From an optimization exercise on the open Yosys and OpenROAD flow, aimed at small area; shortcuts taken in it are not production practice. Where RTL was checked, it was by simulation tests only, not by an equivalence proof against the original. Not every run is shown, and edits may drop behaviour that the tests do not exercise. Function not checked in runs 8 to 10: the RTL went through the layout flow alone.

==> flow/design.v <==
`timescale 1ns / 1ps
module main
(clk, rst, JA,Left, Right,Up, Down,  sw,led, seg, an );
input clk,rst,Up,Down,Left,Right;
input [7:0] sw;
output [7:0] JA;
output [7:0] led;
output [6:0] seg;
output [3:0] an;
wire oneHz, tick;
wire [1:0] state;
wire combo_en;
wire [2:0] mtr;             
wire is_pm;                 
wire [3:0] nextArrow, a0, a1, a2, a3;
wire correctHit, incorrectHit;
wire [2:0] multiplier;
wire [4:0] s_th, c_th;
wire [3:0] s_h, s_t, s_u, c_h, c_t, c_u;
wire right_d1, right_d2;
clock firstclock (.clk(clk), .rst(rst), .state(state), .oneHz_CLK(oneHz), .display_CLK(tick),
    .mtr(mtr), .is_pm(is_pm));
stateGenerator Findstate (.clk(clk), .rst(rst), .pauseSwitch(sw[6]), .combo(sw[7]),
    .right_d1(right_d1), .right_d2(right_d2), .output_state(state), .display_combo_en(combo_en));
random Numberrandom (.clk(clk), .rst(rst), .metronome_clk(oneHz), .metronome_prev(mtr[2]),
    .sw(sw[7:1]), .state(state), .random_arrow(nextArrow));
arrow Calarrow (.clk(clk), .rst(rst), .state(state), .shift(is_pm), .next_arrow(nextArrow),
    .arrow0(a0), .arrow1(a1), .arrow2(a2), .arrow3(a3));
collision Calmatch (.clk(clk), .rst(rst), .state(state), .metronome_clk(oneHz), .is_pm(is_pm),
    .Up(Up), .Down(Down), .Left(Left), .Right(Right), .arrow(a3),
    .right_d1(right_d1), .right_d2(right_d2),
    .correctHit(correctHit), .incorrectHit(incorrectHit));
score Findscore (.clk(clk), .rst(rst), .state(state), .correctHit(correctHit),
    .incorrectHit(incorrectHit), .multiplier(multiplier),
    .s_th(s_th), .s_h(s_h), .s_t(s_t), .s_u(s_u),
    .c_th(c_th), .c_h(c_h), .c_t(c_t), .c_u(c_u));
display Display (.clk(clk), .rst(rst), .tick(tick), .metronome_clk(oneHz), .state(state),
    .combo_enable(combo_en), .a0(a0), .a1(a1), .a2(a2), .a3(a3),
    .s_th(s_th), .s_h(s_h), .s_t(s_t), .s_u(s_u),
    .c_th(c_th), .c_h(c_h), .c_t(c_t), .c_u(c_u), .seg(seg), .an(an));
music music (.clk(clk), .rst(rst), .speaker(JA[0]));
assign JA[7:1] = 7'b0000000;
assign led = {correctHit, incorrectHit, state, 1'b0, multiplier};
endmodule
`timescale 1ns / 1ps
module clock (clk, rst, state, oneHz_CLK, display_CLK, mtr, is_pm);
input clk, rst;
input [1:0] state;
output oneHz_CLK, display_CLK;
output reg [2:0] mtr;
output reg is_pm;
reg [2:0] ScreenDivid;
reg Screen_reg;
reg [7:0] DividOneHz;
always @(posedge clk)
    if (rst || state == 2'd2) begin
        ScreenDivid <= 0; Screen_reg <= 0; DividOneHz <= 0;
    end else begin
        ScreenDivid <= ScreenDivid + 3'd1;
        Screen_reg <= (ScreenDivid == 3'd7);
        if (Screen_reg) DividOneHz <= DividOneHz + 8'd1;
    end
assign oneHz_CLK = |DividOneHz;
assign display_CLK = Screen_reg;
always @(posedge clk)
    if (rst) begin
        mtr <= 0; is_pm <= 0;
    end else begin
        mtr <= {oneHz_CLK, mtr[2:1]};
        is_pm <= ~mtr[0] & mtr[1];
    end
endmodule
module stateGenerator (clk, rst, pauseSwitch, combo, right_d1, right_d2, output_state, display_combo_en);
input clk, rst, pauseSwitch, combo, right_d1, right_d2;
output reg [1:0] output_state;
output reg display_combo_en;
reg [1:0] ShowComboReg;
wire Reset = right_d1 | right_d2;
always @(posedge clk)
    if (rst)
        ShowComboReg <= 2'b00;
    else if (combo)
        ShowComboReg <= 2'b11;
    else
        ShowComboReg <= {1'b0, ShowComboReg[1]};
always @(posedge clk)
    if (rst) begin
        output_state <= 2'd2;
        display_combo_en <= 0;
    end else begin
        output_state <= !pauseSwitch ? 2'd0 : Reset ? 2'd2 : 2'd1;
        display_combo_en <= pauseSwitch & ShowComboReg[0];
    end
endmodule
`timescale 1ns / 1ps
module random (clk, rst, metronome_clk, metronome_prev, sw, state, random_arrow);
input clk, rst, metronome_clk, metronome_prev;
input [1:0] state;
input [6:0] sw;
output reg [3:0] random_arrow;
reg [6:0] RandomR;
reg Re;
always @(posedge clk)
    if (rst) begin
        RandomR <= 0; Re <= 0;
    end else if (state == 2'd2)
        RandomR <= sw;
    else if (metronome_clk & ~metronome_prev) begin
        Re <= ~(RandomR[6] ^ RandomR[5]);
        RandomR <= {Re, RandomR[6:1]};
    end
always @*
    case (RandomR % 7'd11)
        7'd0: random_arrow = 4'b1000;    
        7'd1: random_arrow = 4'b0100;    
        7'd2: random_arrow = 4'b0010;    
        7'd3: random_arrow = 4'b0001;    
        7'd4: random_arrow = 4'b1100;    
        7'd5: random_arrow = 4'b1010;    
        7'd6: random_arrow = 4'b1001;    
        7'd7: random_arrow = 4'b0110;    
        7'd8: random_arrow = 4'b0101;    
        7'd9: random_arrow = 4'b0011;    
        default: random_arrow = 4'b0000;  
    endcase
endmodule
`timescale 1ns / 1ps
module score (clk, rst, state, correctHit, incorrectHit, multiplier,
    s_th, s_h, s_t, s_u, c_th, c_h, c_t, c_u);
input clk, rst, correctHit, incorrectHit;
input [1:0] state;
output [2:0] multiplier;               
output reg [4:0] s_th, c_th;
output reg [3:0] s_h, s_t, s_u, c_h, c_t, c_u;
reg [2:0] MMissed, HHit;
reg isMissed, isHit;
always @(posedge clk)
    if (rst) begin
        MMissed <= 0; isMissed <= 0; HHit <= 0; isHit <= 0;
    end else begin
        MMissed <= {incorrectHit, MMissed[2:1]};
        isMissed <= ~MMissed[0] & MMissed[1];
        HHit <= {correctHit, HHit[2:1]};
        isHit <= ~HHit[0] & HHit[1];
    end
reg [1:0] mult;                        
assign multiplier = {mult == 2'd2, mult == 2'd1, mult == 2'd0};
function [16:0] dec_add;
    input [4:0] th; input [3:0] h, t, u; input [2:0] k;
    reg [4:0] us; reg [3:0] nu, nt, nh; reg [4:0] nth; reg cu, ct, ch;
    begin
        us = u + k;
        cu = us >= 5'd10;
        nu = cu ? us - 5'd10 : us;
        ct = cu && t == 4'd9;
        nt = ct ? 4'd0 : t + cu;
        ch = ct && h == 4'd9;
        nh = ch ? 4'd0 : h + ct;
        nth = th + ch;
        if (nth == 5'd16 && nh == 4'd3 && nt == 4'd8 && nu >= 4'd4)
            dec_add = {5'd0, 4'd0, 4'd0, nu - 4'd4};
        else
            dec_add = {nth, nh, nt, nu};
    end
endfunction
wire combo_ge3 = c_th != 0 || c_h != 0 || c_t != 0 || c_u >= 4'd3;
wire combo_ge6 = c_th != 0 || c_h != 0 || c_t != 0 || c_u >= 4'd6;
reg [1:0] m;
reg [16:0] cz;
always @(posedge clk)
    if (rst) begin
        mult <= 0;
        {s_th, s_h, s_t, s_u} <= 0;
        {c_th, c_h, c_t, c_u} <= 0;
    end else begin
        m = mult;
        cz = {c_th, c_h, c_t, c_u};
        if (isHit)
            m = combo_ge6 ? 2'd2 : combo_ge3 ? 2'd1 : 2'd0;
        if (isMissed) begin
            m = 0; cz = 0;
        end
        case (state)
            2'd0: begin
                {s_th, s_h, s_t, s_u} <= dec_add(s_th, s_h, s_t, s_u,
                                                 isHit ? (3'd1 << m) : 3'd0);
                {c_th, c_h, c_t, c_u} <= dec_add(cz[16:12], cz[11:8], cz[7:4], cz[3:0],
                                                 {2'b00, isHit});
            end
            2'd2: begin
                m = 0;
                {s_th, s_h, s_t, s_u} <= 0;
                {c_th, c_h, c_t, c_u} <= 0;
            end
            default: {c_th, c_h, c_t, c_u} <= cz;
        endcase
        mult <= m;
    end
endmodule
`timescale 1ns / 1ps
module arrow (clk, rst, state, shift, next_arrow, arrow0, arrow1, arrow2, arrow3);
input clk, rst, shift;
input [1:0] state;
input [3:0] next_arrow;
output reg [3:0] arrow0, arrow1, arrow2, arrow3;
always @(posedge clk)
    if (rst || state == 2'd2) begin
        arrow0 <= 0; arrow1 <= 0; arrow2 <= 0; arrow3 <= 0;
    end else if (state == 2'd0 && shift) begin
        arrow3 <= arrow2; arrow2 <= arrow1; arrow1 <= arrow0; arrow0 <= next_arrow;
    end
endmodule
`timescale 1ns / 1ps
module display (clk, rst, tick, metronome_clk, state, combo_enable, a0, a1, a2, a3,
    s_th, s_h, s_t, s_u, c_th, c_h, c_t, c_u, seg, an);
input clk, rst, tick, metronome_clk, combo_enable;
input [1:0] state;
input [3:0] a0, a1, a2, a3;
input [4:0] s_th, c_th;
input [3:0] s_h, s_t, s_u, c_h, c_t, c_u;
output reg [6:0] seg;
output [3:0] an;
reg [1:0] PosClockReg;
reg isPosClock;
always @(posedge clk)
    if (rst) begin
        PosClockReg <= 0; isPosClock <= 0;
    end else if (tick) begin
        PosClockReg <= {metronome_clk, PosClockReg[1]};
        isPosClock <= ~PosClockReg[0] & PosClockReg[1];
    end
function [4:0] enc_th;
    input [4:0] v;
    case (v)
        5'd10: enc_th = 5'b11000;
        5'd11: enc_th = 5'b10100;
        5'd12: enc_th = 5'b10010;
        5'd13: enc_th = 5'b10001;
        5'd14: enc_th = 5'b11100;
        5'd15: enc_th = 5'b11010;
        5'd16: enc_th = 5'b11001;
        default: enc_th = {1'b0, v[3:0]};
    endcase
endfunction
reg [4:0] tmpx, tmpy, tmpz, tmpq;
reg [1:0] DisReg;
reg ticked;
wire [4:0] th = combo_enable ? c_th : s_th;
wire [3:0] h = combo_enable ? c_h : s_h;
wire [3:0] t = combo_enable ? c_t : s_t;
wire [3:0] u = combo_enable ? c_u : s_u;
always @(posedge clk)
    if (rst) begin
        DisReg <= 0; ticked <= 0;
        tmpx <= 5'b10000; tmpy <= 5'b10000; tmpz <= 5'b10000; tmpq <= 5'b10000;
    end else if (tick) begin
        if (state == 2'd1) begin
            tmpx <= enc_th(th); tmpy <= {1'b0, h}; tmpz <= {1'b0, t}; tmpq <= {1'b0, u};
        end else if (state == 2'd0 && isPosClock) begin
            tmpx <= {1'b1, a0}; tmpy <= {1'b1, a1}; tmpz <= {1'b1, a2}; tmpq <= {1'b1, a3};
        end
        DisReg <= DisReg + 2'd1;
        ticked <= 1;
    end
assign an = ticked ? ~(4'b1000 >> DisReg) : 4'b1111;
reg [4:0] num;
always @*
    case (DisReg)
        2'd0: num = tmpx;
        2'd1: num = tmpy;
        2'd2: num = tmpz;
        default: num = tmpq;
    endcase
always @*
    if (num[4])
        seg = {1'b1, ~num[1], ~num[1], ~num[2], ~num[0], ~num[0], ~num[3]};
    else
        case (num[3:0])
            4'd0: seg = 7'b1000000;
            4'd1: seg = 7'b1111001;
            4'd2: seg = 7'b0100100;
            4'd3: seg = 7'b0110000;
            4'd4: seg = 7'b0011001;
            4'd5: seg = 7'b0010010;
            4'd6: seg = 7'b0000010;
            4'd7: seg = 7'b1111000;
            4'd8: seg = 7'b0000000;
            4'd9: seg = 7'b0011000;
            default: seg = 7'b1111111;
        endcase
endmodule
`timescale 1ns / 1ps
module collision (clk, rst, state, metronome_clk, is_pm, Up, Down, Left, Right, arrow,
    right_d1, right_d2, correctHit, incorrectHit);
input clk, rst, metronome_clk, is_pm, Up, Down, Left, Right;
input [1:0] state;
input [3:0] arrow;
output right_d1, right_d2;
output reg correctHit, incorrectHit;
reg [2:0] pu, pd, pl, pr;
reg eu, ed, el, er;
always @(posedge clk)
    if (rst) begin
        pu <= 0; pd <= 0; pl <= 0; pr <= 0;
        eu <= 0; ed <= 0; el <= 0; er <= 0;
    end else begin
        pu <= {Up, pu[2:1]}; pd <= {Down, pd[2:1]};
        pl <= {Left, pl[2:1]}; pr <= {Right, pr[2:1]};
        eu <= ~pu[0] & pu[1]; ed <= ~pd[0] & pd[1];
        el <= ~pl[0] & pl[1]; er <= ~pr[0] & pr[1];
    end
assign right_d1 = pr[2];
assign right_d2 = pr[1];
reg [3:0] keys;
reg [3:0] k;
reg c, i;
function [4:0] press;    
    input [3:0] m;
    input [3:0] key;
    if ((m & key) != 0 || (m[3] + m[2] + m[1] + m[0]) == 2)
        press = {1'b1, m};
    else
        press = {1'b0, m | key};
endfunction
always @(posedge clk)
    if (rst) begin
        keys <= 0; correctHit <= 0; incorrectHit <= 0;
    end else begin
        k = keys; c = correctHit; i = incorrectHit;
        if (is_pm) begin
            k = 0; c = 0; i = 0;
        end
        if (state == 2'd0) begin
            if (metronome_clk && !c && !i) begin
                if (el) begin {i, k} = press(k, 4'b0010) | {i, 4'b0000}; end
                if (er) begin {i, k} = press(k, 4'b0001) | {i, 4'b0000}; end
                if (eu) begin {i, k} = press(k, 4'b1000) | {i, 4'b0000}; end
                if (ed) begin {i, k} = press(k, 4'b0100) | {i, 4'b0000}; end
                if (k == arrow)
                    c = 1;
                else if (k != 0)
                    i = 1;
            end else if (!metronome_clk) begin
                if (eu | ed | el | er | !c)
                    i = 1;
            end
        end
        keys <= k; correctHit <= c; incorrectHit <= i;
    end
endmodule
module music(
    input clk,
    input rst,
    output reg speaker
);
reg [21:0] tone_cnt;
always @(posedge clk)
    if (rst) tone_cnt <= 22'd1;
    else tone_cnt <= tone_cnt + 22'd1;
wire [2:0] rom_code;
music_ROM get_fullnote(.address(tone_cnt[21:14]), .code(rom_code));
reg [2:0] note_code;           
always @(posedge clk)
    if (rst) note_code <= 0;
    else note_code <= rom_code;
wire [8:0] clkdivider;
wire [7:0] octave_reload;
divide_by12 get_divider(.code(note_code), .clkdivider(clkdivider), .octave_reload(octave_reload));
reg [8:0] counter_note;
reg [7:0] counter_octave;
always @(posedge clk) if (rst) counter_note <= 0; else counter_note <= counter_note == 0 ? clkdivider : counter_note - 9'd1;
always @(posedge clk) if (rst) counter_octave <= 0; else if (counter_note == 0) counter_octave <= counter_octave == 0 ? octave_reload : counter_octave - 8'd1;
always @(posedge clk) if (rst) speaker <= 0; else if (counter_note == 0 && counter_octave == 0 && note_code != 0 && tone_cnt[13:10] != 0) speaker <= ~speaker;
endmodule
module music_ROM(input [7:0] address, output reg [2:0] code);
always @*
case (address)
  8'd0: code = 3'd6;
  8'd1: code = 3'd6;
  8'd2: code = 3'd6;
  8'd3: code = 3'd6;
  8'd4: code = 3'd6;
  8'd5: code = 3'd6;
  8'd6: code = 3'd6;
  8'd7: code = 3'd6;
  8'd8: code = 3'd6;
  8'd9: code = 3'd6;
  8'd10: code = 3'd6;
  8'd11: code = 3'd6;
  8'd12: code = 3'd6;
  8'd13: code = 3'd6;
  8'd14: code = 3'd6;
  8'd15: code = 3'd6;
  8'd16: code = 3'd6;
  8'd17: code = 3'd6;
  8'd18: code = 3'd6;
  8'd19: code = 3'd6;
  8'd20: code = 3'd6;
  8'd21: code = 3'd6;
  8'd22: code = 3'd1;
  8'd23: code = 3'd1;
  8'd24: code = 3'd6;
  8'd25: code = 3'd6;
  8'd26: code = 3'd6;
  8'd27: code = 3'd6;
  8'd28: code = 3'd6;
  8'd29: code = 3'd6;
  8'd30: code = 3'd6;
  8'd31: code = 3'd6;
  8'd32: code = 3'd6;
  8'd33: code = 3'd6;
  8'd34: code = 3'd6;
  8'd35: code = 3'd6;
  8'd36: code = 3'd6;
  8'd37: code = 3'd6;
  8'd38: code = 3'd6;
  8'd39: code = 3'd6;
  8'd40: code = 3'd3;
  8'd41: code = 3'd3;
  8'd42: code = 3'd3;
  8'd43: code = 3'd3;
  8'd44: code = 3'd2;
  8'd45: code = 3'd2;
  8'd46: code = 3'd1;
  8'd47: code = 3'd1;
  8'd48: code = 3'd6;
  8'd49: code = 3'd6;
  8'd50: code = 3'd6;
  8'd51: code = 3'd6;
  8'd52: code = 3'd6;
  8'd53: code = 3'd6;
  8'd54: code = 3'd5;
  8'd55: code = 3'd5;
  8'd56: code = 3'd6;
  8'd57: code = 3'd6;
  8'd58: code = 3'd6;
  8'd59: code = 3'd6;
  8'd60: code = 3'd1;
  8'd61: code = 3'd1;
  8'd62: code = 3'd2;
  8'd63: code = 3'd2;
  8'd64: code = 3'd6;
  8'd65: code = 3'd6;
  8'd66: code = 3'd1;
  8'd67: code = 3'd1;
  8'd68: code = 3'd6;
  8'd69: code = 3'd6;
  8'd70: code = 3'd6;
  8'd71: code = 3'd6;
  8'd72: code = 3'd3;
  8'd73: code = 3'd3;
  8'd74: code = 3'd2;
  8'd75: code = 3'd2;
  8'd76: code = 3'd5;
  8'd77: code = 3'd5;
  8'd78: code = 3'd4;
  8'd79: code = 3'd4;
  8'd80: code = 3'd4;
  8'd81: code = 3'd4;
  8'd82: code = 3'd2;
  8'd83: code = 3'd2;
  8'd84: code = 3'd1;
  8'd85: code = 3'd1;
  8'd86: code = 3'd6;
  8'd87: code = 3'd6;
  8'd88: code = 3'd6;
  8'd89: code = 3'd6;
  8'd90: code = 3'd6;
  8'd91: code = 3'd6;
  8'd92: code = 3'd6;
  8'd93: code = 3'd6;
  8'd94: code = 3'd6;
  8'd95: code = 3'd6;
  8'd96: code = 3'd5;
  8'd97: code = 3'd5;
  8'd98: code = 3'd4;
  8'd100: code = 3'd4;
  8'd101: code = 3'd6;
  8'd102: code = 3'd6;
  default: code = 3'd0;
endcase
endmodule
module divide_by12(
    input [2:0] code,
    output reg [8:0] clkdivider,
    output reg [7:0] octave_reload
);
always @*
    case (code)
        3'd1: begin clkdivider = 9'd303; octave_reload = 8'd127; end    
        3'd2: begin clkdivider = 9'd270; octave_reload = 8'd127; end    
        3'd3: begin clkdivider = 9'd482; octave_reload = 8'd63;  end    
        3'd4: begin clkdivider = 9'd455; octave_reload = 8'd63;  end    
        3'd5: begin clkdivider = 9'd405; octave_reload = 8'd63;  end    
        3'd6: begin clkdivider = 9'd341; octave_reload = 8'd63;  end    
        default: begin clkdivider = 9'd511; octave_reload = 8'd255; end  
    endcase
endmodule
==> flow/run.sh <==
#!/bin/bash
# synth_recipe.tcl (not shown) runs the flow's synth.tcl, then flattens the netlist and writes it again
# the make line also repeats each setting of config.mk as NAME=value (left out here)
make -C /OpenROAD-flow-scripts/flow DESIGN_CONFIG=/design/flow/config.mk WORK_HOME=/design/flow/orfs CLKGATE_MAP_FILE= SYNTH_SCRIPT=/design/flow/synth_recipe.tcl finish
==> flow/config.mk <==
export PLATFORM = sky130hd
export DESIGN_NAME = main
export DESIGN_NICKNAME = main
export VERILOG_FILES = /design/flow/design.v
export SDC_FILE = /design/flow/constraint.sdc
export NUM_CORES = 4
export LEC_CHECK = 0
export ABC_AREA = 1
export CAP_MARGIN = 20
export CORE_MARGIN = 2
export CORE_UTILIZATION = 40
export SLEW_MARGIN = 20
==> flow/constraint.sdc <==
create_clock -name core_clock -period 150.0 [get_ports {clk}]
set_input_delay 30.0000 -clock core_clock [delete_from_list [all_inputs] [get_ports {clk}]]
set_output_delay 30.0000 -clock core_clock [all_outputs]
set_load 0.01 [all_outputs]
==> reports/metrics.csv, run 1 <==
metric,value,unit
dr.pass1.iters,4,
final_cell_mix,"nand2_1, inv_1, dfxtp_1",
max_slew_margin,0.4244,
yosysUniqueCellTypes,59,
synth_xor_area_frac,0.02700,
finalWeightedCongestion,0.8245,
worstMarginPinSlew,0.8602,ns
cts_resized,0,
dpl_cell_area,10580,sq um
yosysTopAreaCellShare,0.3560,
whs,0.3890,ns
hold_buffers,0,
instances_no_fill,1736,
max_flop_register,music.tone_cnt,
grt_pass1_wl,37650,um
place_inst,1704,
fp.dieW,162.2,um
avgViaCountPerCell,4.978,
drv_slew,0,
finalCriticalPeriod,33.24,ns
grt.overflow.total,0,
syn_area,10010,sq um
synth_top_family_by_area,simple AND/OR/NAND/NOR gates,
fin_worst_skew,0.01120,ns
portBuffers,31,
antenna_left,0,
critical_path.max_fanout,7,
status,no timing/DRC/antenna violations,
reg2regPathDepth,40,
yosys_register_bits,178,
hpwl,16080,um
io_pins,41,
syn_avg_cell_area,7.227,sq um
drv_cap,0,
worstHoldPathCells,1,
synthFlopType,dfxtp_1,
crit_required,120.00,ns
insertion_delay,0.43,ns
top_regs,"music.tone_cnt: 22 flops, music.counter_note: 9 flops",
end_kind,output pin,
final_util,0.4574,
startpoint,Display.DisReg[0]$_SDFFE_PP0P_,
synthAdderAreaFrac,0.08625,
antenna_found_initial,0,
finalSetupViolCount,0,
synth-simple-area-share,0.2665,
drt_iter0_drc,557,
grt_use_total,0.1732,
==> run 1: cells in the mapped netlist (8+ instances only) <==
master	number
nor2_1	153
xor2_1	20
nor3_1	32
xnor2_1	9
ha_1	61
clkbuf_1	31
buf_1	8
a21oi_1	119
inv_1	181
nand3_1	64
nand2_4	11
nand2_1	249
nand4_1	13
o211ai_1	25
nand2_2	12
nand3_2	9
a31oi_1	15
a211oi_1	19
buf_4	11
nor4_1	9
dfxtp_1	178
o21ai_0	73
==> run 1: worst max-delay path, cell delays in order (launching register included) <==
cell             delay [ns]
dfxtp_1                0.39
inv_1                  0.10
ha_1                   0.29
a22o_1                 0.22
o22ai_1                0.47
inv_1                  0.14
ha_1                   0.22
or2_2                  0.30
o211ai_1               0.09
nand3_1                0.09
clkdlybuf4s50_1        0.51
==> run 1: cell type report <==
class	instances	area, sq um
fillers	2455	13270
clock inverters	15	187.7
clock buffers	17	425.4
repair buffers	39	367.9
flip-flops and latches	178	3563
well taps	324	405.4
inverters	194	730.7
multi-input cells	969	5508
==> run 1: per-layer routing <==
metal	GRT usage	wire length [um]	up-vias
met5	0	0	-
met4	0.04505	269	0
li1	-	-	4596
met1	0.2366	10950	3904
met2	0.2863	10100	124
met3	0.02707	739	17
==> run 1: logic make-up (layout without fill, tap and decap cells) <==
kind of cell,count (synthesis),after routing
other cells,1,8
buf+inv,245,265
simple gates,577,577
xor+xnor,30,30
compound gates,288,288
fa+ha+maj,66,66
flops,178,178
==> run 1: worst paths after layout <==
kind / end / slack, ns
worst max-delay path: seg[6] / 116.76
worst min-delay path: Calmatch.ed$_SDFF_PP0_ / 0.39
worst max register to register: Calmatch.incorrectHit$_SDFF_PP0_ / 142.39
worst min register to register: Calmatch.ed$_SDFF_PP0_ / 0.39
Fig. 1: run 1, M4 wires
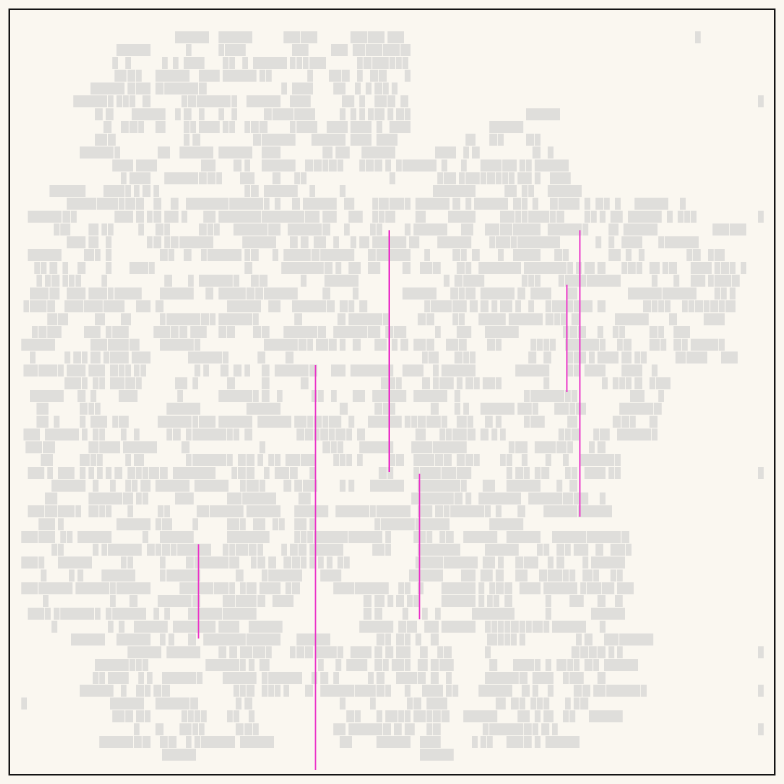
- share of all routed wire: 1.2%
- nets with wire on the layer: 4
- main direction: vertical
- wire length on this layer: 270 um

Fig. 2: run 1, the clock tree on the layout
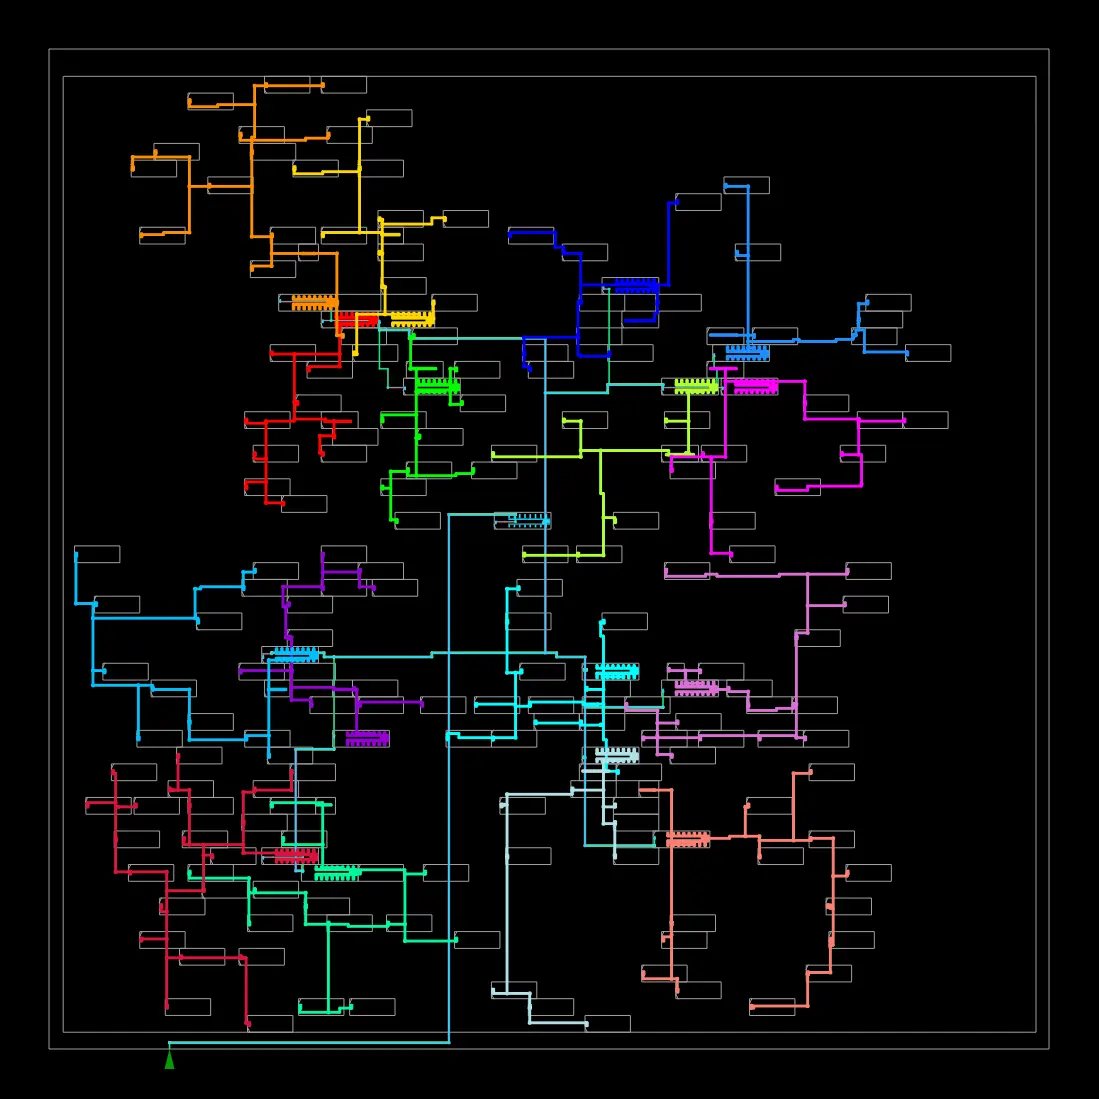
H-tree depth: 4
clock sink count: 178

Fig. 3: run 1, signal metal coverage by tile
The die is cut into 32 by 32 equal tiles; white is low, dark blue is high, scaled to the fullest tile. Values are wire area over tile area, all layers added.
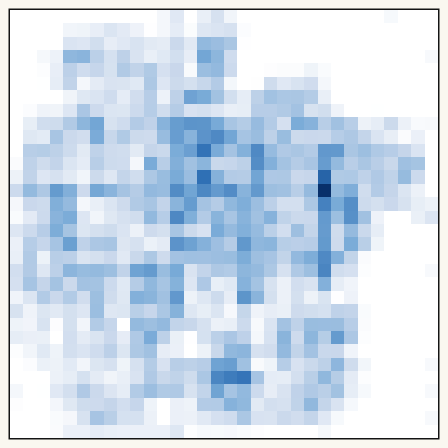
- fullest tile: 0.65
- nearly empty tiles: 25%
- tiles over half the peak: 5.5%
- emptiest ninth of the die: upper right

## Run 2: files that changed since run 1, shown whole
==> flow/design.v <==
`timescale 1ns / 1ps
module main
(clk, rst, JA,Left, Right,Up, Down,  sw,led, seg, an );
input clk,rst,Up,Down,Left,Right;
input [7:0] sw;
output [7:0] JA;
output [7:0] led;
output [6:0] seg;
output [3:0] an;
wire oneHz, tick;
wire [1:0] state;
wire combo_en;
wire [2:0] mtr;             
wire is_pm;                 
wire [3:0] nextArrow, a0, a1, a2, a3;
wire correctHit, incorrectHit;
wire [2:0] multiplier;
wire [4:0] s_th, c_th;
wire [3:0] s_h, s_t, s_u, c_h, c_t, c_u;
wire right_d1, right_d2;
clock firstclock (.clk(clk), .rst(rst), .state(state), .oneHz_CLK(oneHz), .display_CLK(tick),
    .mtr(mtr), .is_pm(is_pm));
stateGenerator Findstate (.clk(clk), .rst(rst), .pauseSwitch(sw[6]), .combo(sw[7]),
    .right_d1(right_d1), .right_d2(right_d2), .output_state(state), .display_combo_en(combo_en));
random Numberrandom (.clk(clk), .rst(rst), .metronome_clk(oneHz), .metronome_prev(mtr[2]),
    .sw(sw[7:1]), .state(state), .random_arrow(nextArrow));
arrow Calarrow (.clk(clk), .rst(rst), .state(state), .shift(is_pm), .next_arrow(nextArrow),
    .arrow0(a0), .arrow1(a1), .arrow2(a2), .arrow3(a3));
collision Calmatch (.clk(clk), .rst(rst), .state(state), .metronome_clk(oneHz), .is_pm(is_pm),
    .Up(Up), .Down(Down), .Left(Left), .Right(Right), .arrow(a3),
    .right_d1(right_d1), .right_d2(right_d2),
    .correctHit(correctHit), .incorrectHit(incorrectHit));
score Findscore (.clk(clk), .rst(rst), .state(state), .correctHit(correctHit),
    .incorrectHit(incorrectHit), .multiplier(multiplier),
    .s_th(s_th), .s_h(s_h), .s_t(s_t), .s_u(s_u),
    .c_th(c_th), .c_h(c_h), .c_t(c_t), .c_u(c_u));
display Display (.clk(clk), .rst(rst), .tick(tick), .metronome_clk(oneHz), .state(state),
    .combo_enable(combo_en), .a0(a0), .a1(a1), .a2(a2), .a3(a3),
    .s_th(s_th), .s_h(s_h), .s_t(s_t), .s_u(s_u),
    .c_th(c_th), .c_h(c_h), .c_t(c_t), .c_u(c_u), .seg(seg), .an(an));
music music (.clk(clk), .rst(rst), .speaker(JA[0]));
assign JA[7:1] = 7'b0000000;
assign led = {correctHit, incorrectHit, state, 1'b0, multiplier};
endmodule
`timescale 1ns / 1ps
module clock (clk, rst, state, oneHz_CLK, display_CLK, mtr, is_pm);
input clk, rst;
input [1:0] state;
output oneHz_CLK, display_CLK;
output reg [2:0] mtr;
output reg is_pm;
reg [2:0] ScreenDivid;
reg Screen_reg;
reg [7:0] DividOneHz;
function [7:0] inc8;
    input [7:0] x; input ci;
    integer j; reg c;
    begin
        c = ci;
        for (j = 0; j < 8; j = j + 1) begin
            inc8[j] = x[j] ^ c;
            c = c & x[j];
        end
    end
endfunction
wire clr = rst | (state == 2'd2);
wire [7:0] sd_n = inc8({5'd0, ScreenDivid}, 1'b1);
wire [7:0] dv_n = inc8(DividOneHz, Screen_reg);
always @(posedge clk) begin
    ScreenDivid <= clr ? 3'd0 : sd_n[2:0];
    Screen_reg <= ~clr & (ScreenDivid == 3'd7);
    DividOneHz <= clr ? 8'd0 : dv_n;
end
assign oneHz_CLK = |DividOneHz;
assign display_CLK = Screen_reg;
always @(posedge clk)
    if (rst) begin
        mtr <= 0; is_pm <= 0;
    end else begin
        mtr <= {oneHz_CLK, mtr[2:1]};
        is_pm <= ~mtr[0] & mtr[1];
    end
endmodule
module stateGenerator (clk, rst, pauseSwitch, combo, right_d1, right_d2, output_state, display_combo_en);
input clk, rst, pauseSwitch, combo, right_d1, right_d2;
output reg [1:0] output_state;
output reg display_combo_en;
reg [1:0] ShowComboReg;
wire Reset = right_d1 | right_d2;
always @(posedge clk)
    if (rst)
        ShowComboReg <= 2'b00;
    else if (combo)
        ShowComboReg <= 2'b11;
    else
        ShowComboReg <= {1'b0, ShowComboReg[1]};
always @(posedge clk)
    if (rst) begin
        output_state <= 2'd2;
        display_combo_en <= 0;
    end else begin
        output_state <= !pauseSwitch ? 2'd0 : Reset ? 2'd2 : 2'd1;
        display_combo_en <= pauseSwitch & ShowComboReg[0];
    end
endmodule
`timescale 1ns / 1ps
module random (clk, rst, metronome_clk, metronome_prev, sw, state, random_arrow);
input clk, rst, metronome_clk, metronome_prev;
input [1:0] state;
input [6:0] sw;
output [3:0] random_arrow;
reg [6:0] RandomR;
reg Re;
always @(posedge clk)
    if (rst) begin
        RandomR <= 0; Re <= 0;
    end else if (state == 2'd2)
        RandomR <= sw;
    else if (metronome_clk & ~metronome_prev) begin
        Re <= ~(RandomR[6] ^ RandomR[5]);
        RandomR <= {Re, RandomR[6:1]};
    end
localparam [63:0] HI_MOD = 64'ha2580369147a2580;    
localparam [127:0] MASK = 128'h3569ac124803569ac124803569ac1248;
wire [3:0] h = HI_MOD[RandomR[6:3] * 4 +: 4];
wire [2:0] l = RandomR[2:0];
wire c1 = l[0] & h[0];
wire c2 = (l[1] & h[1]) | (c1 & (l[1] ^ h[1]));
wire c3 = (l[2] & h[2]) | (c2 & (l[2] ^ h[2]));
wire [4:0] s = {h[3] & c3, h[3] ^ c3, l[2] ^ h[2] ^ c2, l[1] ^ h[1] ^ c1, l[0] ^ h[0]};
assign random_arrow = MASK[s * 4 +: 4];
endmodule
`timescale 1ns / 1ps
module score (clk, rst, state, correctHit, incorrectHit, multiplier,
    s_th, s_h, s_t, s_u, c_th, c_h, c_t, c_u);
input clk, rst, correctHit, incorrectHit;
input [1:0] state;
output [2:0] multiplier;               
output reg [4:0] s_th, c_th;
output reg [3:0] s_h, s_t, s_u, c_h, c_t, c_u;
reg [2:0] MMissed, HHit;
reg isMissed, isHit;
always @(posedge clk)
    if (rst) begin
        MMissed <= 0; isMissed <= 0; HHit <= 0; isHit <= 0;
    end else begin
        MMissed <= {incorrectHit, MMissed[2:1]};
        isMissed <= ~MMissed[0] & MMissed[1];
        HHit <= {correctHit, HHit[2:1]};
        isHit <= ~HHit[0] & HHit[1];
    end
reg [1:0] mult;                        
assign multiplier = {mult[1], mult[0], ~mult[1] & ~mult[0]};
function [4:0] dinc;
    input [3:0] d; input ci;
    reg co, c1, c2, c3;
    begin
        co = ci & d[3] & d[0];
        c1 = ci & d[0]; c2 = c1 & d[1]; c3 = c2 & d[2];
        dinc = {co, (d[3] ^ c3) & ~co, d[2] ^ c2, (d[1] ^ c1) & ~co, d[0] ^ ci};
    end
endfunction
function [4:0] uadd;
    input [3:0] u; input [1:0] sel;
    case ({u, sel})
        6'd0: uadd = 5'd0;
        6'd1: uadd = 5'd1;
        6'd2: uadd = 5'd2;
        6'd3: uadd = 5'd4;
        6'd4: uadd = 5'd1;
        6'd5: uadd = 5'd2;
        6'd6: uadd = 5'd3;
        6'd7: uadd = 5'd5;
        6'd8: uadd = 5'd2;
        6'd9: uadd = 5'd3;
        6'd10: uadd = 5'd4;
        6'd11: uadd = 5'd6;
        6'd12: uadd = 5'd3;
        6'd13: uadd = 5'd4;
        6'd14: uadd = 5'd5;
        6'd15: uadd = 5'd7;
        6'd16: uadd = 5'd4;
        6'd17: uadd = 5'd5;
        6'd18: uadd = 5'd6;
        6'd19: uadd = 5'd8;
        6'd20: uadd = 5'd5;
        6'd21: uadd = 5'd6;
        6'd22: uadd = 5'd7;
        6'd23: uadd = 5'd9;
        6'd24: uadd = 5'd6;
        6'd25: uadd = 5'd7;
        6'd26: uadd = 5'd8;
        6'd27: uadd = 5'd16;
        6'd28: uadd = 5'd7;
        6'd29: uadd = 5'd8;
        6'd30: uadd = 5'd9;
        6'd31: uadd = 5'd17;
        6'd32: uadd = 5'd8;
        6'd33: uadd = 5'd9;
        6'd34: uadd = 5'd16;
        6'd35: uadd = 5'd18;
        6'd36: uadd = 5'd9;
        6'd37: uadd = 5'd16;
        6'd38: uadd = 5'd17;
        6'd39: uadd = 5'd19;
        6'd40: uadd = 5'd10;
        6'd41: uadd = 5'd11;
        6'd42: uadd = 5'd12;
        6'd43: uadd = 5'd14;
        6'd44: uadd = 5'd11;
        6'd45: uadd = 5'd12;
        6'd46: uadd = 5'd13;
        6'd47: uadd = 5'd15;
        6'd48: uadd = 5'd12;
        6'd49: uadd = 5'd13;
        6'd50: uadd = 5'd14;
        6'd51: uadd = 5'd0;
        6'd52: uadd = 5'd13;
        6'd53: uadd = 5'd14;
        6'd54: uadd = 5'd15;
        6'd55: uadd = 5'd1;
        6'd56: uadd = 5'd14;
        6'd57: uadd = 5'd15;
        6'd58: uadd = 5'd0;
        6'd59: uadd = 5'd2;
        6'd60: uadd = 5'd15;
        6'd61: uadd = 5'd0;
        6'd62: uadd = 5'd1;
        6'd63: uadd = 5'd3;
    endcase
endfunction
function [16:0] dnext;
    input [4:0] th; input [3:0] h, t; input [4:0] ures;
    reg [4:0] rt, rh; reg [4:0] nth; reg c4, w;
    begin
        rt = dinc(t, ures[4]);
        rh = dinc(h, rt[4]);
        c4 = rh[4];
        nth = {th[4] ^ (c4 & th[3] & th[2] & th[1] & th[0]), th[3] ^ (c4 & th[2] & th[1] & th[0]),
               th[2] ^ (c4 & th[1] & th[0]), th[1] ^ (c4 & th[0]), th[0] ^ c4};
        w = th[4] & h[1] & h[0] & t[3] & ures[2];
        dnext = {nth[4] & ~w, nth[3:0], rh[3:2], rh[1:0] & ~{w, w}, rt[3] & ~w, rt[2:0],
                 ures[3], ures[2] & ~w, ures[1:0]};
    end
endfunction
wire clr = rst | (state == 2'd2);
wire hit = isHit & (state == 2'd0) & ~rst;
wire combo_big = (c_th != 0) | (c_h != 0) | (c_t != 0);
wire combo_ge3 = combo_big | (c_u >= 4'd3);
wire combo_ge6 = combo_big | (c_u >= 4'd6);
wire [1:0] m = (isMissed | clr) ? 2'd0 : isHit ? {combo_ge6, ~combo_ge6 & combo_ge3} : mult;
wire [16:0] sb = clr ? 17'd0 : {s_th, s_h, s_t, s_u};
wire [16:0] cb = (clr | isMissed) ? 17'd0 : {c_th, c_h, c_t, c_u};
always @(posedge clk) begin
    mult <= m;
    {s_th, s_h, s_t, s_u} <= dnext(sb[16:12], sb[11:8], sb[7:4],
                                   uadd(sb[3:0], hit ? m + 2'd1 : 2'd0));
    {c_th, c_h, c_t, c_u} <= dnext(cb[16:12], cb[11:8], cb[7:4], dinc(cb[3:0], hit));
end
endmodule
`timescale 1ns / 1ps
module arrow (clk, rst, state, shift, next_arrow, arrow0, arrow1, arrow2, arrow3);
input clk, rst, shift;
input [1:0] state;
input [3:0] next_arrow;
output reg [3:0] arrow0, arrow1, arrow2, arrow3;
always @(posedge clk)
    if (rst || state == 2'd2) begin
        arrow0 <= 0; arrow1 <= 0; arrow2 <= 0; arrow3 <= 0;
    end else if (state == 2'd0 && shift) begin
        arrow3 <= arrow2; arrow2 <= arrow1; arrow1 <= arrow0; arrow0 <= next_arrow;
    end
endmodule
`timescale 1ns / 1ps
module display (clk, rst, tick, metronome_clk, state, combo_enable, a0, a1, a2, a3,
    s_th, s_h, s_t, s_u, c_th, c_h, c_t, c_u, seg, an);
input clk, rst, tick, metronome_clk, combo_enable;
input [1:0] state;
input [3:0] a0, a1, a2, a3;
input [4:0] s_th, c_th;
input [3:0] s_h, s_t, s_u, c_h, c_t, c_u;
output reg [6:0] seg;
output [3:0] an;
reg [1:0] PosClockReg;
reg isPosClock;
always @(posedge clk)
    if (rst) begin
        PosClockReg <= 0; isPosClock <= 0;
    end else if (tick) begin
        PosClockReg <= {metronome_clk, PosClockReg[1]};
        isPosClock <= ~PosClockReg[0] & PosClockReg[1];
    end
function [4:0] enc_th;
    input [4:0] v;
    case (v)
        5'd10: enc_th = 5'b11000;
        5'd11: enc_th = 5'b10100;
        5'd12: enc_th = 5'b10010;
        5'd13: enc_th = 5'b10001;
        5'd14: enc_th = 5'b11100;
        5'd15: enc_th = 5'b11010;
        5'd16: enc_th = 5'b11001;
        default: enc_th = {1'b0, v[3:0]};
    endcase
endfunction
reg [4:0] tmpx, tmpy, tmpz, tmpq;
reg [1:0] DisReg;
reg ticked;
wire [4:0] th = combo_enable ? c_th : s_th;
wire [3:0] h = combo_enable ? c_h : s_h;
wire [3:0] t = combo_enable ? c_t : s_t;
wire [3:0] u = combo_enable ? c_u : s_u;
always @(posedge clk)
    if (rst) begin
        DisReg <= 0; ticked <= 0;
        tmpx <= 5'b10000; tmpy <= 5'b10000; tmpz <= 5'b10000; tmpq <= 5'b10000;
    end else if (tick) begin
        if (state == 2'd1) begin
            tmpx <= enc_th(th); tmpy <= {1'b0, h}; tmpz <= {1'b0, t}; tmpq <= {1'b0, u};
        end else if (state == 2'd0 && isPosClock) begin
            tmpx <= {1'b1, a0}; tmpy <= {1'b1, a1}; tmpz <= {1'b1, a2}; tmpq <= {1'b1, a3};
        end
        DisReg <= DisReg + 2'd1;
        ticked <= 1;
    end
assign an = ticked ? ~(4'b1000 >> DisReg) : 4'b1111;
reg [4:0] num;
always @*
    case (DisReg)
        2'd0: num = tmpx;
        2'd1: num = tmpy;
        2'd2: num = tmpz;
        default: num = tmpq;
    endcase
always @*
    if (num[4])
        seg = {1'b1, ~num[1], ~num[1], ~num[2], ~num[0], ~num[0], ~num[3]};
    else
        case (num[3:0])
            4'd0: seg = 7'b1000000;
            4'd1: seg = 7'b1111001;
            4'd2: seg = 7'b0100100;
            4'd3: seg = 7'b0110000;
            4'd4: seg = 7'b0011001;
            4'd5: seg = 7'b0010010;
            4'd6: seg = 7'b0000010;
            4'd7: seg = 7'b1111000;
            4'd8: seg = 7'b0000000;
            4'd9: seg = 7'b0011000;
            default: seg = 7'b1111111;
        endcase
endmodule
`timescale 1ns / 1ps
module collision (clk, rst, state, metronome_clk, is_pm, Up, Down, Left, Right, arrow,
    right_d1, right_d2, correctHit, incorrectHit);
input clk, rst, metronome_clk, is_pm, Up, Down, Left, Right;
input [1:0] state;
input [3:0] arrow;                    
output right_d1, right_d2;
output reg correctHit, incorrectHit;
reg [2:0] pu, pd, pl, pr;
reg eu, ed, el, er;
always @(posedge clk)
    if (rst) begin
        pu <= 0; pd <= 0; pl <= 0; pr <= 0;
        eu <= 0; ed <= 0; el <= 0; er <= 0;
    end else begin
        pu <= {Up, pu[2:1]}; pd <= {Down, pd[2:1]};
        pl <= {Left, pl[2:1]}; pr <= {Right, pr[2:1]};
        eu <= ~pu[0] & pu[1]; ed <= ~pd[0] & pd[1];
        el <= ~pl[0] & pl[1]; er <= ~pr[0] & pr[1];
    end
assign right_d1 = pr[2];
assign right_d2 = pr[1];
wire any = eu | ed | el | er;
wire many = (eu & ed & (el | er)) | (el & er & (eu | ed));
wire [3:0] keys = !many ? {eu, ed, el, er} : (el & er) ? 4'b0011 : {2'b10, el, er};
wire match = keys == arrow;
wire c = correctHit & ~is_pm;
wire i = incorrectHit & ~is_pm;
wire play = state == 2'd0;
wire judge = play & metronome_clk & ~c & ~i;
always @(posedge clk)
    if (rst) begin
        correctHit <= 0; incorrectHit <= 0;
    end else begin
        correctHit <= judge ? match : c;
        incorrectHit <= judge ? (many | (~match & (keys != 4'b0000)))
                      : (play & ~metronome_clk) ? (i | any | ~c) : i;
    end
endmodule
module music(
    input clk,
    input rst,
    output reg speaker
);
function [21:0] inc22;
    input [21:0] x;
    integer j; reg c;
    begin
        c = 1'b1;
        for (j = 0; j < 22; j = j + 1) begin
            inc22[j] = x[j] ^ c;
            c = c & x[j];
        end
    end
endfunction
function [8:0] dec9;
    input [8:0] x;
    integer j; reg b;
    begin
        b = 1'b1;
        for (j = 0; j < 9; j = j + 1) begin
            dec9[j] = x[j] ^ b;
            b = b & ~x[j];
        end
    end
endfunction
reg [21:0] tone_cnt;
always @(posedge clk)
    tone_cnt <= rst ? 22'd1 : inc22(tone_cnt);
wire [2:0] rom_code;
music_ROM get_fullnote(.address(tone_cnt[21:14]), .code(rom_code));
reg [2:0] note_code;           
always @(posedge clk)
    note_code <= rst ? 3'd0 : rom_code;
wire [8:0] clkdivider;
wire [7:0] octave_reload;
divide_by12 get_divider(.code(note_code), .clkdivider(clkdivider), .octave_reload(octave_reload));
reg [8:0] counter_note;
reg [7:0] counter_octave;
wire note_zero = counter_note == 9'd0;
wire octave_zero = counter_octave == 8'd0;
wire [8:0] note_dec = dec9(counter_note);
wire [8:0] octave_dec = dec9({1'b0, counter_octave});
always @(posedge clk) begin
    counter_note <= rst ? 9'd0 : note_zero ? clkdivider : note_dec;
    counter_octave <= rst ? 8'd0 : !note_zero ? counter_octave : octave_zero ? octave_reload : octave_dec[7:0];
    speaker <= rst ? 1'b0 : speaker ^ (note_zero & octave_zero & (note_code != 3'd0) & (tone_cnt[13:10] != 4'd0));
end
endmodule
module music_ROM(input [7:0] address, output reg [2:0] code);
always @*
case (address)
  8'd0: code = 3'd6;
  8'd1: code = 3'd6;
  8'd2: code = 3'd6;
  8'd3: code = 3'd6;
  8'd4: code = 3'd6;
  8'd5: code = 3'd6;
  8'd6: code = 3'd6;
  8'd7: code = 3'd6;
  8'd8: code = 3'd6;
  8'd9: code = 3'd6;
  8'd10: code = 3'd6;
  8'd11: code = 3'd6;
  8'd12: code = 3'd6;
  8'd13: code = 3'd6;
  8'd14: code = 3'd6;
  8'd15: code = 3'd6;
  8'd16: code = 3'd6;
  8'd17: code = 3'd6;
  8'd18: code = 3'd6;
  8'd19: code = 3'd6;
  8'd20: code = 3'd6;
  8'd21: code = 3'd6;
  8'd22: code = 3'd1;
  8'd23: code = 3'd1;
  8'd24: code = 3'd6;
  8'd25: code = 3'd6;
  8'd26: code = 3'd6;
  8'd27: code = 3'd6;
  8'd28: code = 3'd6;
  8'd29: code = 3'd6;
  8'd30: code = 3'd6;
  8'd31: code = 3'd6;
  8'd32: code = 3'd6;
  8'd33: code = 3'd6;
  8'd34: code = 3'd6;
  8'd35: code = 3'd6;
  8'd36: code = 3'd6;
  8'd37: code = 3'd6;
  8'd38: code = 3'd6;
  8'd39: code = 3'd6;
  8'd40: code = 3'd3;
  8'd41: code = 3'd3;
  8'd42: code = 3'd3;
  8'd43: code = 3'd3;
  8'd44: code = 3'd2;
  8'd45: code = 3'd2;
  8'd46: code = 3'd1;
  8'd47: code = 3'd1;
  8'd48: code = 3'd6;
  8'd49: code = 3'd6;
  8'd50: code = 3'd6;
  8'd51: code = 3'd6;
  8'd52: code = 3'd6;
  8'd53: code = 3'd6;
  8'd54: code = 3'd5;
  8'd55: code = 3'd5;
  8'd56: code = 3'd6;
  8'd57: code = 3'd6;
  8'd58: code = 3'd6;
  8'd59: code = 3'd6;
  8'd60: code = 3'd1;
  8'd61: code = 3'd1;
  8'd62: code = 3'd2;
  8'd63: code = 3'd2;
  8'd64: code = 3'd6;
  8'd65: code = 3'd6;
  8'd66: code = 3'd1;
  8'd67: code = 3'd1;
  8'd68: code = 3'd6;
  8'd69: code = 3'd6;
  8'd70: code = 3'd6;
  8'd71: code = 3'd6;
  8'd72: code = 3'd3;
  8'd73: code = 3'd3;
  8'd74: code = 3'd2;
  8'd75: code = 3'd2;
  8'd76: code = 3'd5;
  8'd77: code = 3'd5;
  8'd78: code = 3'd4;
  8'd79: code = 3'd4;
  8'd80: code = 3'd4;
  8'd81: code = 3'd4;
  8'd82: code = 3'd2;
  8'd83: code = 3'd2;
  8'd84: code = 3'd1;
  8'd85: code = 3'd1;
  8'd86: code = 3'd6;
  8'd87: code = 3'd6;
  8'd88: code = 3'd6;
  8'd89: code = 3'd6;
  8'd90: code = 3'd6;
  8'd91: code = 3'd6;
  8'd92: code = 3'd6;
  8'd93: code = 3'd6;
  8'd94: code = 3'd6;
  8'd95: code = 3'd6;
  8'd96: code = 3'd5;
  8'd97: code = 3'd5;
  8'd98: code = 3'd4;
  8'd100: code = 3'd4;
  8'd101: code = 3'd6;
  8'd102: code = 3'd6;
  default: code = 3'd0;
endcase
endmodule
module divide_by12(
    input [2:0] code,
    output reg [8:0] clkdivider,
    output reg [7:0] octave_reload
);
always @*
    case (code)
        3'd1: begin clkdivider = 9'd303; octave_reload = 8'd127; end    
        3'd2: begin clkdivider = 9'd270; octave_reload = 8'd127; end    
        3'd3: begin clkdivider = 9'd482; octave_reload = 8'd63;  end    
        3'd4: begin clkdivider = 9'd455; octave_reload = 8'd63;  end    
        3'd5: begin clkdivider = 9'd405; octave_reload = 8'd63;  end    
        3'd6: begin clkdivider = 9'd341; octave_reload = 8'd63;  end    
        default: begin clkdivider = 9'd511; octave_reload = 8'd255; end  
    endcase
endmodule
==> flow/config.mk <==
export PLATFORM = sky130hd
export DESIGN_NAME = main
export DESIGN_NICKNAME = main
export VERILOG_FILES = /design/flow/design.v
export SDC_FILE = /design/flow/constraint.sdc
export NUM_CORES = 4
export LEC_CHECK = 0
export ABC_AREA = 1
export CAP_MARGIN = 20
export CORE_MARGIN = 2
export CORE_UTILIZATION = 40
export CTS_BUF_LIST = sky130_fd_sc_hd__clkbuf_8
export SLEW_MARGIN = 20
Fig. 4: run 2, metal layers overlaid
Bar = 50 um. Two of the layers only.
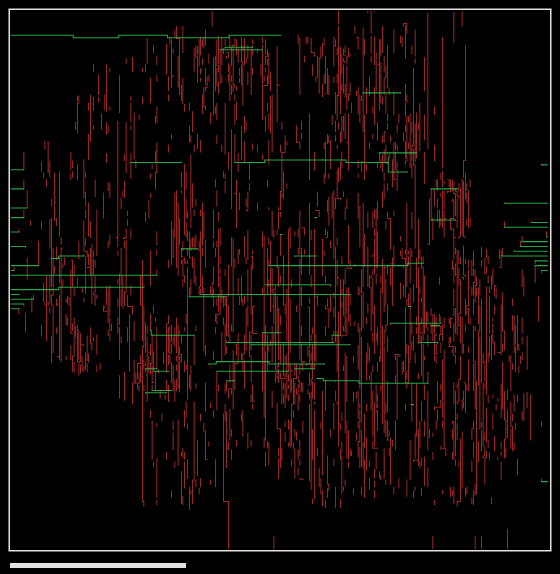
- red: M2 (wire length 8,010 um)
- green: M3 (wire length 756 um)

Fig. 5: run 2, signal metal coverage by tile
The die is cut into 31 by 31 equal tiles; white is low, dark blue is high, scaled to the fullest tile. Values are wire area over tile area, all layers added.
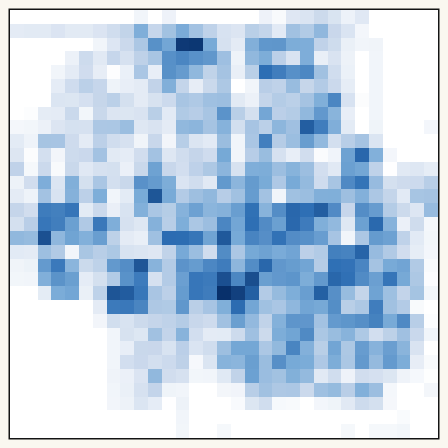
- emptiest ninth of the die: lower left
- fullest tile: 0.46
- nearly empty tiles: 23%

==> run 2 against run 1 <==
Against the previous run: still clean on timing, DRC and antenna; final area fell by 13%; register-to-register slack improved by 3.0 ns; synthesized area is 11% lower; hold slack gained 0.0010 ns; non-clock buffer count down 6; fmax is 0.66% lower; critical path type is now input port to register.
==> reports/metrics.csv, run 2 <==
metric,value,unit,change
insertion_delay,0.46,ns,+0.03 ns
hold_buffers,0,,unchanged
cpPeakStageDelay,0.62,ns,+0.11 ns
cts_resized,0,,unchanged
crit_required,150.36,ns,+30.36 ns
drv_cap,0,,unchanged
critical_path.max_fanout,81,,+74
yosys_register_bits,174,,-2.2%
startpoint,rst,,
grt_pass1_wl,30800,um,-18%
yosysUniqueCellTypes,53,,-10%
fin_worst_skew,0.01535,ns,+0.004148 ns
syn_area,8884,sq um,-11%
final_cell_mix,"inv_1, dfxtp_1, nor2_1",,
place_inst,1442,,-15%
top_regs,"music.tone_cnt: 22 flops, music.counter_note: 9 flops",,
worstMarginPinSlew,0.9857,ns,+0.1255 ns
max_flop_register,music.tone_cnt,,
reg2regPathDepth,22,,-45%
fp.dieW,153.0,um,-5.7%
synth_commonest_cells,"inv_1, dfxtp_1, nor2_1",,
clock-sinks,174,,-2.2%
yosysMostFrequentCell,inv_1,,
finalSetupViolCount,0,,unchanged
antenna_left,0,,unchanged
dr.pass1.iters,5,,+1
syn_avg_cell_area,7.619,sq um,+5.4%
instances_no_fill,1474,,-15%
max_slew_margin,0.3420,,-0.08247
end_kind,register,,
crit_slowest_cell,buf_4,,
synthFlopType,dfxtp_1,,
status,no timing/DRC/antenna violations,,
antenna_found_initial,0,,unchanged
cp_num_buf_inv,7,,+4
path_cells,"buf_2, buf_4, inv_2, nand2_4, nor2_8, inv_4, nor2_4, nand3_2, nand2_1, inv_1, ha_1, nand2_1, nand4_2, nand2_2, nand2_1, inv_1, ha_1, ha_1, ha_1, xor2_1, nand2_1, inv_1",,
finalCriticalPeriod,33.47,ns,+0.2230 ns
grt_use_total,0.1581,,-0.01514
drv_slew,0,,unchanged
crit_family,buffers and inverters,,
holdPathEnd,firstclock.is_pm$_SDFF_PP0_,,
yosysTopAreaCellShare,0.3921,,+0.03611
grt.overflow.total,0,,unchanged
run 2: changes by cell type in the layout (fill, tap and decap cells not counted), sizes merged, moves of 10 or more:
cell	change
nand2	-132
a21oi	-51
nand3	-33
ha	+32
nor2	+19
xor2	-13
o211ai	-11
a211oi	-10
o21ai	+10
run 2: cell families after synthesis:
group | after synthesis | share of synthesized area
adders and majority gates | 95 | 0.1355
buffers and inverters | 242 | 0.1076
xor gates and xnor gates | 17 | 0.01676
AOI/OAI and AO/OA | 225 | 0.1448
and+or+nand+nor | 412 | 0.2028
other | 1 | 0.0004221
DFF | 174 | 0.3921
run 2: worst max-delay path by stage:
stage | slack (ns) | cells past startpoint | to
6_report | 116.53 | 22 | Findscore.s_h[3]$_DFF_P_
3_3_place_gp | 116.05 | 22 | Findscore.s_h[3]$_DFF_P_
4_1_cts | 116.53 | 22 | Findscore.s_h[3]$_DFF_P_
3_5_place_dp | 116.04 | 22 | Findscore.s_h[3]$_DFF_P_
5_1_grt | 116.18 | 22 | Findscore.s_h[3]$_DFF_P_
2_1_floorplan | 117.83 | 21 | Findscore.s_h[3]$_DFF_P_
run 2: layout make-up:
class / count / area (sq um)
fill: 2211 / 12030
multi-input combinational: 757 / 4471
sequential: 174 / 3483
inverter: 198 / 745.7
tap: 280 / 350.3
timing repair buffer: 33 / 320.3
clock buffer: 18 / 247.7
clock inverter: 14 / 171.4
run 2: layer usage:
metal  global-route usage  part of all wire
met5                    0                 0
met4              0.03704            0.0080
met3              0.03799             0.041
met2               0.2445              0.44
met1               0.2232              0.51
run 2: metrics by stage:
step / hold WS [ns] / cell area (sq um) / utilization / setup slack (ns)
4_1_cts: 0.3933 / 9789 / 0.4486 / 116.53
3_3_place_gp: 0.3782 / 9370 / 0.4294 / 116.05
6_report: 0.3900 / 9789 / 0.4486 / 116.53
2_1_floorplan: 0.3707 / 8910 / - / 117.83
5_1_grt: 0.4003 / 9789 / 0.4486 / 116.18
3_5_place_dp: 0.3777 / 9370 / 0.4294 / 116.04
--- run 3 (diff from run 2) ---
--- a/flow/config.mk
+++ b/flow/config.mk
@@ -10,4 +10,3 @@
 export CORE_MARGIN = 2
 export CORE_UTILIZATION = 40
-export CTS_BUF_LIST = sky130_fd_sc_hd__clkbuf_8
 export SLEW_MARGIN = 20
Fig. 6: run 3, the clock tree on the layout
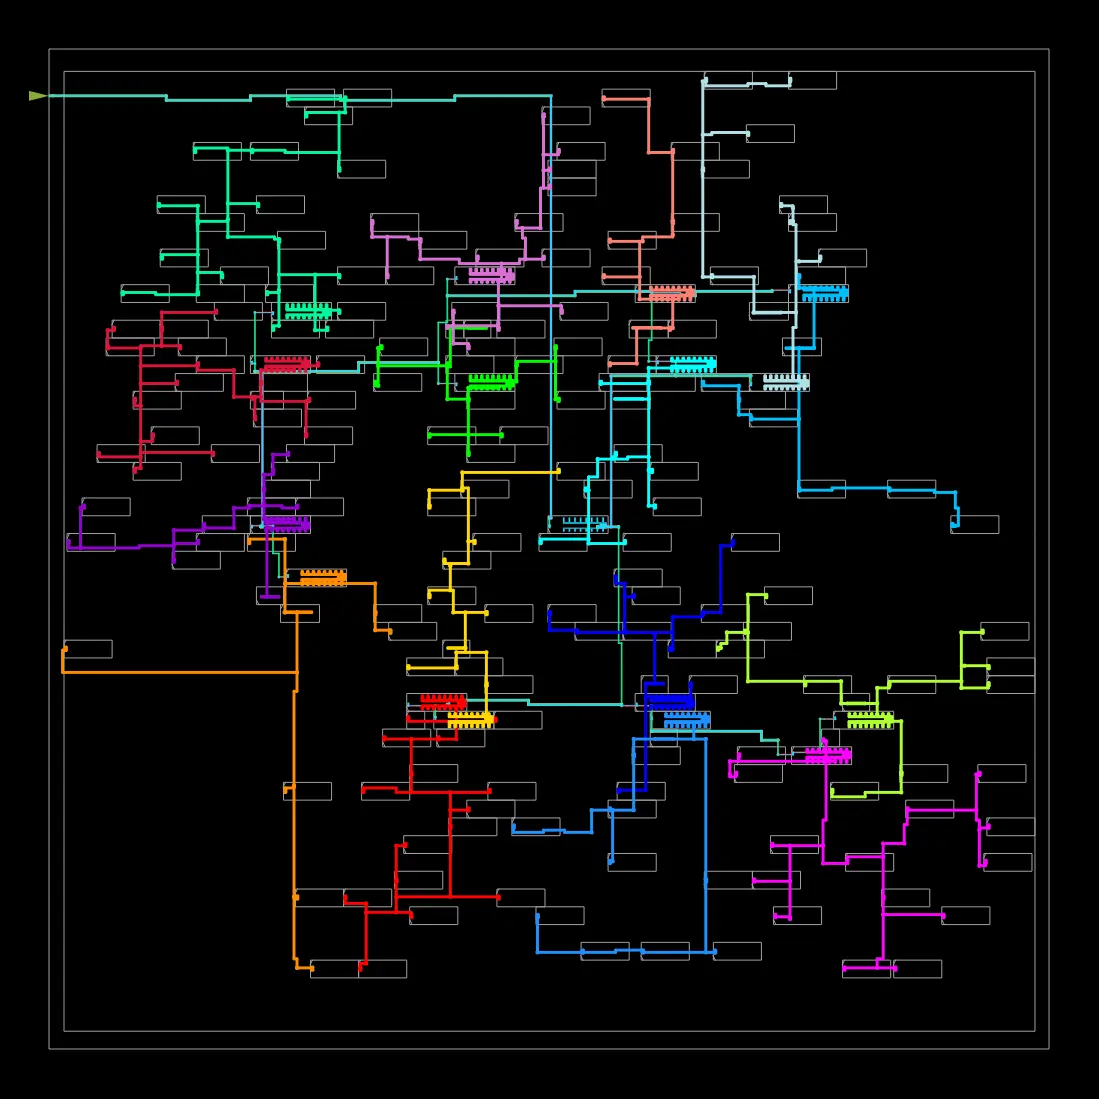
num sequential: 174
CTS Buf Count: 17
clock sink count: 174
CTS root buffer: clkbuf_16

Fig. 7: run 3, worst path highlighted
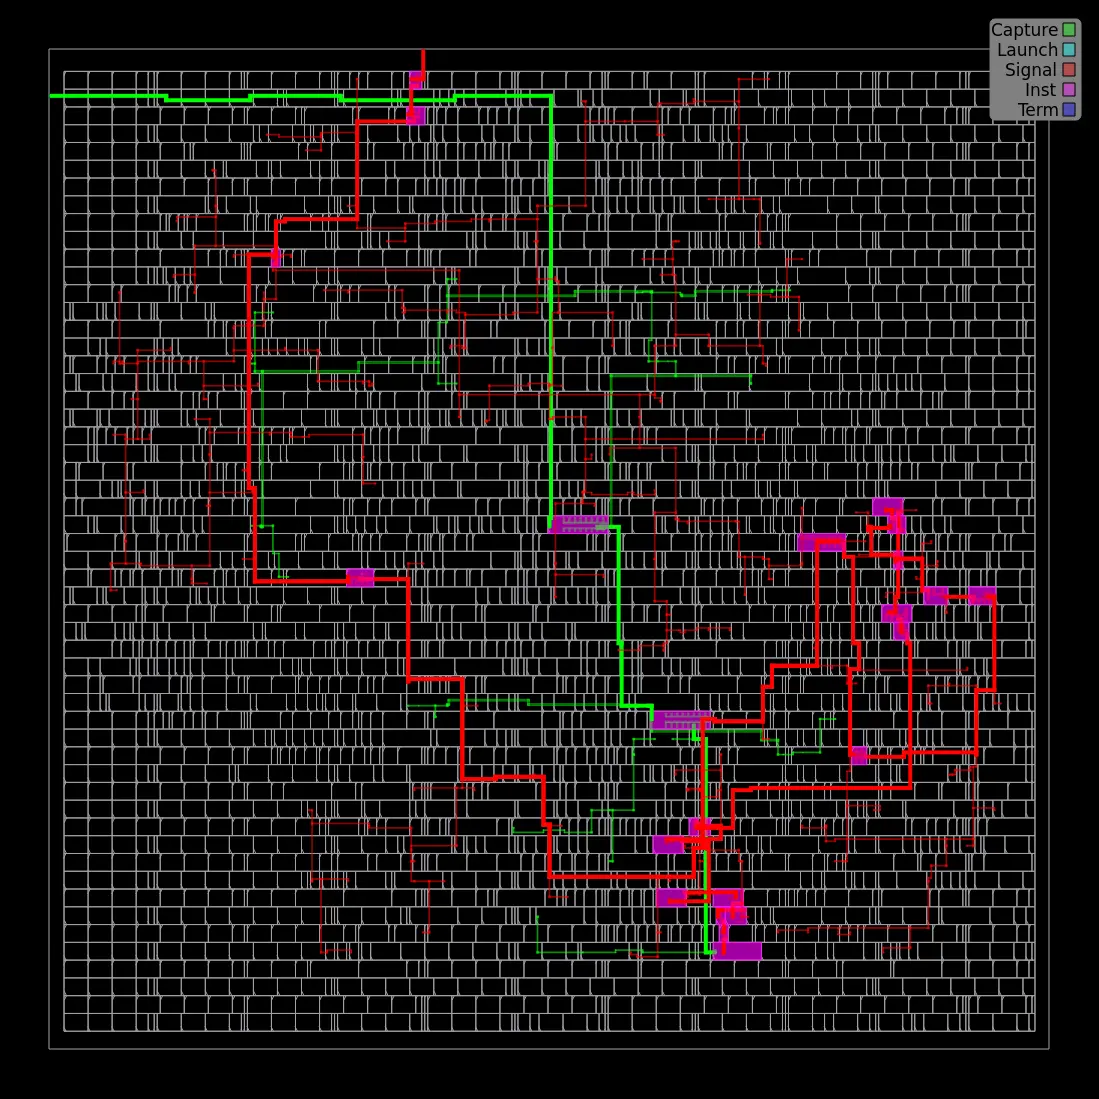
Final Util: 0.4573
Tmin final: 33.48 ns

==> run 3 against run 2 <==
Against the previous run: critical path type unchanged; final area up 2.0%; die area unchanged; sequential share of layout area down 0.68 points; largest cell class unchanged; utilization up 0.88 points; clock skew down 0.0059 ns; non-clock buffer count unchanged; critical path depth unchanged.
==> reports/metrics.csv, run 3 <==
metric,value,unit,change
status,no timing/DRC/antenna violations,,
fp.dieW,153.0,um,unchanged
antenna_left,0,,unchanged
insertion_delay,0.43,ns,-0.03 ns
fillers,2182,,-1.3%
end_kind,register,,
yosysUniqueCellTypes,53,,unchanged
antenna_found_initial,0,,unchanged
syn_avg_cell_area,7.619,sq um,unchanged
place_inst,1442,,unchanged
whs,0.3856,ns,-0.004464 ns
reg2regPathDepth,22,,unchanged
grt_use_total,0.1599,,+0.001803
yosys_register_bits,174,,unchanged
hold_buffers,0,,unchanged
finalSetupViolCount,0,,unchanged
max_slew_margin,0.3491,,+0.007129
worstMarginPinSlew,0.9750,ns,-0.01068 ns
drv_cap,0,,unchanged
yosysMostFrequentCell,inv_1,,
drv_slew,0,,unchanged
final_area,9981,sq um,+2.0%
critical_path.max_fanout,81,,unchanged
dpl_cell_area,9370,sq um,unchanged
synthFlopType,dfxtp_1,,
[run 3: cell counts after synthesis]
Identical to the previous run, type by type.
[run 3: critical path: stages]
cell,delay (ns)
buf_2,0.08
buf_4,0.63
inv_2,0.47
nand2_4,0.48
nor2_8,0.09
inv_4,0.20
nor2_4,0.05
nand3_2,0.11
nand2_1,0.11
inv_1,0.09
ha_1,0.14
nand2_1,0.08
nand4_2,0.12
nand2_2,0.11
nand2_1,0.08
inv_1,0.07
ha_1,0.20
ha_1,0.19
ha_1,0.20
xor2_1,0.16
nand2_1,0.07
inv_1,0.03
[run 3: cells by family (layout without fill, tap and decap cells)]
logic type               Yosys count  in the layout  share of synthesized area
buffers and inverters            242            263                     0.1076
adder cells (fa/ha/maj)           95             95                     0.1355
AND/OR/NAND/NOR                  412            412                     0.2028
other                              1              8                  0.0004221
XOR/XNOR                          17             17                    0.01676
AO/OA/AOI/OAI                    225            225                     0.1448
flip-flops                       174            174                     0.3921
[run 3: worst max-delay path by stage]
stage | depth (start not counted) | slack, ns | start | to
floorplan | 21 | 117.83 | rst | Findscore.s_h[3]$_DFF_P_
global placement | 22 | 116.05 | rst | Findscore.s_h[3]$_DFF_P_
detailed placement | 22 | 116.04 | rst | Findscore.s_h[3]$_DFF_P_
CTS | 22 | 116.48 | rst | Findscore.s_h[3]$_DFF_P_
global route | 22 | 116.14 | rst | Findscore.s_h[3]$_DFF_P_
finish | 22 | 116.52 | rst | Findscore.s_h[3]$_DFF_P_
[run 3: layout make-up]
| class | instances | area (sq um) | share of cell area |
|---|---|---|---|
| clock buffers | 18 | 439.2 | 0.04400 |
| clock inverters | 14 | 171.4 | 0.01717 |
| inverters | 198 | 745.7 | 0.07471 |
| multi-input cells | 757 | 4471 | 0.4479 |
| flip-flops and latches | 174 | 3483 | 0.3490 |
| well taps | 280 | 350.3 | 0.03510 |
| repair buffers | 33 | 320.3 | 0.03209 |
[run 3: per-layer routing]
metal / share of wire / GRT usage / vias to the layer above / wire, um
met2: 0.44 / 0.2491 / 127 / 8162
met1: 0.51 / 0.2235 / 3213 / 9384
met3: 0.042 / 0.03714 / 8 / 774
li1: - / - / 3791 / -
met5: 0 / 0 / - / 0
met4: 0.0075 / 0.04101 / 0 / 139
--- run 4 (diff from run 3) ---
==> flow/flow/run.sh (new file) <==
#!/bin/bash
# Own flow: the standard synthesis, the logic (not the flip-flops) mapped again with a
# stronger ABC area script, then the standard layout from floorplan to finish.
set -euo pipefail
W=$PWD
R=$W/orfs/results/$FLOW_PLATFORM/main/base
YOSYS=$FLOW_HOME/../tools/install/yosys/bin/yosys
LIB=$FLOW_HOME/platforms/sky130hd/lib/sky130_fd_sc_hd__tt_025C_1v80.lib

bash standard.sh synth > synth.log 2>&1
cp "$R/1_2_yosys.v" std.v
sed "s#@LIB@#$LIB#g; s#@DIR@#$W/flow#g" flow/remap1.ys > remap1.ys
sed "s#@LIB@#$LIB#g; s#@DIR@#$W/flow#g" flow/remap2.ys > remap2.ys
"$YOSYS" -s remap1.ys > remap1.log 2>&1
"$YOSYS" -s remap2.ys > remap2.log 2>&1
cp new.v "$R/1_2_yosys.v"
rm -f "$R/1_synth.odb" "$R/1_synth.sdc"
bash standard.sh finish > finish.log 2>&1
==> flow/flow/remap.abc (new file) <==
strash
dc2
balance; rewrite; refactor; balance; rewrite; rewrite -z; balance; refactor -z; rewrite -z; balance
dch -f
map -a
strash
balance; resub -K 6; rewrite; resub -K 6 -N 2; refactor; resub -K 8; balance; resub -K 8 -N 2; rewrite; resub -K 10; rewrite -z; resub -K 10 -N 2; balance; resub -K 12; refactor -z; resub -K 12 -N 2; rewrite -z; balance
dch -f
map -a
mfs2
strash
dch -f
map -a
topo
==> flow/flow/remap1.ys (new file) <==
# Flatten the standard synthesis netlist's logic cells into generic gates; flip-flops stay cells.
read_liberty -ignore_miss_func @LIB@
blackbox sky130_fd_sc_hd__df* sky130_fd_sc_hd__dl* sky130_fd_sc_hd__sdf* sky130_fd_sc_hd__edf*
read_verilog std.v
hierarchy -top main
flatten
opt_clean -purge
write_verilog -noattr generic.v
==> flow/flow/remap2.ys (new file) <==
# Map the logic again with a stronger ABC area script; the flip-flops are untouched.
read_liberty -lib @LIB@
read_verilog generic.v
hierarchy -top main
opt_clean -purge
techmap
opt -fast
abc -script @DIR@/remap.abc -liberty @LIB@ -dont_use sky130_fd_sc_hd__probe_p_8 -dont_use sky130_fd_sc_hd__probec_p_8 -dont_use sky130_fd_sc_hd__lpflow_bleeder_1 -dont_use sky130_fd_sc_hd__lpflow_clkbufkapwr_1 -dont_use sky130_fd_sc_hd__lpflow_clkbufkapwr_16 -dont_use sky130_fd_sc_hd__lpflow_clkbufkapwr_2 -dont_use sky130_fd_sc_hd__lpflow_clkbufkapwr_4 -dont_use sky130_fd_sc_hd__lpflow_clkbufkapwr_8 -dont_use sky130_fd_sc_hd__lpflow_clkinvkapwr_1 -dont_use sky130_fd_sc_hd__lpflow_clkinvkapwr_16 -dont_use sky130_fd_sc_hd__lpflow_clkinvkapwr_2 -dont_use sky130_fd_sc_hd__lpflow_clkinvkapwr_4 -dont_use sky130_fd_sc_hd__lpflow_clkinvkapwr_8 -dont_use sky130_fd_sc_hd__lpflow_decapkapwr_12 -dont_use sky130_fd_sc_hd__lpflow_decapkapwr_3 -dont_use sky130_fd_sc_hd__lpflow_decapkapwr_4 -dont_use sky130_fd_sc_hd__lpflow_decapkapwr_6 -dont_use sky130_fd_sc_hd__lpflow_decapkapwr_8 -dont_use sky130_fd_sc_hd__lpflow_inputiso0n_1 -dont_use sky130_fd_sc_hd__lpflow_inputiso0p_1 -dont_use sky130_fd_sc_hd__lpflow_inputiso1n_1 -dont_use sky130_fd_sc_hd__lpflow_inputiso1p_1 -dont_use sky130_fd_sc_hd__lpflow_inputisolatch_1 -dont_use sky130_fd_sc_hd__lpflow_isobufsrc_1 -dont_use sky130_fd_sc_hd__lpflow_isobufsrc_16 -dont_use sky130_fd_sc_hd__lpflow_isobufsrc_2 -dont_use sky130_fd_sc_hd__lpflow_isobufsrc_4 -dont_use sky130_fd_sc_hd__lpflow_isobufsrc_8 -dont_use sky130_fd_sc_hd__lpflow_isobufsrckapwr_16 -dont_use sky130_fd_sc_hd__lpflow_lsbuf_lh_hl_isowell_tap_1 -dont_use sky130_fd_sc_hd__lpflow_lsbuf_lh_hl_isowell_tap_2 -dont_use sky130_fd_sc_hd__lpflow_lsbuf_lh_hl_isowell_tap_4 -dont_use sky130_fd_sc_hd__lpflow_lsbuf_lh_isowell_4 -dont_use sky130_fd_sc_hd__lpflow_lsbuf_lh_isowell_tap_1 -dont_use sky130_fd_sc_hd__lpflow_lsbuf_lh_isowell_tap_2 -dont_use sky130_fd_sc_hd__lpflow_lsbuf_lh_isowell_tap_4 
opt_clean -purge
hilomap -singleton -hicell sky130_fd_sc_hd__conb_1 HI -locell sky130_fd_sc_hd__conb_1 LO
insbuf -buf sky130_fd_sc_hd__buf_4 A X
splitnets
opt_clean -purge
tee -o remap.stat stat -liberty @LIB@
check -assert
write_verilog -noattr -nohex -nodec new.v
==> flow/standard.sh (new file) <==
#!/bin/bash
# synth_recipe.tcl (not shown) runs the flow's synth.tcl, then flattens the netlist and writes it again
# the make line also repeats each setting of config.mk as NAME=value (left out here)
make -C /OpenROAD-flow-scripts/flow DESIGN_CONFIG=/design/flow/config.mk WORK_HOME=/design/flow/orfs CLKGATE_MAP_FILE= SYNTH_SCRIPT=/design/flow/synth_recipe.tcl "${@:-finish}"
removed: flow/run.sh
Fig. 8: run 4, M2 wires
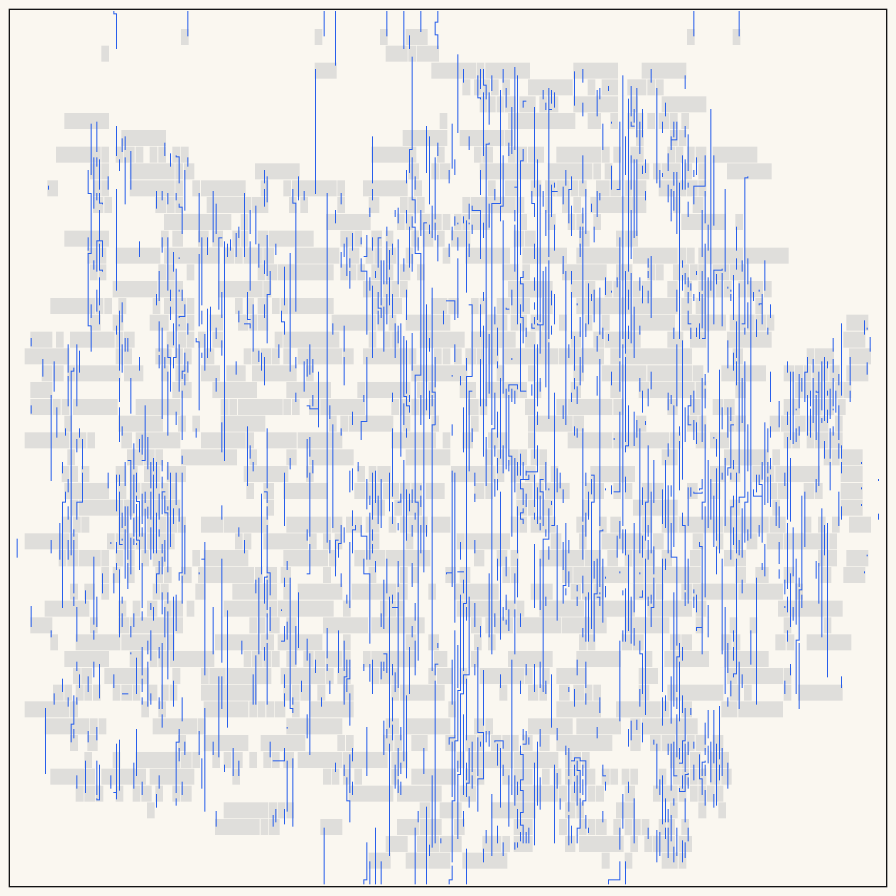
- nets with wire on the layer: 864
- wire length on this layer: 7,280 um
- main direction: vertical
- share of all routed wire: 45%
- longest straight run: 56.4 um

Fig. 9: run 4, gate-type map
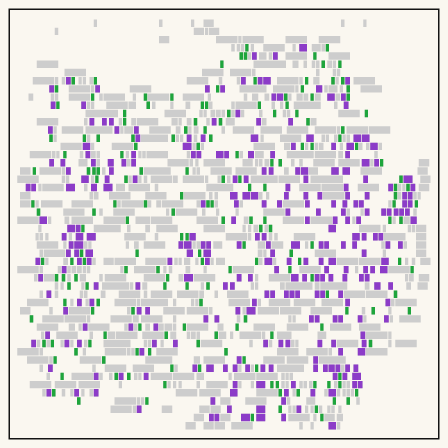
- purple: aoi and oai cells (cells 285)
- green: inv cells (cells 183; where widely spread)

==> run 4 against run 3 <==
Against the previous run: wire length down 13%; clock-buffer cell count up 2; first-iteration DRC count down 15%; critical endpoint is now Findscore.s_th[4]$_DFF_P_; synthesized area down 15%; sequential share of layout area up 5.5 points; critical path type unchanged; non-clock buffer count up 1.
==> reports/metrics.csv, run 4 <==
metric,value,unit,change
worstMarginPinSlew,1.018,ns,+0.04248 ns
dpl_cell_area,8034,sq um,-14%
hold_buffers,0,,unchanged
clock-sinks,174,,unchanged
grt_use_total,0.1666,,+0.006713
finalCriticalPeriod,34.21,ns,+0.7230 ns
status,no timing/DRC/antenna violations,,
finalSetupViolCount,0,,unchanged
insertion_delay,0.43,ns,about the same
gr-usage-met1,0.2237,,about the same
final_util,0.4630,,+0.005676
drv_cap,0,,unchanged
multi_input_area,3243,sq um,-27%
max_slew_margin,0.3192,,-0.02994
seqCellArea,3483,sq um,unchanged
numCtsBuffers,17,,unchanged
grt.met2_usage,0.2685,,+0.01937
fillers,1904,,-13%
critical_path.max_fanout,13,,-84%
final_area,8632,sq um,-14%
antenna_left,0,,unchanged
drv_slew,0,,unchanged
antenna_found_initial,0,,unchanged
end_kind,register,,
grt_most_used_layer,met2,,
## run 4: cell types whose count changed in the layout (fill, tap and decap cells not counted), moves of 7 or more
cell	delta
ha_1	-93
nand3_1	-22
a21oi_1	+25
nor2_1	+36
o21ai_0	+40
o211ai_1	-13
inv_1	-190
nor4_1	+7
a22oi_1	+21
a31oi_1	-11
nand2_1	-28
clkinv_1	+182
## run 4: metrics by stage
| stage | std cells |
|---|---|
| global route | 1338 |
| CTS | 1338 |
| detailed placement | 1307 |
| global placement | 1307 |
| floorplan | 1066 |
| finish | 1338 |
## run 4: worst max-delay path, cell delays in order
cell and delay [ns]:
buf_2 0.20, nor2_2 0.16, clkinv_1 0.43, nor2_1 0.83, clkinv_1 0.50, a21oi_1 0.29
nand2_1 0.10, nand2_1 0.11, a21oi_1 0.07, nor3_1 0.25, a21oi_1 0.07, clkinv_1 0.09
nand2_1 0.07, clkinv_1 0.11, nand2_1 0.08, clkinv_1 0.08, nand2_1 0.07, nor3_1 0.33
nand2_1 0.10, clkinv_1 0.09, nand2_1 0.07, nor2_1 0.20, a21oi_1 0.06, a211oi_1 0.17
## run 4: final cells by class
| type | count | area share |
|---|---|---|
| multi-input combinational | 682 | 0.3757 |
| tap | 234 | 0.03392 |
| inverter | 183 | 0.07958 |
| clock buffer | 20 | 0.05291 |
| sequential | 174 | 0.4035 |
| timing repair buffer | 34 | 0.03798 |
| clock inverter | 11 | 0.01638 |
## run 4: final timing paths
path,startpoint,to,slack (ns),cells after the start
setup reg to reg,Findstate.output_state[0]$_SDFF_PP0_,Findscore.s_th[4]$_DFF_P_,144.55,26
hold reg to reg,Findscore.HHit[0]$_SDFF_PP0_,Findscore.isHit$_SDFF_PP0_,0.38,1
setup / recovery,rst,Findscore.s_th[4]$_DFF_P_,115.79,24
hold / removal,Findscore.HHit[0]$_SDFF_PP0_,Findscore.isHit$_SDFF_PP0_,0.38,1
## run 4: metal layers
layer | vias to the layer above | wire length, um | share of wire
li1 | 3542 | - | -
met1 | 2902 | 8188 | 0.51
met2 | 94 | 7275 | 0.45
met3 | 15 | 456 | 0.028
met4 | 0 | 213 | 0.013
met5 | - | 0 | 0
--- run 5 (diff from run 4) ---
==> flow/flow/remap.abc (replaced) <==
strash
&get -n
&deepsyn -T 60
&put
&get -n
&dch -f
&nf -R 1000 -a
&put
--- a/flow/config.mk
+++ b/flow/config.mk
@@ -10,3 +10,4 @@
 export CORE_MARGIN = 2
 export CORE_UTILIZATION = 40
+export CTS_BUF_LIST = sky130_fd_sc_hd__clkbuf_8
 export SLEW_MARGIN = 20
Fig. 10: run 5, gate-type map
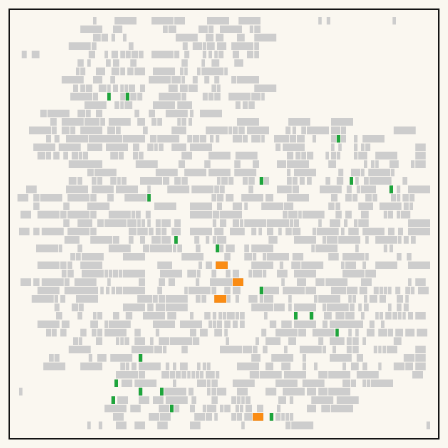
- green: inv cells (cells 20)
- orange: mux cells (cells 4)

Fig. 11: run 5, metal layers overlaid
Bar = 50 um. Two of the layers only.
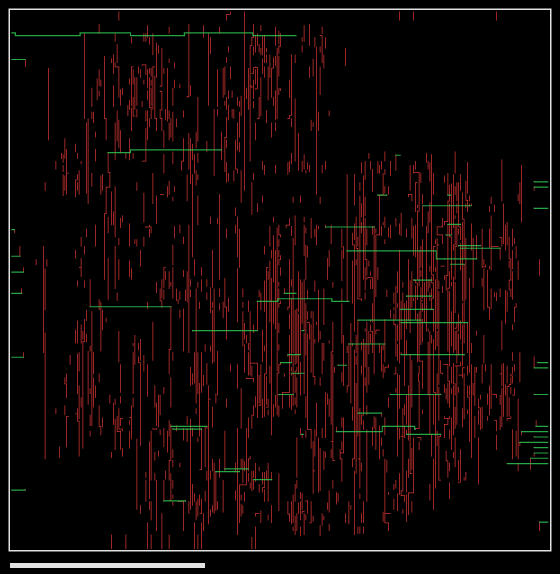
- red: M2 (wire length 6,740 um)
- green: M3 (wire length 522 um)

==> run 5 against run 4 <==
Against the previous run: final area is 6.5% lower; clock-buffer cell count is 2 lower; clock skew decreased by 0.0068 ns; global-route usage fell by 0.70 points; critical path depth fell by 8; first-iteration DRC count increased by 31%; fmax increased by 1.4%; die area shrank 5.0%; flip-flop and latch count stayed put; synthesized area decreased by 5.2%; wire length is 7.0% lower; synthesized cell count shrank 21%; critical path type unchanged.
==> reports/metrics.csv, run 5 <==
metric,value,unit,change
wl_met2,6739,um,-7.4%
antenna_found_initial,0,,unchanged
wl_met3,521,um,+14%
grt_max_degree,79,,
die_h,138.1,um,
antenna_left,0,,unchanged
drt_wl_total,15010,um,
fillers,1776,,-6.7%
finalSetupViolCount,0,,unchanged
clk_pin_slew_worst_paths,0.08,ns,
worstMarginPinSlew,1.107,ns,+0.08973 ns
grt_pass1_wl,25270,um,
syn_avg_cell_area,8.618,sq um,
wl_met1,7562,um,-7.6%
fp.dieW,138.1,um,
clock-sinks,174,,unchanged
grt.overflow.total,0,,
yosysWarnings,10,,
status,no timing/DRC/antenna violations,,
drc,0,,
hold_buffers,0,,unchanged
insertion_delay,0.45,ns,+0.02 ns
vias,5794,,
io_pins,41,,
final_util,0.4539,,-0.009114
cts-htree-levels,4,,
max_slew_margin,0.2591,,-0.06004
hpwl,10580,um,
fp.dieArea,19080,sq um,
drv_slew,0,,unchanged
grt_use_total,0.1596,,-0.007044
top_regs,"music.tone_cnt: 22 flops, music.counter_note: 9 flops",,
critical_path.max_fanout,78,,+65
seqCellArea,3483,sq um,unchanged
synthCells,835,,
path_class,input port to register,,
fin_worst_skew,0.01047,ns,
finalCriticalPeriod,33.72,ns,-0.4850 ns
routed.top_layer,met4,,
drv_cap,0,,unchanged
setup_ws,116.28,ns,
multi_input_area,3461,sq um,+6.7%
avgViaCountPerCell,5.220,,
end_kind,register,,
numCtsBuffers,17,,unchanged
fmax,29.66,MHz,
wl_per_cell,13.52,um,
cts_resized,0,,
run 5: layer usage:
| metal | vias up | GRT usage |
|---|---|---|
| met5 | - | 0 |
| met4 | 0 | 0.05747 |
| met3 | 11 | 0.03776 |
| met2 | 100 | 0.2478 |
| met1 | 2640 | 0.2179 |
| li1 | 3043 | - |
run 5: final cells by class:
type,instances,area share
clock buffer,18,0.03070
clock inverter,14,0.02341
sequential,174,0.4316
timing repair buffer,34,0.04062
inverter,20,0.009302
tap,229,0.03550
multi-input combinational,621,0.4288
run 5: metrics by stage:
| step | instance area (sq um) | instances | hold WS [ns] |
|---|---|---|---|
| 3_5_place_dp | 7634 | 1078 | 0.3729 |
| 6_report | 8070 | 1110 | 0.3829 |
| 2_1_floorplan | 7222 | 842 | 0.3674 |
| 3_3_place_gp | 7634 | 1078 | 0.3706 |
| 4_1_cts | 8070 | 1110 | 0.3849 |
| 5_1_grt | 8070 | 1110 | 0.3964 |
run 5: worst paths after layout:
check / startpoint / end / slack, ns / depth (start not counted)
hold reg to reg: Calmatch.pl[0]$_SDFF_PP0_ / Calmatch.el$_SDFF_PP0_ / 0.38 / 1
hold / removal: Calmatch.pl[0]$_SDFF_PP0_ / Calmatch.el$_SDFF_PP0_ / 0.38 / 1
setup reg to reg: Findstate.output_state[0]$_SDFF_PP0_ / Findscore.s_th[4]$_DFF_P_ / 145.84 / 15
setup / recovery: rst / Findscore.s_th[4]$_DFF_P_ / 116.28 / 16
run 5: critical path: stages:
cell      delay [ns]
buf_2           0.09
buf_4           0.34
nand2b_1        0.51
nor2_1          0.66
nand3_1         0.24
nor3_1          0.22
nor2_1          0.08
a21oi_1         0.30
and2_0          0.37
and3_1          0.30
and3_1          0.25
nand2_1         0.10
nor2_1          0.19
nand2_1         0.09
xnor2_1         0.12
and3_1          0.17
--- run 6 (diff from run 5) ---
--- a/flow/flow/run.sh
+++ b/flow/flow/run.sh
@@ -16,3 +16,3 @@
 cp new.v "$R/1_2_yosys.v"
 rm -f "$R/1_synth.odb" "$R/1_synth.sdc"
-bash standard.sh finish > finish.log 2>&1
+bash standard.sh finish "BUFFER_PORTS_ARGS=-buffer_cell sky130_fd_sc_hd__buf_1" "CTS_ARGS=-sink_clustering_enable -repair_clock_nets -buf_list {sky130_fd_sc_hd__clkbuf_4 sky130_fd_sc_hd__clkbuf_8} -dont_use_dummy_load" > finish.log 2>&1
Fig. 12: run 6, M2 wires
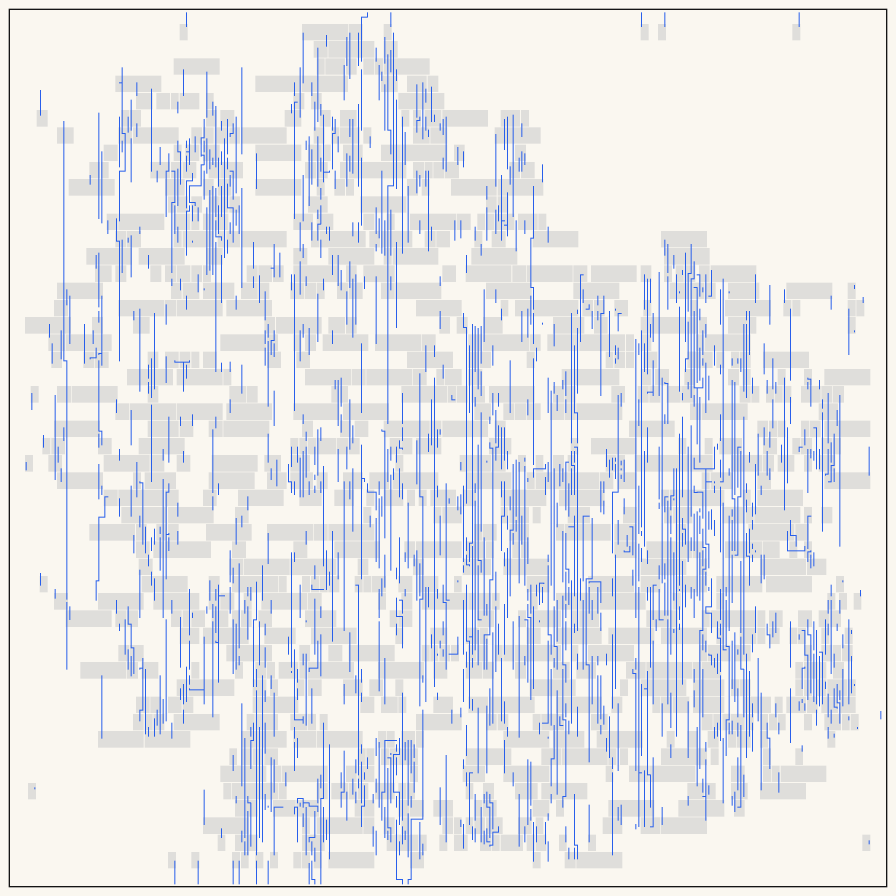
- longest straight run: 48.6 um
- main direction: vertical
- wire length on this layer: 6,730 um
- share of all routed wire: 45%
- nets with wire on the layer: 701

Fig. 13: run 6, gate-type map
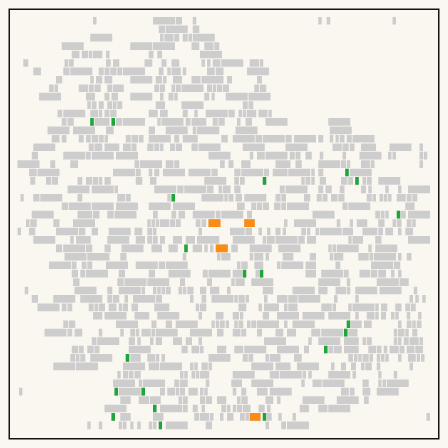
- green: inv cells (cells 20)
- orange: mux cells (cells 4; where centre)

==> run 6 against run 5 <==
Against the previous run: clock-buffer cell count down 1; non-clock buffer count increased by 1; clock skew grew 0.011 ns; synthesized cell count is the same; synthesized area stayed put; global-route usage about the same; via count is essentially flat; critical path type unchanged; largest cell class unchanged; worst setup slack better by 0.48 ns.
==> reports/metrics.csv, run 6 <==
metric,value,unit,change
status,no timing/DRC/antenna violations,,
drc,0,,unchanged
grt_max_degree,65,,-18%
clk_pin_slew_worst_paths,0.09,ns,about the same
fin_crit_sh,0.2216,,
hold_buffers,0,,unchanged
setup_ws,116.75,ns,+0.4750 ns
fillers,1831,,+3.1%
grt_pass1_wl,25130,um,-0.57%
cts-htree-levels,4,,unchanged
grt.overflow.total,0,,unchanged
seqCellArea,3483,sq um,unchanged
syn_avg_cell_area,8.618,sq um,unchanged
insertion_delay,0.45,ns,about the same
antenna_found_initial,0,,unchanged
wl_per_cell,13.66,um,+1.0%
whs,0.3733,ns,-0.009592 ns
antenna_left,0,,unchanged
vias,5797,,+0.052%
end_kind,register,,
die_h,138.1,um,unchanged
hold_viol,0,,
multi_input_area,3463,sq um,about the same
first_global_vias,5213,,
critical_path.max_fanout,15,,-81%
worstMarginPinSlew,0.9953,ns,-0.1120 ns
hpwl,10540,um,-0.38%
avgViaCountPerCell,5.289,,+1.3%
finalCriticalPeriod,33.25,ns,-0.4750 ns
final_util,0.4325,,-0.02139
numCtsBuffers,17,,unchanged
cts_resized,0,,unchanged
drv_cap,0,,unchanged
fp.dieArea,19080,sq um,unchanged
io_pins,41,,unchanged
yosysWarnings,10,,unchanged
synthCells,835,,unchanged
grt_use_total,0.1593,,-0.0002532
path_class,input port to register,,
nets,883,,
fin_worst_skew,0.02144,ns,+0.01096 ns
finalSetupViolCount,0,,unchanged
final_cell_mix,"dfxtp_1, nand2_1, nor2_1",,
drt_wl_total,14970,um,-0.23%
fmax,30.08,MHz,+1.4%
clock-sinks,174,,unchanged
max_slew_margin,0.3361,,+0.07700
fp.dieW,138.1,um,unchanged
drv_slew,0,,unchanged
top_regs,"music.tone_cnt: 22 flops, music.counter_note: 9 flops",,
## run 6: worst paths after layout
path,from,endpoint,slack (ns),cells past startpoint
hold / removal,Calmatch.pr[0]$_SDFF_PP0_,Calmatch.er$_SDFF_PP0_,0.37,1
setup reg to reg,music.counter_note[0]$_SDFF_PP0_,music.speaker$_SDFF_PP0_,146.03,12
hold reg to reg,Calmatch.pr[0]$_SDFF_PP0_,Calmatch.er$_SDFF_PP0_,0.37,1
setup / recovery,rst,Findscore.s_th[4]$_DFF_P_,116.75,15
## run 6: worst max-delay path, cell delays in order
cell      delay (ns)
clkbuf_2        0.26
nor3_1          0.51
and2_0          0.42
nand3_1         0.19
nor3_1          0.22
nor2_1          0.08
a21oi_1         0.29
and2_0          0.37
and3_1          0.30
and3_1          0.26
nand2_1         0.10
nor2_1          0.18
nand2_1         0.09
xnor2_1         0.12
and3_1          0.17
## run 6: area by class of cell
type,count,share of cell area
tap,229,0.03726
inverter,20,0.009762
sequential,174,0.4530
multi-input combinational,621,0.4504
clock buffer,17,0.03043
timing repair buffer,35,0.01920
## run 6: routing by layer
metal / vias up / track usage / part of all wire
met3: 11 / 0.03706 / 0.041
met1: 2665 / 0.2166 / 0.50
met2: 92 / 0.2525 / 0.45
met4: 0 / 0.04995 / 0.011
li1: 3029 / - / -
met5: - / 0 / 0
## run 6: per-stage QoR
step	cells	area, sq um
6_report	1096	7690
5_1_grt	1096	7690
4_1_cts	1096	7687
3_5_place_dp	1079	7453
3_3_place_gp	1079	7453
2_1_floorplan	842	7222
--- run 7 (diff from run 6) ---
--- a/flow/flow/run.sh
+++ b/flow/flow/run.sh
@@ -16,3 +16,3 @@
 cp new.v "$R/1_2_yosys.v"
 rm -f "$R/1_synth.odb" "$R/1_synth.sdc"
-bash standard.sh finish "BUFFER_PORTS_ARGS=-buffer_cell sky130_fd_sc_hd__buf_1" "CTS_ARGS=-sink_clustering_enable -repair_clock_nets -buf_list {sky130_fd_sc_hd__clkbuf_4 sky130_fd_sc_hd__clkbuf_8} -dont_use_dummy_load" > finish.log 2>&1
+bash standard.sh finish "BUFFER_PORTS_ARGS=-buffer_cell sky130_fd_sc_hd__buf_1" "CTS_ARGS=-sink_clustering_enable -repair_clock_nets -buf_list sky130_fd_sc_hd__clkbuf_8 -dont_use_dummy_load" > finish.log 2>&1
Fig. 14: run 7, M4 wires
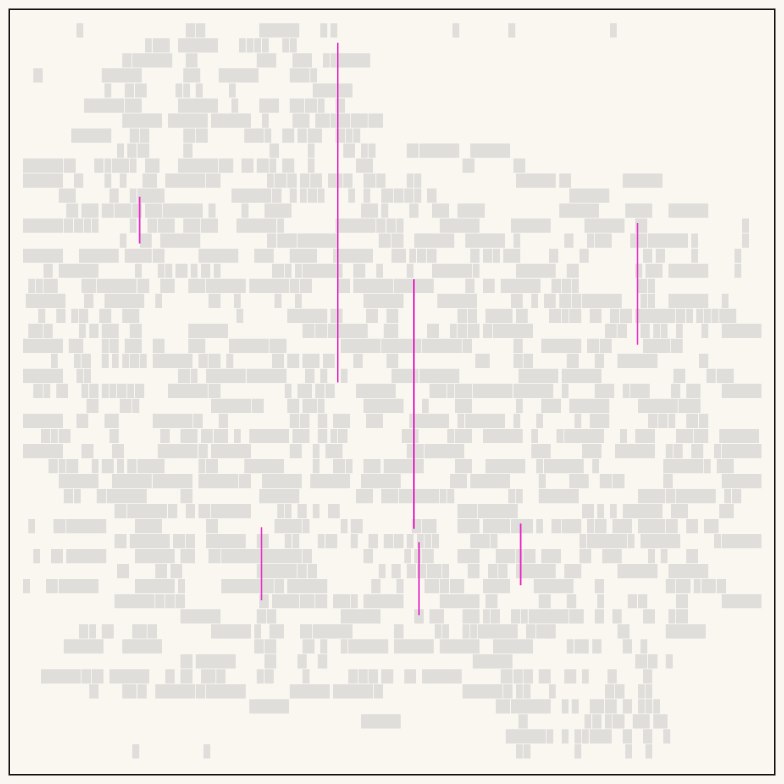
- wire length on this layer: 173 um
- main direction: vertical

Fig. 15: run 7, the clock tree on the layout
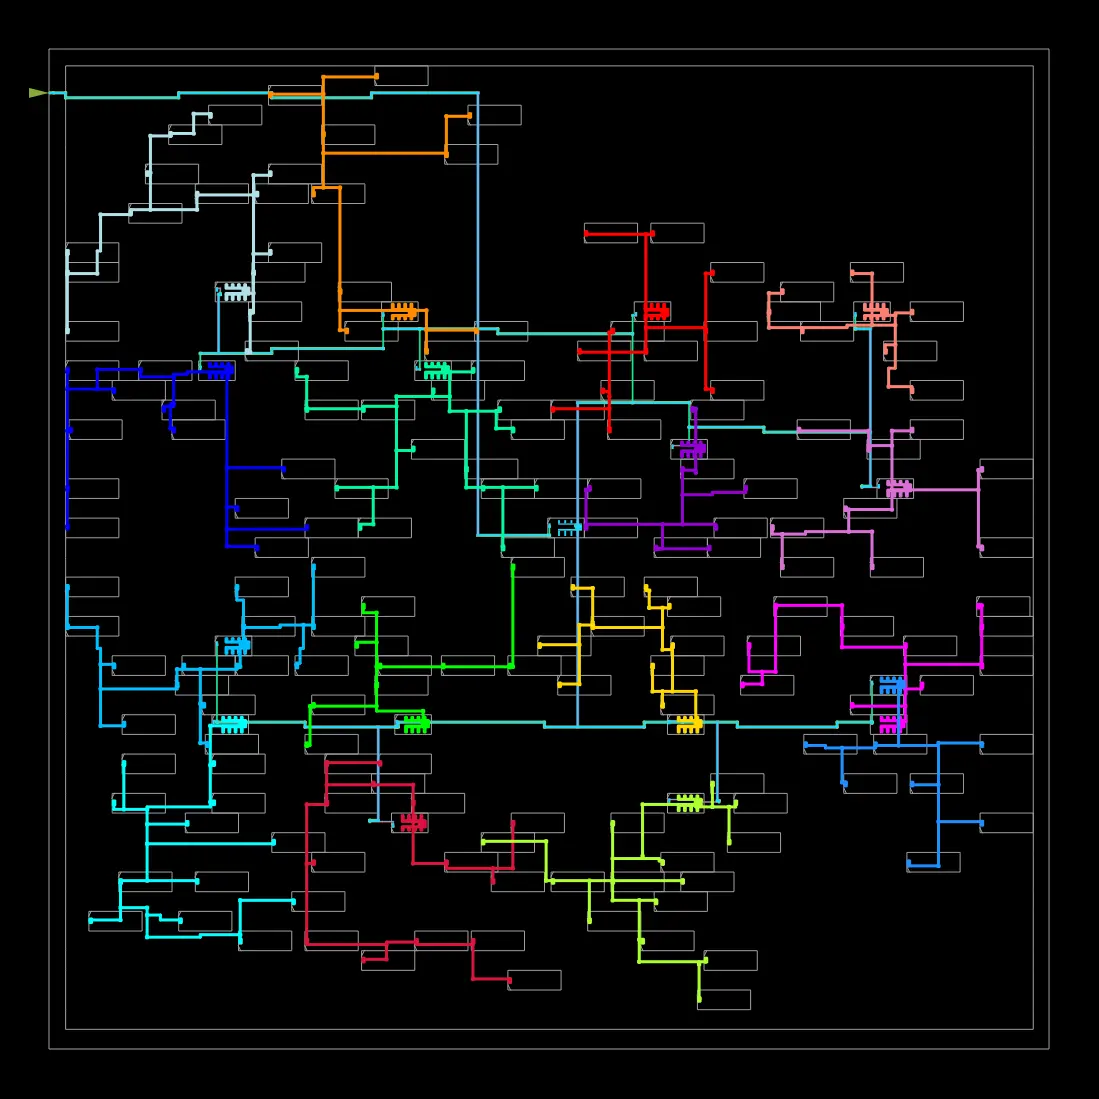
CTS root buffer: clkbuf_8

==> run 7 against run 6 <==
Against the previous run: flip-flop and latch count unchanged; wire length rose by 3.5%; fmax fell by 0.98%; clock skew grew 0.0048 ns; hold slack better by 0.015 ns; via count grew 1.3%; sequential share of layout area fell by 0.074 points; first-iteration DRC count shrank 4.7%; synthesized cell count is 0.12% lower; clock-buffer cell count unchanged; critical path type unchanged; largest cell class is now multi-input gates.
==> reports/metrics.csv, run 7 <==
metric,value,unit,change
clock-sinks,174,,unchanged
drt_iter0_drc,405,,
cp_common_cell,and3_1,,
crit_slowest_cell,nor2_1,,
die_h,138.3,um,+0.15%
cp_num_buf_inv,1,,unchanged
drv_slew,0,,unchanged
path_cells,"clkbuf_2, nand2b_1, nor2_1, and3_1, and3_1, o221a_1, and2_0, and3_1, and3_1, and2_0, and3_1, xnor2_1, nor2_1",,
cts_tree,built,,
finalCriticalPeriod,33.58,ns,+0.3290 ns
cpPeakStageDelay,0.65,ns,+0.14 ns
max_slew_margin,0.3075,,-0.02863
worstMarginPinSlew,1.035,ns,+0.03969 ns
hold_buffers,0,,unchanged
grt_use_total,0.1636,,+0.004241
numCtsBuffers,17,,unchanged
hpwl,11110,um,+5.4%
hold_viol,0,,unchanged
fmax,29.78,MHz,-0.98%
grt_pass1_wl,25630,um,+2.0%
clk_pin_slew_worst_paths,0.06,ns,-0.03 ns
fp.dieArea,19140,sq um,+0.30%
first_global_vias,5234,,+0.40%
antenna_found_initial,0,,unchanged
final_cell_mix,"dfxtp_1, nor2_1, nand2_1",,
fillers,1809,,-1.2%
critical_path.max_fanout,19,,+4
drv_cap,0,,unchanged
antenna_left,0,,unchanged
end_kind,register,,
synthCells,834,,-0.12%
fin_worst_skew,0.02623,ns,+0.004788 ns
top_regs,"music.tone_cnt: 22 flops, music.counter_note: 9 flops",,
dpl_cell_area,7468,sq um,+0.20%
grt.overflow.total,0,,unchanged
io_pins,41,,unchanged
vias,5871,,+1.3%
drc,0,,unchanged
path_class,input port to register,,
avgViaCountPerCell,5.367,,+1.5%
cts-htree-levels,4,,unchanged
nets,881,,-0.23%
fp.dieW,138.3,um,+0.15%
status,no timing/DRC/antenna violations,,
core,17840,sq um,
cts_resized,0,,unchanged
fin_crit_sh,0.2238,,+0.002193
drt_wl_total,15490,um,+3.5%
grt_max_degree,60,,-7.7%
run 7: cell types whose count changed in the layout (fill, tap and decap cells not counted), sizes merged, moves of 4 or more:
cell and change:
a21oi -4, and3 +4, nand2 -22, nand2b +5, nor2 +10, nor3 -7, o21ai +5, o22ai +7
xor2 -7
run 7: path summary, 6_finish.rpt:
path / startpoint / end / slack (ns) / cells past startpoint
worst max-delay path: rst / Findscore.s_th[4]$_DFF_P_ / 116.43 / 13
worst min-delay path: Calmatch.pu[0]$_SDFF_PP0_ / Calmatch.eu$_SDFF_PP0_ / 0.39 / 1
worst max register to register: Findstate.output_state[0]$_SDFF_PP0_ / Findscore.s_th[4]$_DFF_P_ / 145.73 / 13
worst min register to register: Calmatch.pu[0]$_SDFF_PP0_ / Calmatch.eu$_SDFF_PP0_ / 0.39 / 1
run 7: cell type report:
| class | count | area, sq um | share of cell area |
|---|---|---|---|
| Multi-Input combinational cell | 622 | 3491 | 0.4532 |
| Timing Repair Buffer | 34 | 140.1 | 0.01819 |
| Sequential cell | 174 | 3483 | 0.4522 |
| Inverter | 18 | 67.56 | 0.008772 |
| Tap cell | 229 | 286.5 | 0.03720 |
| Clock buffer | 17 | 234.0 | 0.03038 |
run 7: layer usage:
layer | track usage | routed length (um) | part of all wire
met4 | 0.05263 | 172 | 0.011
met3 | 0.04641 | 652 | 0.042
met5 | 0 | 0 | 0
met1 | 0.2122 | 7524 | 0.49
met2 | 0.2642 | 7142 | 0.46
run 7: through the flow:
stage               hold slack (ns)  setup WS [ns]  instances    util
CTS                          0.3918         116.46       1094  0.4317
finish                       0.3879         116.43       1094  0.4317
detailed placement           0.3726         115.99       1077  0.4186
global route                 0.4021         116.20       1094  0.4317
global placement             0.3711         115.97       1077  0.4186
floorplan                    0.3674         116.97        841       -
--- run 8 (diff from run 7) ---
--- a/flow/design.v
+++ b/flow/design.v
@@ -113,12 +113,13 @@
 reg Re;
 always @(posedge clk)
-    if (rst) begin
-        RandomR <= 0; Re <= 0;
-    end else if (state == 2'd2)
+    if (state == 2'd2)
         RandomR <= sw;
-    else if (metronome_clk & ~metronome_prev) begin
-        Re <= ~(RandomR[6] ^ RandomR[5]);
+    else if (metronome_clk & ~metronome_prev)
         RandomR <= {Re, RandomR[6:1]};
-    end
+always @(posedge clk)
+    if (rst)
+        Re <= 0;
+    else if (state != 2'd2 && metronome_clk & ~metronome_prev)
+        Re <= ~(RandomR[6] ^ RandomR[5]);
 localparam [63:0] HI_MOD = 64'ha2580369147a2580;    
 localparam [127:0] MASK = 128'h3569ac124803569ac124803569ac1248;
@@ -244,10 +245,10 @@
     end
 endfunction
-wire clr = rst | (state == 2'd2);
-wire hit = isHit & (state == 2'd0) & ~rst;
+wire clr = state == 2'd2;
+wire hit = isHit & (state == 2'd0);
 wire combo_big = (c_th != 0) | (c_h != 0) | (c_t != 0);
 wire combo_ge3 = combo_big | (c_u >= 4'd3);
 wire combo_ge6 = combo_big | (c_u >= 4'd6);
-wire [1:0] m = (isMissed | clr) ? 2'd0 : isHit ? {combo_ge6, ~combo_ge6 & combo_ge3} : mult;
+wire [1:0] m = (rst | isMissed | clr) ? 2'd0 : isHit ? {combo_ge6, ~combo_ge6 & combo_ge3} : mult;
 wire [16:0] sb = clr ? 17'd0 : {s_th, s_h, s_t, s_u};
 wire [16:0] cb = (clr | isMissed) ? 17'd0 : {c_th, c_h, c_t, c_u};
@@ -266,5 +267,5 @@
 output reg [3:0] arrow0, arrow1, arrow2, arrow3;
 always @(posedge clk)
-    if (rst || state == 2'd2) begin
+    if (state == 2'd2) begin    
         arrow0 <= 0; arrow1 <= 0; arrow2 <= 0; arrow3 <= 0;
     end else if (state == 2'd0 && shift) begin
@@ -284,11 +285,14 @@
 reg [1:0] PosClockReg;
 reg isPosClock;
-always @(posedge clk)
-    if (rst) begin
-        PosClockReg <= 0; isPosClock <= 0;
-    end else if (tick) begin
-        PosClockReg <= {metronome_clk, PosClockReg[1]};
+always @(posedge clk) begin
+    if (rst)
+        PosClockReg[1] <= 1'b0;
+    else if (tick)
+        PosClockReg[1] <= metronome_clk;
+    if (tick) begin
+        PosClockReg[0] <= PosClockReg[1];
         isPosClock <= ~PosClockReg[0] & PosClockReg[1];
     end
+end
 function [4:0] enc_th;
     input [4:0] v;
@@ -359,16 +363,16 @@
 output right_d1, right_d2;
 output reg correctHit, incorrectHit;
-reg [2:0] pu, pd, pl, pr;
+reg [2:0] pu, pd, pl;
+reg [2:1] pr;
+reg pr0;
 reg eu, ed, el, er;
+always @(posedge clk) begin
+    pu <= {Up, pu[2:1]}; pd <= {Down, pd[2:1]}; pl <= {Left, pl[2:1]};
+    pr0 <= pr[1];
+    eu <= ~pu[0] & pu[1]; ed <= ~pd[0] & pd[1];
+    el <= ~pl[0] & pl[1]; er <= ~pr0 & pr[1];
+end
 always @(posedge clk)
-    if (rst) begin
-        pu <= 0; pd <= 0; pl <= 0; pr <= 0;
-        eu <= 0; ed <= 0; el <= 0; er <= 0;
-    end else begin
-        pu <= {Up, pu[2:1]}; pd <= {Down, pd[2:1]};
-        pl <= {Left, pl[2:1]}; pr <= {Right, pr[2:1]};
-        eu <= ~pu[0] & pu[1]; ed <= ~pd[0] & pd[1];
-        el <= ~pl[0] & pl[1]; er <= ~pr[0] & pr[1];
-    end
+    pr <= rst ? 2'b00 : {Right, pr[2]};
 assign right_d1 = pr[2];
 assign right_d2 = pr[1];
Fig. 16: run 8, gate-type map
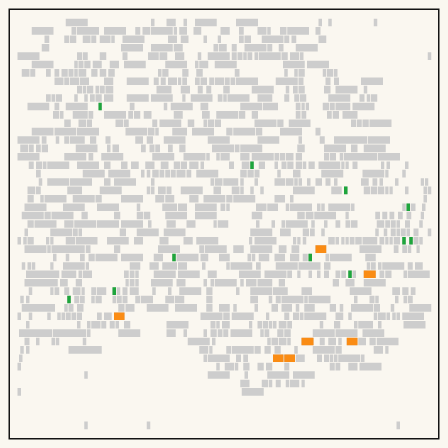
- orange: mux cells (cells 7)
- green: inv cells (cells 11)

Fig. 17: run 8, M4 wires
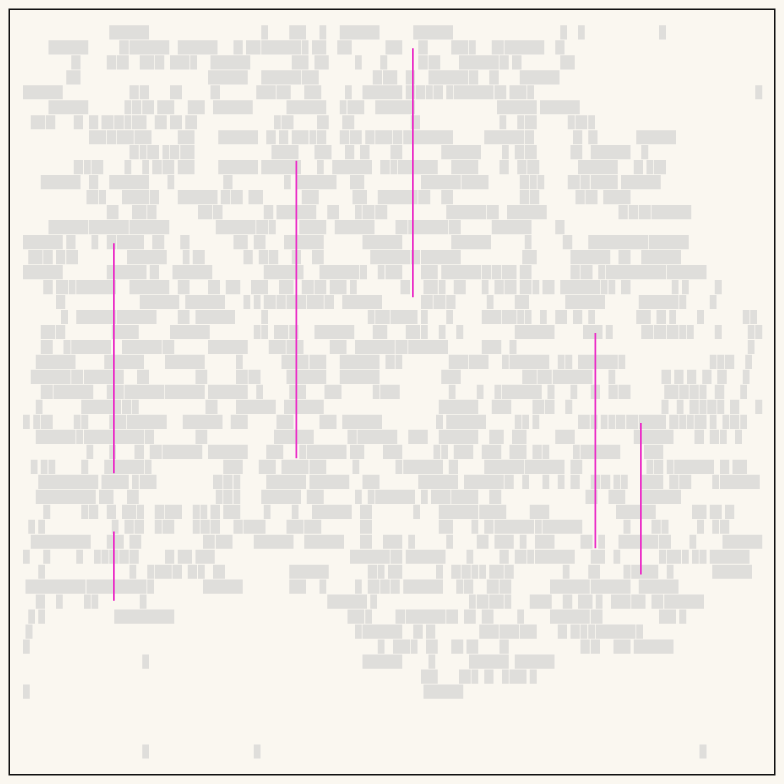
- main direction: vertical
- longest straight run: 53.7 um
- wire length on this layer: 218 um
- share of all routed wire: 1.4%

==> run 8 against run 7 <==
Against the previous run: still clean; synthesized area increased by 0.54%; first-iteration DRC count decreased by 16%; utilization increased by 0.12 points; sequential share of layout area increased by 0.88 points; critical endpoint unchanged; largest cell class is now flip-flops and latches.
==> reports/metrics.csv, run 8 <==
metric,value,unit,change
status,no timing/DRC/antenna violations,,
critical_path.max_fanout,73,,+54
drv_slew,0,,unchanged
drt_iter0_drc,342,,-16%
fillers,1833,,+1.3%
numCtsBuffers,17,,unchanged
drv_cap,0,,unchanged
die_h,138.7,um,+0.26%
io_pins,41,,unchanged
first_global_vias,5188,,-0.88%
hold_buffers,0,,unchanged
routed.top_layer,met4,,
hold_viol,0,,unchanged
grt_use_total,0.1638,,+0.0001980
instances_no_fill,1086,,-0.73%
max_slew_margin,0.2482,,-0.05929
final_cell_mix,"dfxtp_1, nor2_1, nand2_1",,
grt_pass1_wl,25740,um,+0.41%
grt_max_degree,74,,+23%
path_class,input port to register,,
wl_met3,819,um,+26%
clk_pin_slew_worst_paths,0.08,ns,+0.02 ns
==> run 8: routing by layer <==
metal,GRT usage,vias to the layer above
li1,-,3003
met1,0.2391,2645
met2,0.2400,135
met3,0.03660,19
met4,0.05529,0
met5,0,-
==> run 8: area by class of cell <==
class,count,area [sq um],area share
Timing Repair Buffer,35,147.6,0.01905
Tap cell,229,286.5,0.03697
Sequential cell,174,3573,0.4610
Clock buffer,17,234.0,0.03019
Multi-Input combinational cell,620,3468,0.4475
Inverter,11,41.29,0.005327
==> run 8: path summary, 6_finish.rpt <==
check	startpoint	end	slack, ns	cells after the start
min reg2reg	Calmatch.pd[2]$_DFF_P_	Calmatch.pd[1]$_DFF_P_	0.33	0
max	rst	Findscore.s_th[4]$_DFF_P_	116.84	15
min	Calmatch.pd[2]$_DFF_P_	Calmatch.pd[1]$_DFF_P_	0.33	0
max reg2reg	Findscore.c_th[4]$_DFF_P_	Findscore.s_th[4]$_DFF_P_	146.15	14
==> run 8: worst max-delay path, stage by stage <==
cell	delay, ns
clkbuf_2	0.08
buf_4	0.32
nand2b_1	0.37
or3_1	0.49
nor2_1	0.16
o311a_1	0.19
and2_0	0.24
o21a_1	0.27
and2_0	0.30
nand3_1	0.19
nor2_1	0.16
and2_0	0.25
and3_1	0.23
xor2_1	0.15
nor2_1	0.05
==> run 8: through the flow <==
stage / utilization / hold slack [ns] / instance area [sq um] / setup WS (ns)
floorplan: - / 0.3096 / 7283 / 117.45
global placement: 0.4198 / 0.3100 / 7515 / 116.42
detailed placement: 0.4198 / 0.3121 / 7515 / 116.42
CTS: 0.4328 / 0.3319 / 7749 / 116.89
global route: 0.4330 / 0.3488 / 7751 / 116.56
finish: 0.4330 / 0.3310 / 7751 / 116.84
--- run 9 (diff from run 8) ---
--- a/flow/flow/run.sh
+++ b/flow/flow/run.sh
@@ -16,3 +16,3 @@
 cp new.v "$R/1_2_yosys.v"
 rm -f "$R/1_synth.odb" "$R/1_synth.sdc"
-bash standard.sh finish "BUFFER_PORTS_ARGS=-buffer_cell sky130_fd_sc_hd__buf_1" "CTS_ARGS=-sink_clustering_enable -repair_clock_nets -buf_list sky130_fd_sc_hd__clkbuf_8 -dont_use_dummy_load" > finish.log 2>&1
+bash standard.sh finish "BUFFER_PORTS_ARGS=-buffer_cell sky130_fd_sc_hd__buf_1" "CTS_ARGS=-repair_clock_nets -buf_list sky130_fd_sc_hd__clkbuf_8 -dont_use_dummy_load" > finish.log 2>&1
Fig. 18: run 9, worst path highlighted
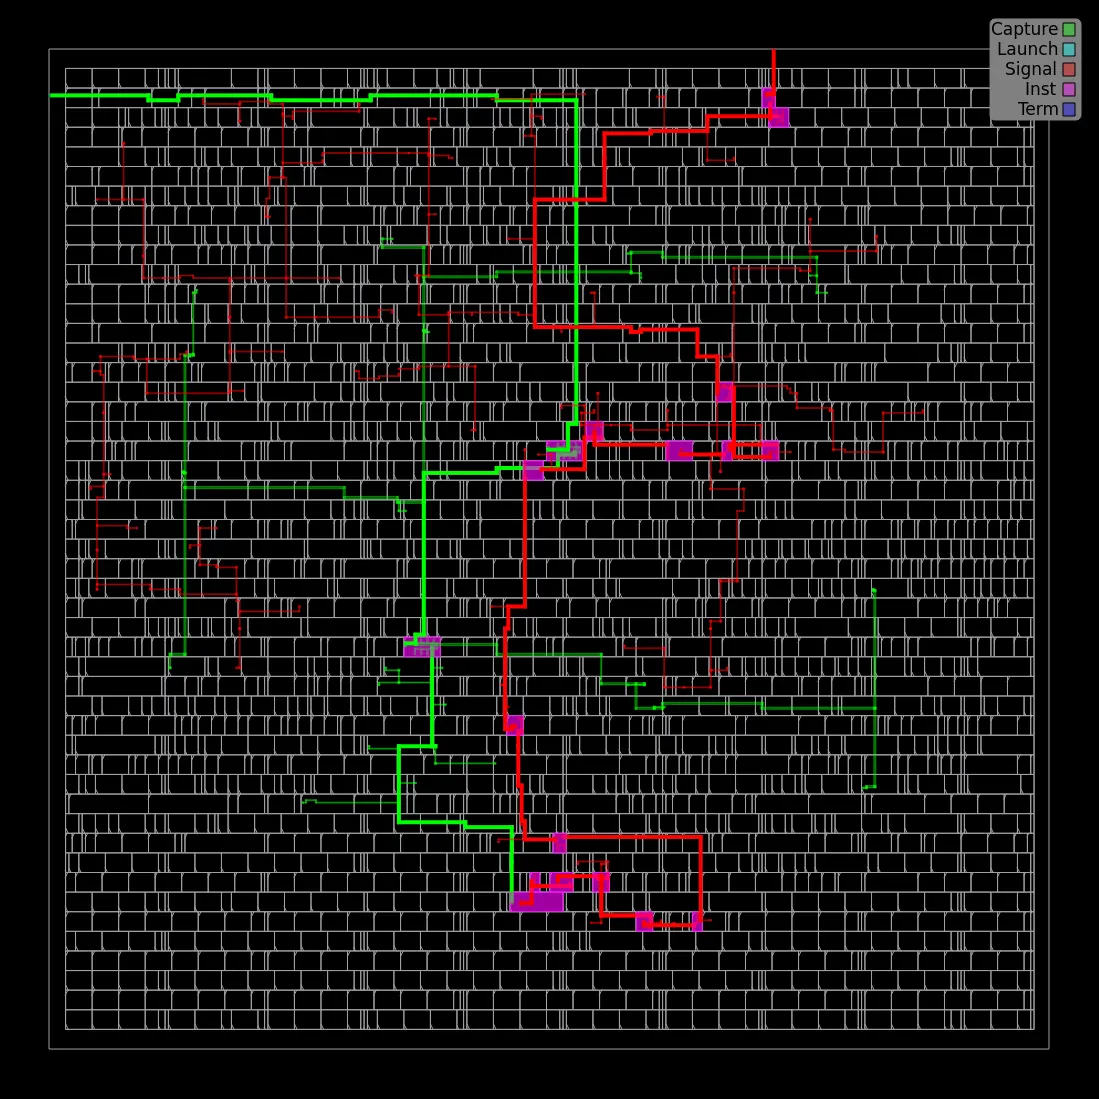
Non-Filler Instances: 1,086
setup TNS: 0 ns

Fig. 19: run 9, signal metal coverage by tile
The die is cut into 28 by 28 equal tiles; white is low, dark blue is high, scaled to the fullest tile. Values are wire area over tile area, all layers added.
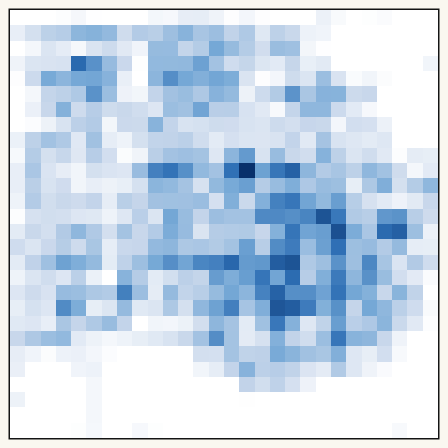
- nearly empty tiles: 25%
- tiles over half the peak: 11%
- densest ninth of the die: centre
- fullest tile: 0.55
- mean over tiles: 0.13

==> run 9 against run 8 <==
Against the previous run: still clean; non-clock buffer count did not move; clock skew did not move; via count did not move; cell count did not move; critical path depth did not move; critical path type unchanged; highest routed layer unchanged.
==> reports/metrics.csv, run 9 <==
metric,value,unit,change
reg2regPathDepth,14,,unchanged
critical_path.max_fanout,73,,unchanged
crit-reg2reg-launch,Findscore.c_th[4]$_DFF_P_,,
final_cell_mix,"dfxtp_1, nor2_1, nand2_1",,
r2r_end,Findscore.s_th[4]$_DFF_P_,,
pre_cts_ws,116.42,ns,unchanged
r2r_slack,146.15,ns,about the same
die_h,138.7,um,unchanged
drt_iter0_drc,342,,unchanged
hold_viol,0,,unchanged
max_slew_margin,0.2482,,unchanged
startpoint,rst,,
grt.overflow.total,0,,
grt_max_degree,74,,unchanged
drv_slew,0,,unchanged
grt_pass1_wl,25740,um,unchanged
first_global_vias,5188,,unchanged
setup_ws,116.84,ns,unchanged
grt_use_total,0.1638,,unchanged
drv_cap,0,,unchanged
path_class,input port to register,,
endpoint,Findscore.s_th[4]$_DFF_P_,,
clk_pin_slew_worst_paths,0.08,ns,about the same
hold_buffers,0,,unchanged
io_pins,41,,unchanged
status,no timing/DRC/antenna violations,,
numCtsBuffers,17,,unchanged
run 9: cell counts in the layout (fill, tap and decap cells not counted):
Identical to the previous run, type by type.
run 9: worst max-delay path: stages:
cell and delay, ns:
clkbuf_2 0.08, buf_4 0.32, nand2b_1 0.37, or3_1 0.49, nor2_1 0.16, o311a_1 0.19
and2_0 0.24, o21a_1 0.27, and2_0 0.30, nand3_1 0.19, nor2_1 0.16, and2_0 0.25
and3_1 0.23, xor2_1 0.15, nor2_1 0.05
run 9: per-stage QoR:
step | hold slack [ns] | cells | utilization | area, sq um
after floorplan | 0.3096 | 832 | - | 7283
after global placement | 0.3100 | 1069 | 0.4198 | 7515
after detailed placement | 0.3121 | 1069 | 0.4198 | 7515
after CTS | 0.3319 | 1086 | 0.4328 | 7749
after global routing | 0.3488 | 1086 | 0.4330 | 7751
final | 0.3310 | 1086 | 0.4330 | 7751
run 9: how the worst min path moves through the flow:
| stage | startpoint | endpoint | slack (ns) | cells after the start |
|---|---|---|---|---|
| after floorplan | Calmatch.pd[2]$_DFF_P_ | Calmatch.pd[1]$_DFF_P_ | 0.31 | 0 |
| after global placement | Calmatch.pd[2]$_DFF_P_ | Calmatch.pd[1]$_DFF_P_ | 0.31 | 0 |
| after detailed placement | Calmatch.pu[2]$_DFF_P_ | Calmatch.pu[1]$_DFF_P_ | 0.31 | 0 |
| after CTS | Calmatch.pu[2]$_DFF_P_ | Calmatch.pu[1]$_DFF_P_ | 0.33 | 0 |
| after global routing | Calmatch.pl[2]$_DFF_P_ | Calmatch.pl[1]$_DFF_P_ | 0.35 | 0 |
| final | Calmatch.pd[2]$_DFF_P_ | Calmatch.pd[1]$_DFF_P_ | 0.33 | 0 |
run 9: cell type report:
cell class	count	area [sq um]
inverters	11	41.29
fillers	1833	10150
clock buffers	17	234.0
well taps	229	286.5
multi-input cells	620	3468
flip-flops and latches	174	3573
repair buffers	35	147.6
run 9: metal layers:
metal / GRT usage / vias to the layer above / wire length [um]
met1: 0.2391 / 2645 / 7948
met4: 0.05529 / 0 / 218
met5: 0 / - / 0
met3: 0.03660 / 19 / 819
met2: 0.2400 / 135 / 6380
li1: - / 3003 / -
--- run 10 (diff from run 9) ---
--- a/flow/flow/run.sh
+++ b/flow/flow/run.sh
@@ -16,3 +16,3 @@
 cp new.v "$R/1_2_yosys.v"
 rm -f "$R/1_synth.odb" "$R/1_synth.sdc"
-bash standard.sh finish "BUFFER_PORTS_ARGS=-buffer_cell sky130_fd_sc_hd__buf_1" "CTS_ARGS=-repair_clock_nets -buf_list sky130_fd_sc_hd__clkbuf_8 -dont_use_dummy_load" > finish.log 2>&1
+bash standard.sh finish "BUFFER_PORTS_ARGS=-buffer_cell sky130_fd_sc_hd__buf_1" "CTS_ARGS=-sink_clustering_enable -repair_clock_nets -buf_list sky130_fd_sc_hd__clkbuf_8 -sink_clustering_size 30 -sink_clustering_max_diameter 80 -dont_use_dummy_load" > finish.log 2>&1
Fig. 20: run 10, M2 wires
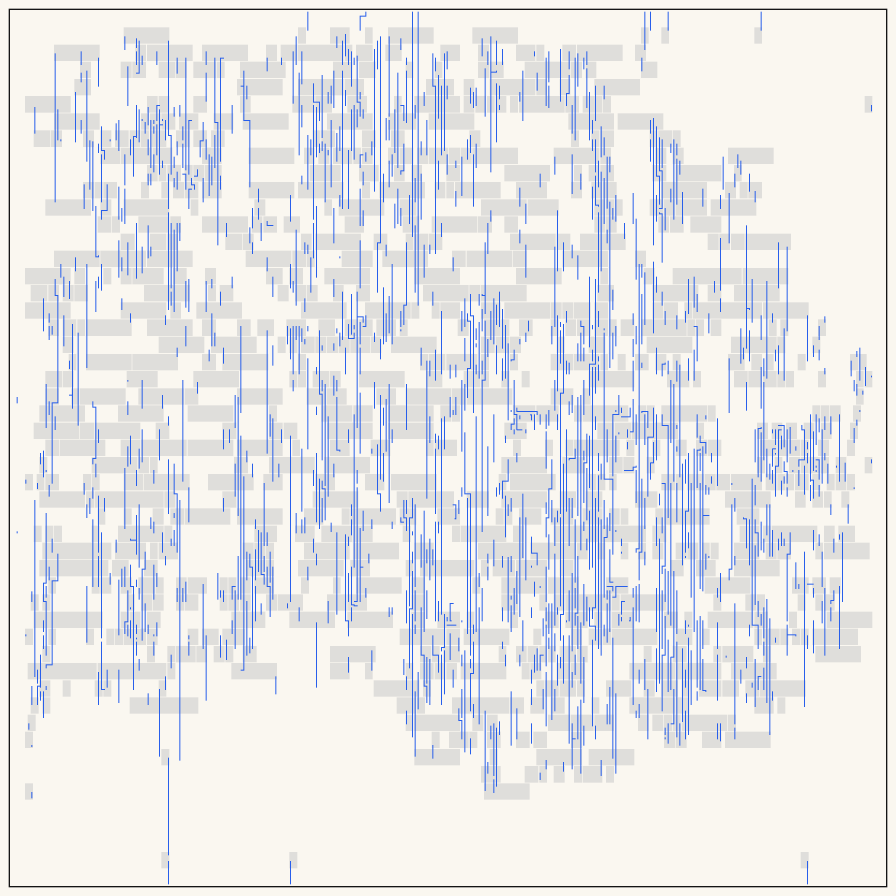
- share of all routed wire: 42%
- wire length on this layer: 6,380 um

Fig. 21: run 10, the clock tree on the layout
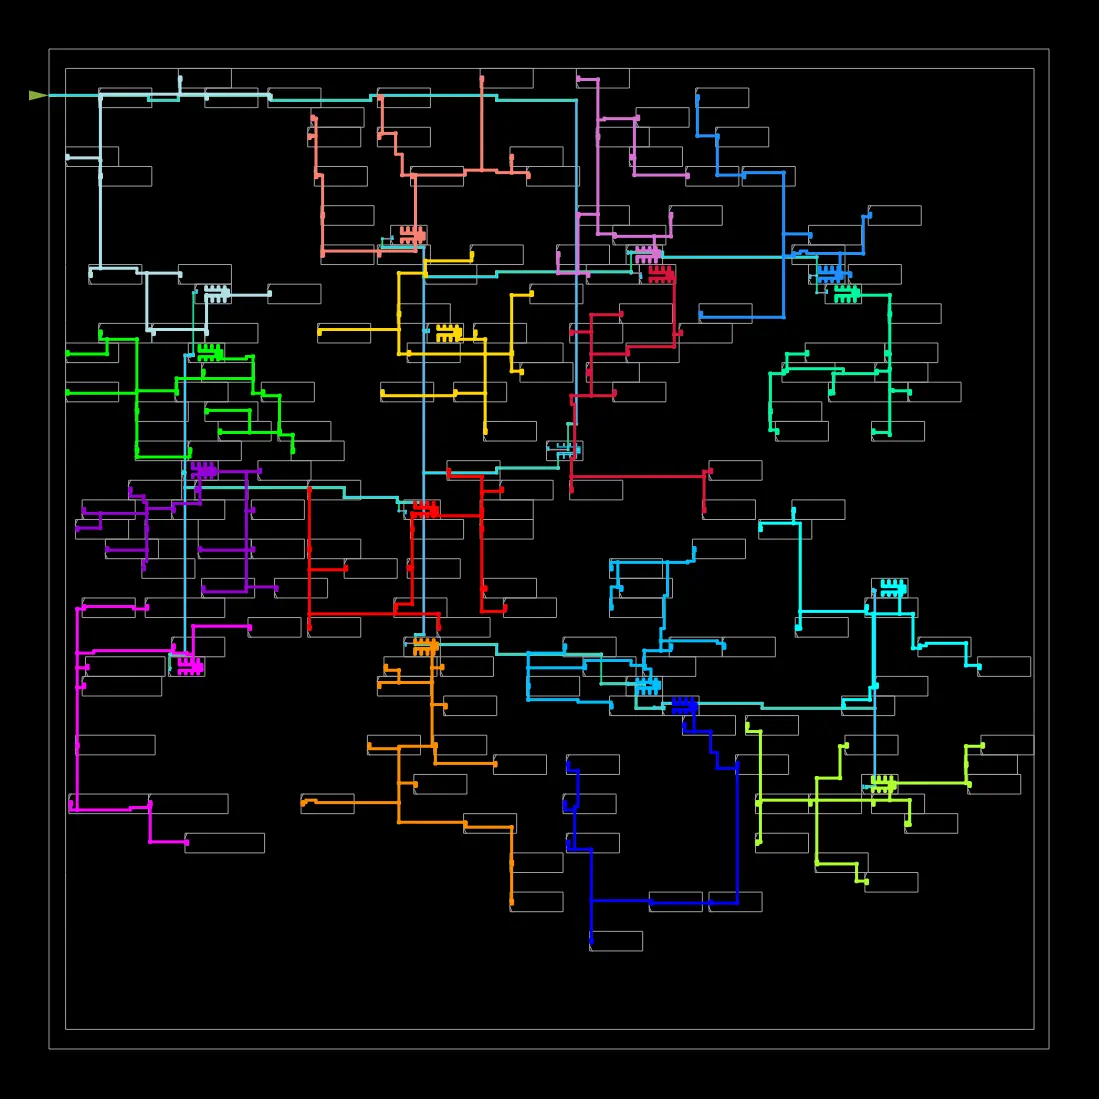

==> run 10 against run 9 <==
Against the previous run: hold slack did not move; cell count did not move; clock-buffer cell count did not move; clock skew did not move; first-iteration DRC count did not move; global-route usage did not move; non-clock buffer count did not move; via count did not move; synthesized area did not move; largest cell class unchanged.
==> reports/metrics.csv, run 10 <==
metric,value,unit,change
status,no timing/DRC/antenna violations,,
drv_slew,0,,unchanged
path_cells,"clkbuf_2, buf_4, nand2b_1, or3_1, nor2_1, o311a_1, and2_0, o21a_1, and2_0, nand3_1, nor2_1, and2_0, and3_1, xor2_1, nor2_1",,
fin_setup_tns,0,ns,unchanged
numCtsBuffers,17,,unchanged
cp_num_buf_inv,2,,unchanged
dpl_cell_area,7515,sq um,unchanged
r2r_slack,146.15,ns,about the same
reg2regPathDepth,14,,unchanged
clk_pin_slew_worst_paths,0.08,ns,about the same
grt.overflow.total,0,,unchanged
whs,0.3310,ns,unchanged
critical_path.max_fanout,73,,unchanged
final_cell_mix,"dfxtp_1, nor2_1, nand2_1",,
holdPathEnd,Calmatch.pd[1]$_DFF_P_,,
hold_buffers,0,,unchanged
grt_pass1_wl,25740,um,unchanged
grt_use_total,0.1638,,unchanged
hp-start,Calmatch.pd[2]$_DFF_P_,,
max_slew_margin,0.2482,,unchanged
worstHoldPathCells,0,,unchanged
setup_ws,116.84,ns,unchanged
instances_no_fill,1086,,unchanged
final_area,7751,sq um,unchanged
hold_viol,0,,unchanged
[run 10: worst register-to-register path: stages (launching register included)]
cell and delay, ns:
dfxtp_1 0.38, nor4_1 0.38, nand4_1 0.18, o32a_1 0.31, nor3_1 0.36, o311a_1 0.26
and2_0 0.24, o21a_1 0.27, and2_0 0.30, nand3_1 0.19, nor2_1 0.16, and2_0 0.25
and3_1 0.23, xor2_1 0.15, nor2_1 0.05
[run 10: layout make-up]
cell class                 count  area, sq um  share of cell area
inverter                      11        41.29            0.005327
tap                          229        286.5             0.03697
sequential                   174         3573              0.4610
multi-input combinational    620         3468              0.4475
timing repair buffer          35        147.6             0.01905
clock buffer                  17        234.0             0.03019
[run 10: worst max path at each step]
stage               start  depth (start not counted)  slack [ns]                        end
floorplan             rst                         13      117.45  Findscore.s_th[4]$_DFF_P_
global placement      rst                         15      116.42  Findscore.s_th[4]$_DFF_P_
detailed placement    rst                         15      116.42  Findscore.s_th[4]$_DFF_P_
CTS                   rst                         15      116.89  Findscore.s_th[4]$_DFF_P_
global route          rst                         15      116.56  Findscore.s_th[4]$_DFF_P_
finish                rst                         15      116.84  Findscore.s_th[4]$_DFF_P_
[run 10: routing by layer]
layer	up-vias	track usage	part of all wire
met4	0	0.05529	0.014
met2	135	0.2400	0.42
li1	3003	-	-
met1	2645	0.2391	0.52
met3	19	0.03660	0.053
met5	-	0	0

separate check: timing with driven ports:
The flow's constraints put no driver on any port. The routed layouts listed below were extracted and timed again, unchanged, in two steps. Step 1 sets driving cells, clkbuf_16 on the clock port and buf_2 on the other inputs (assumed; they add their load-dependent delay and slew). Step 2 times the ports against the registers' clock, not the clock port: input delays grow and output delays shrink by t, the midpoint of the rising clock arrivals with the driver on. Three values: ideal, step 1, step 2; two values: the first two.
run	t, ns	slack for setup (ns)	worst setup path at the end	pins driven straight from the clock port
run 1	0.469	116.757 / 116.713 / 117.182	register to output	1
run 2	0.486	116.534 / 116.552 / 116.066	input to register	1
run 3	0.470	116.517 / 116.539 / 116.070	input to register	1
run 4	0.459	115.794 / 115.813 / 115.354	input to register	1
run 5	0.487	116.279 / 116.302 / 115.814	input to register	1
run 6	0.482	116.754 / 116.771 / 116.288	input to register	1
run 7	0.484	116.425 / 116.441 / 115.956	input to register	1
run 8	0.483	116.837 / 116.854 / 116.371	input to register	1
run 9	0.483	116.837 / 116.854 / 116.371	input to register	1
run 10	0.483	116.837 / 116.854 / 116.371	input to register	1
After both steps setup and hold are still met in every run listed. For run 7, which loses most, drivers alone change the setup slack by +0.016 ns; drivers and shift together by -0.469 ns.
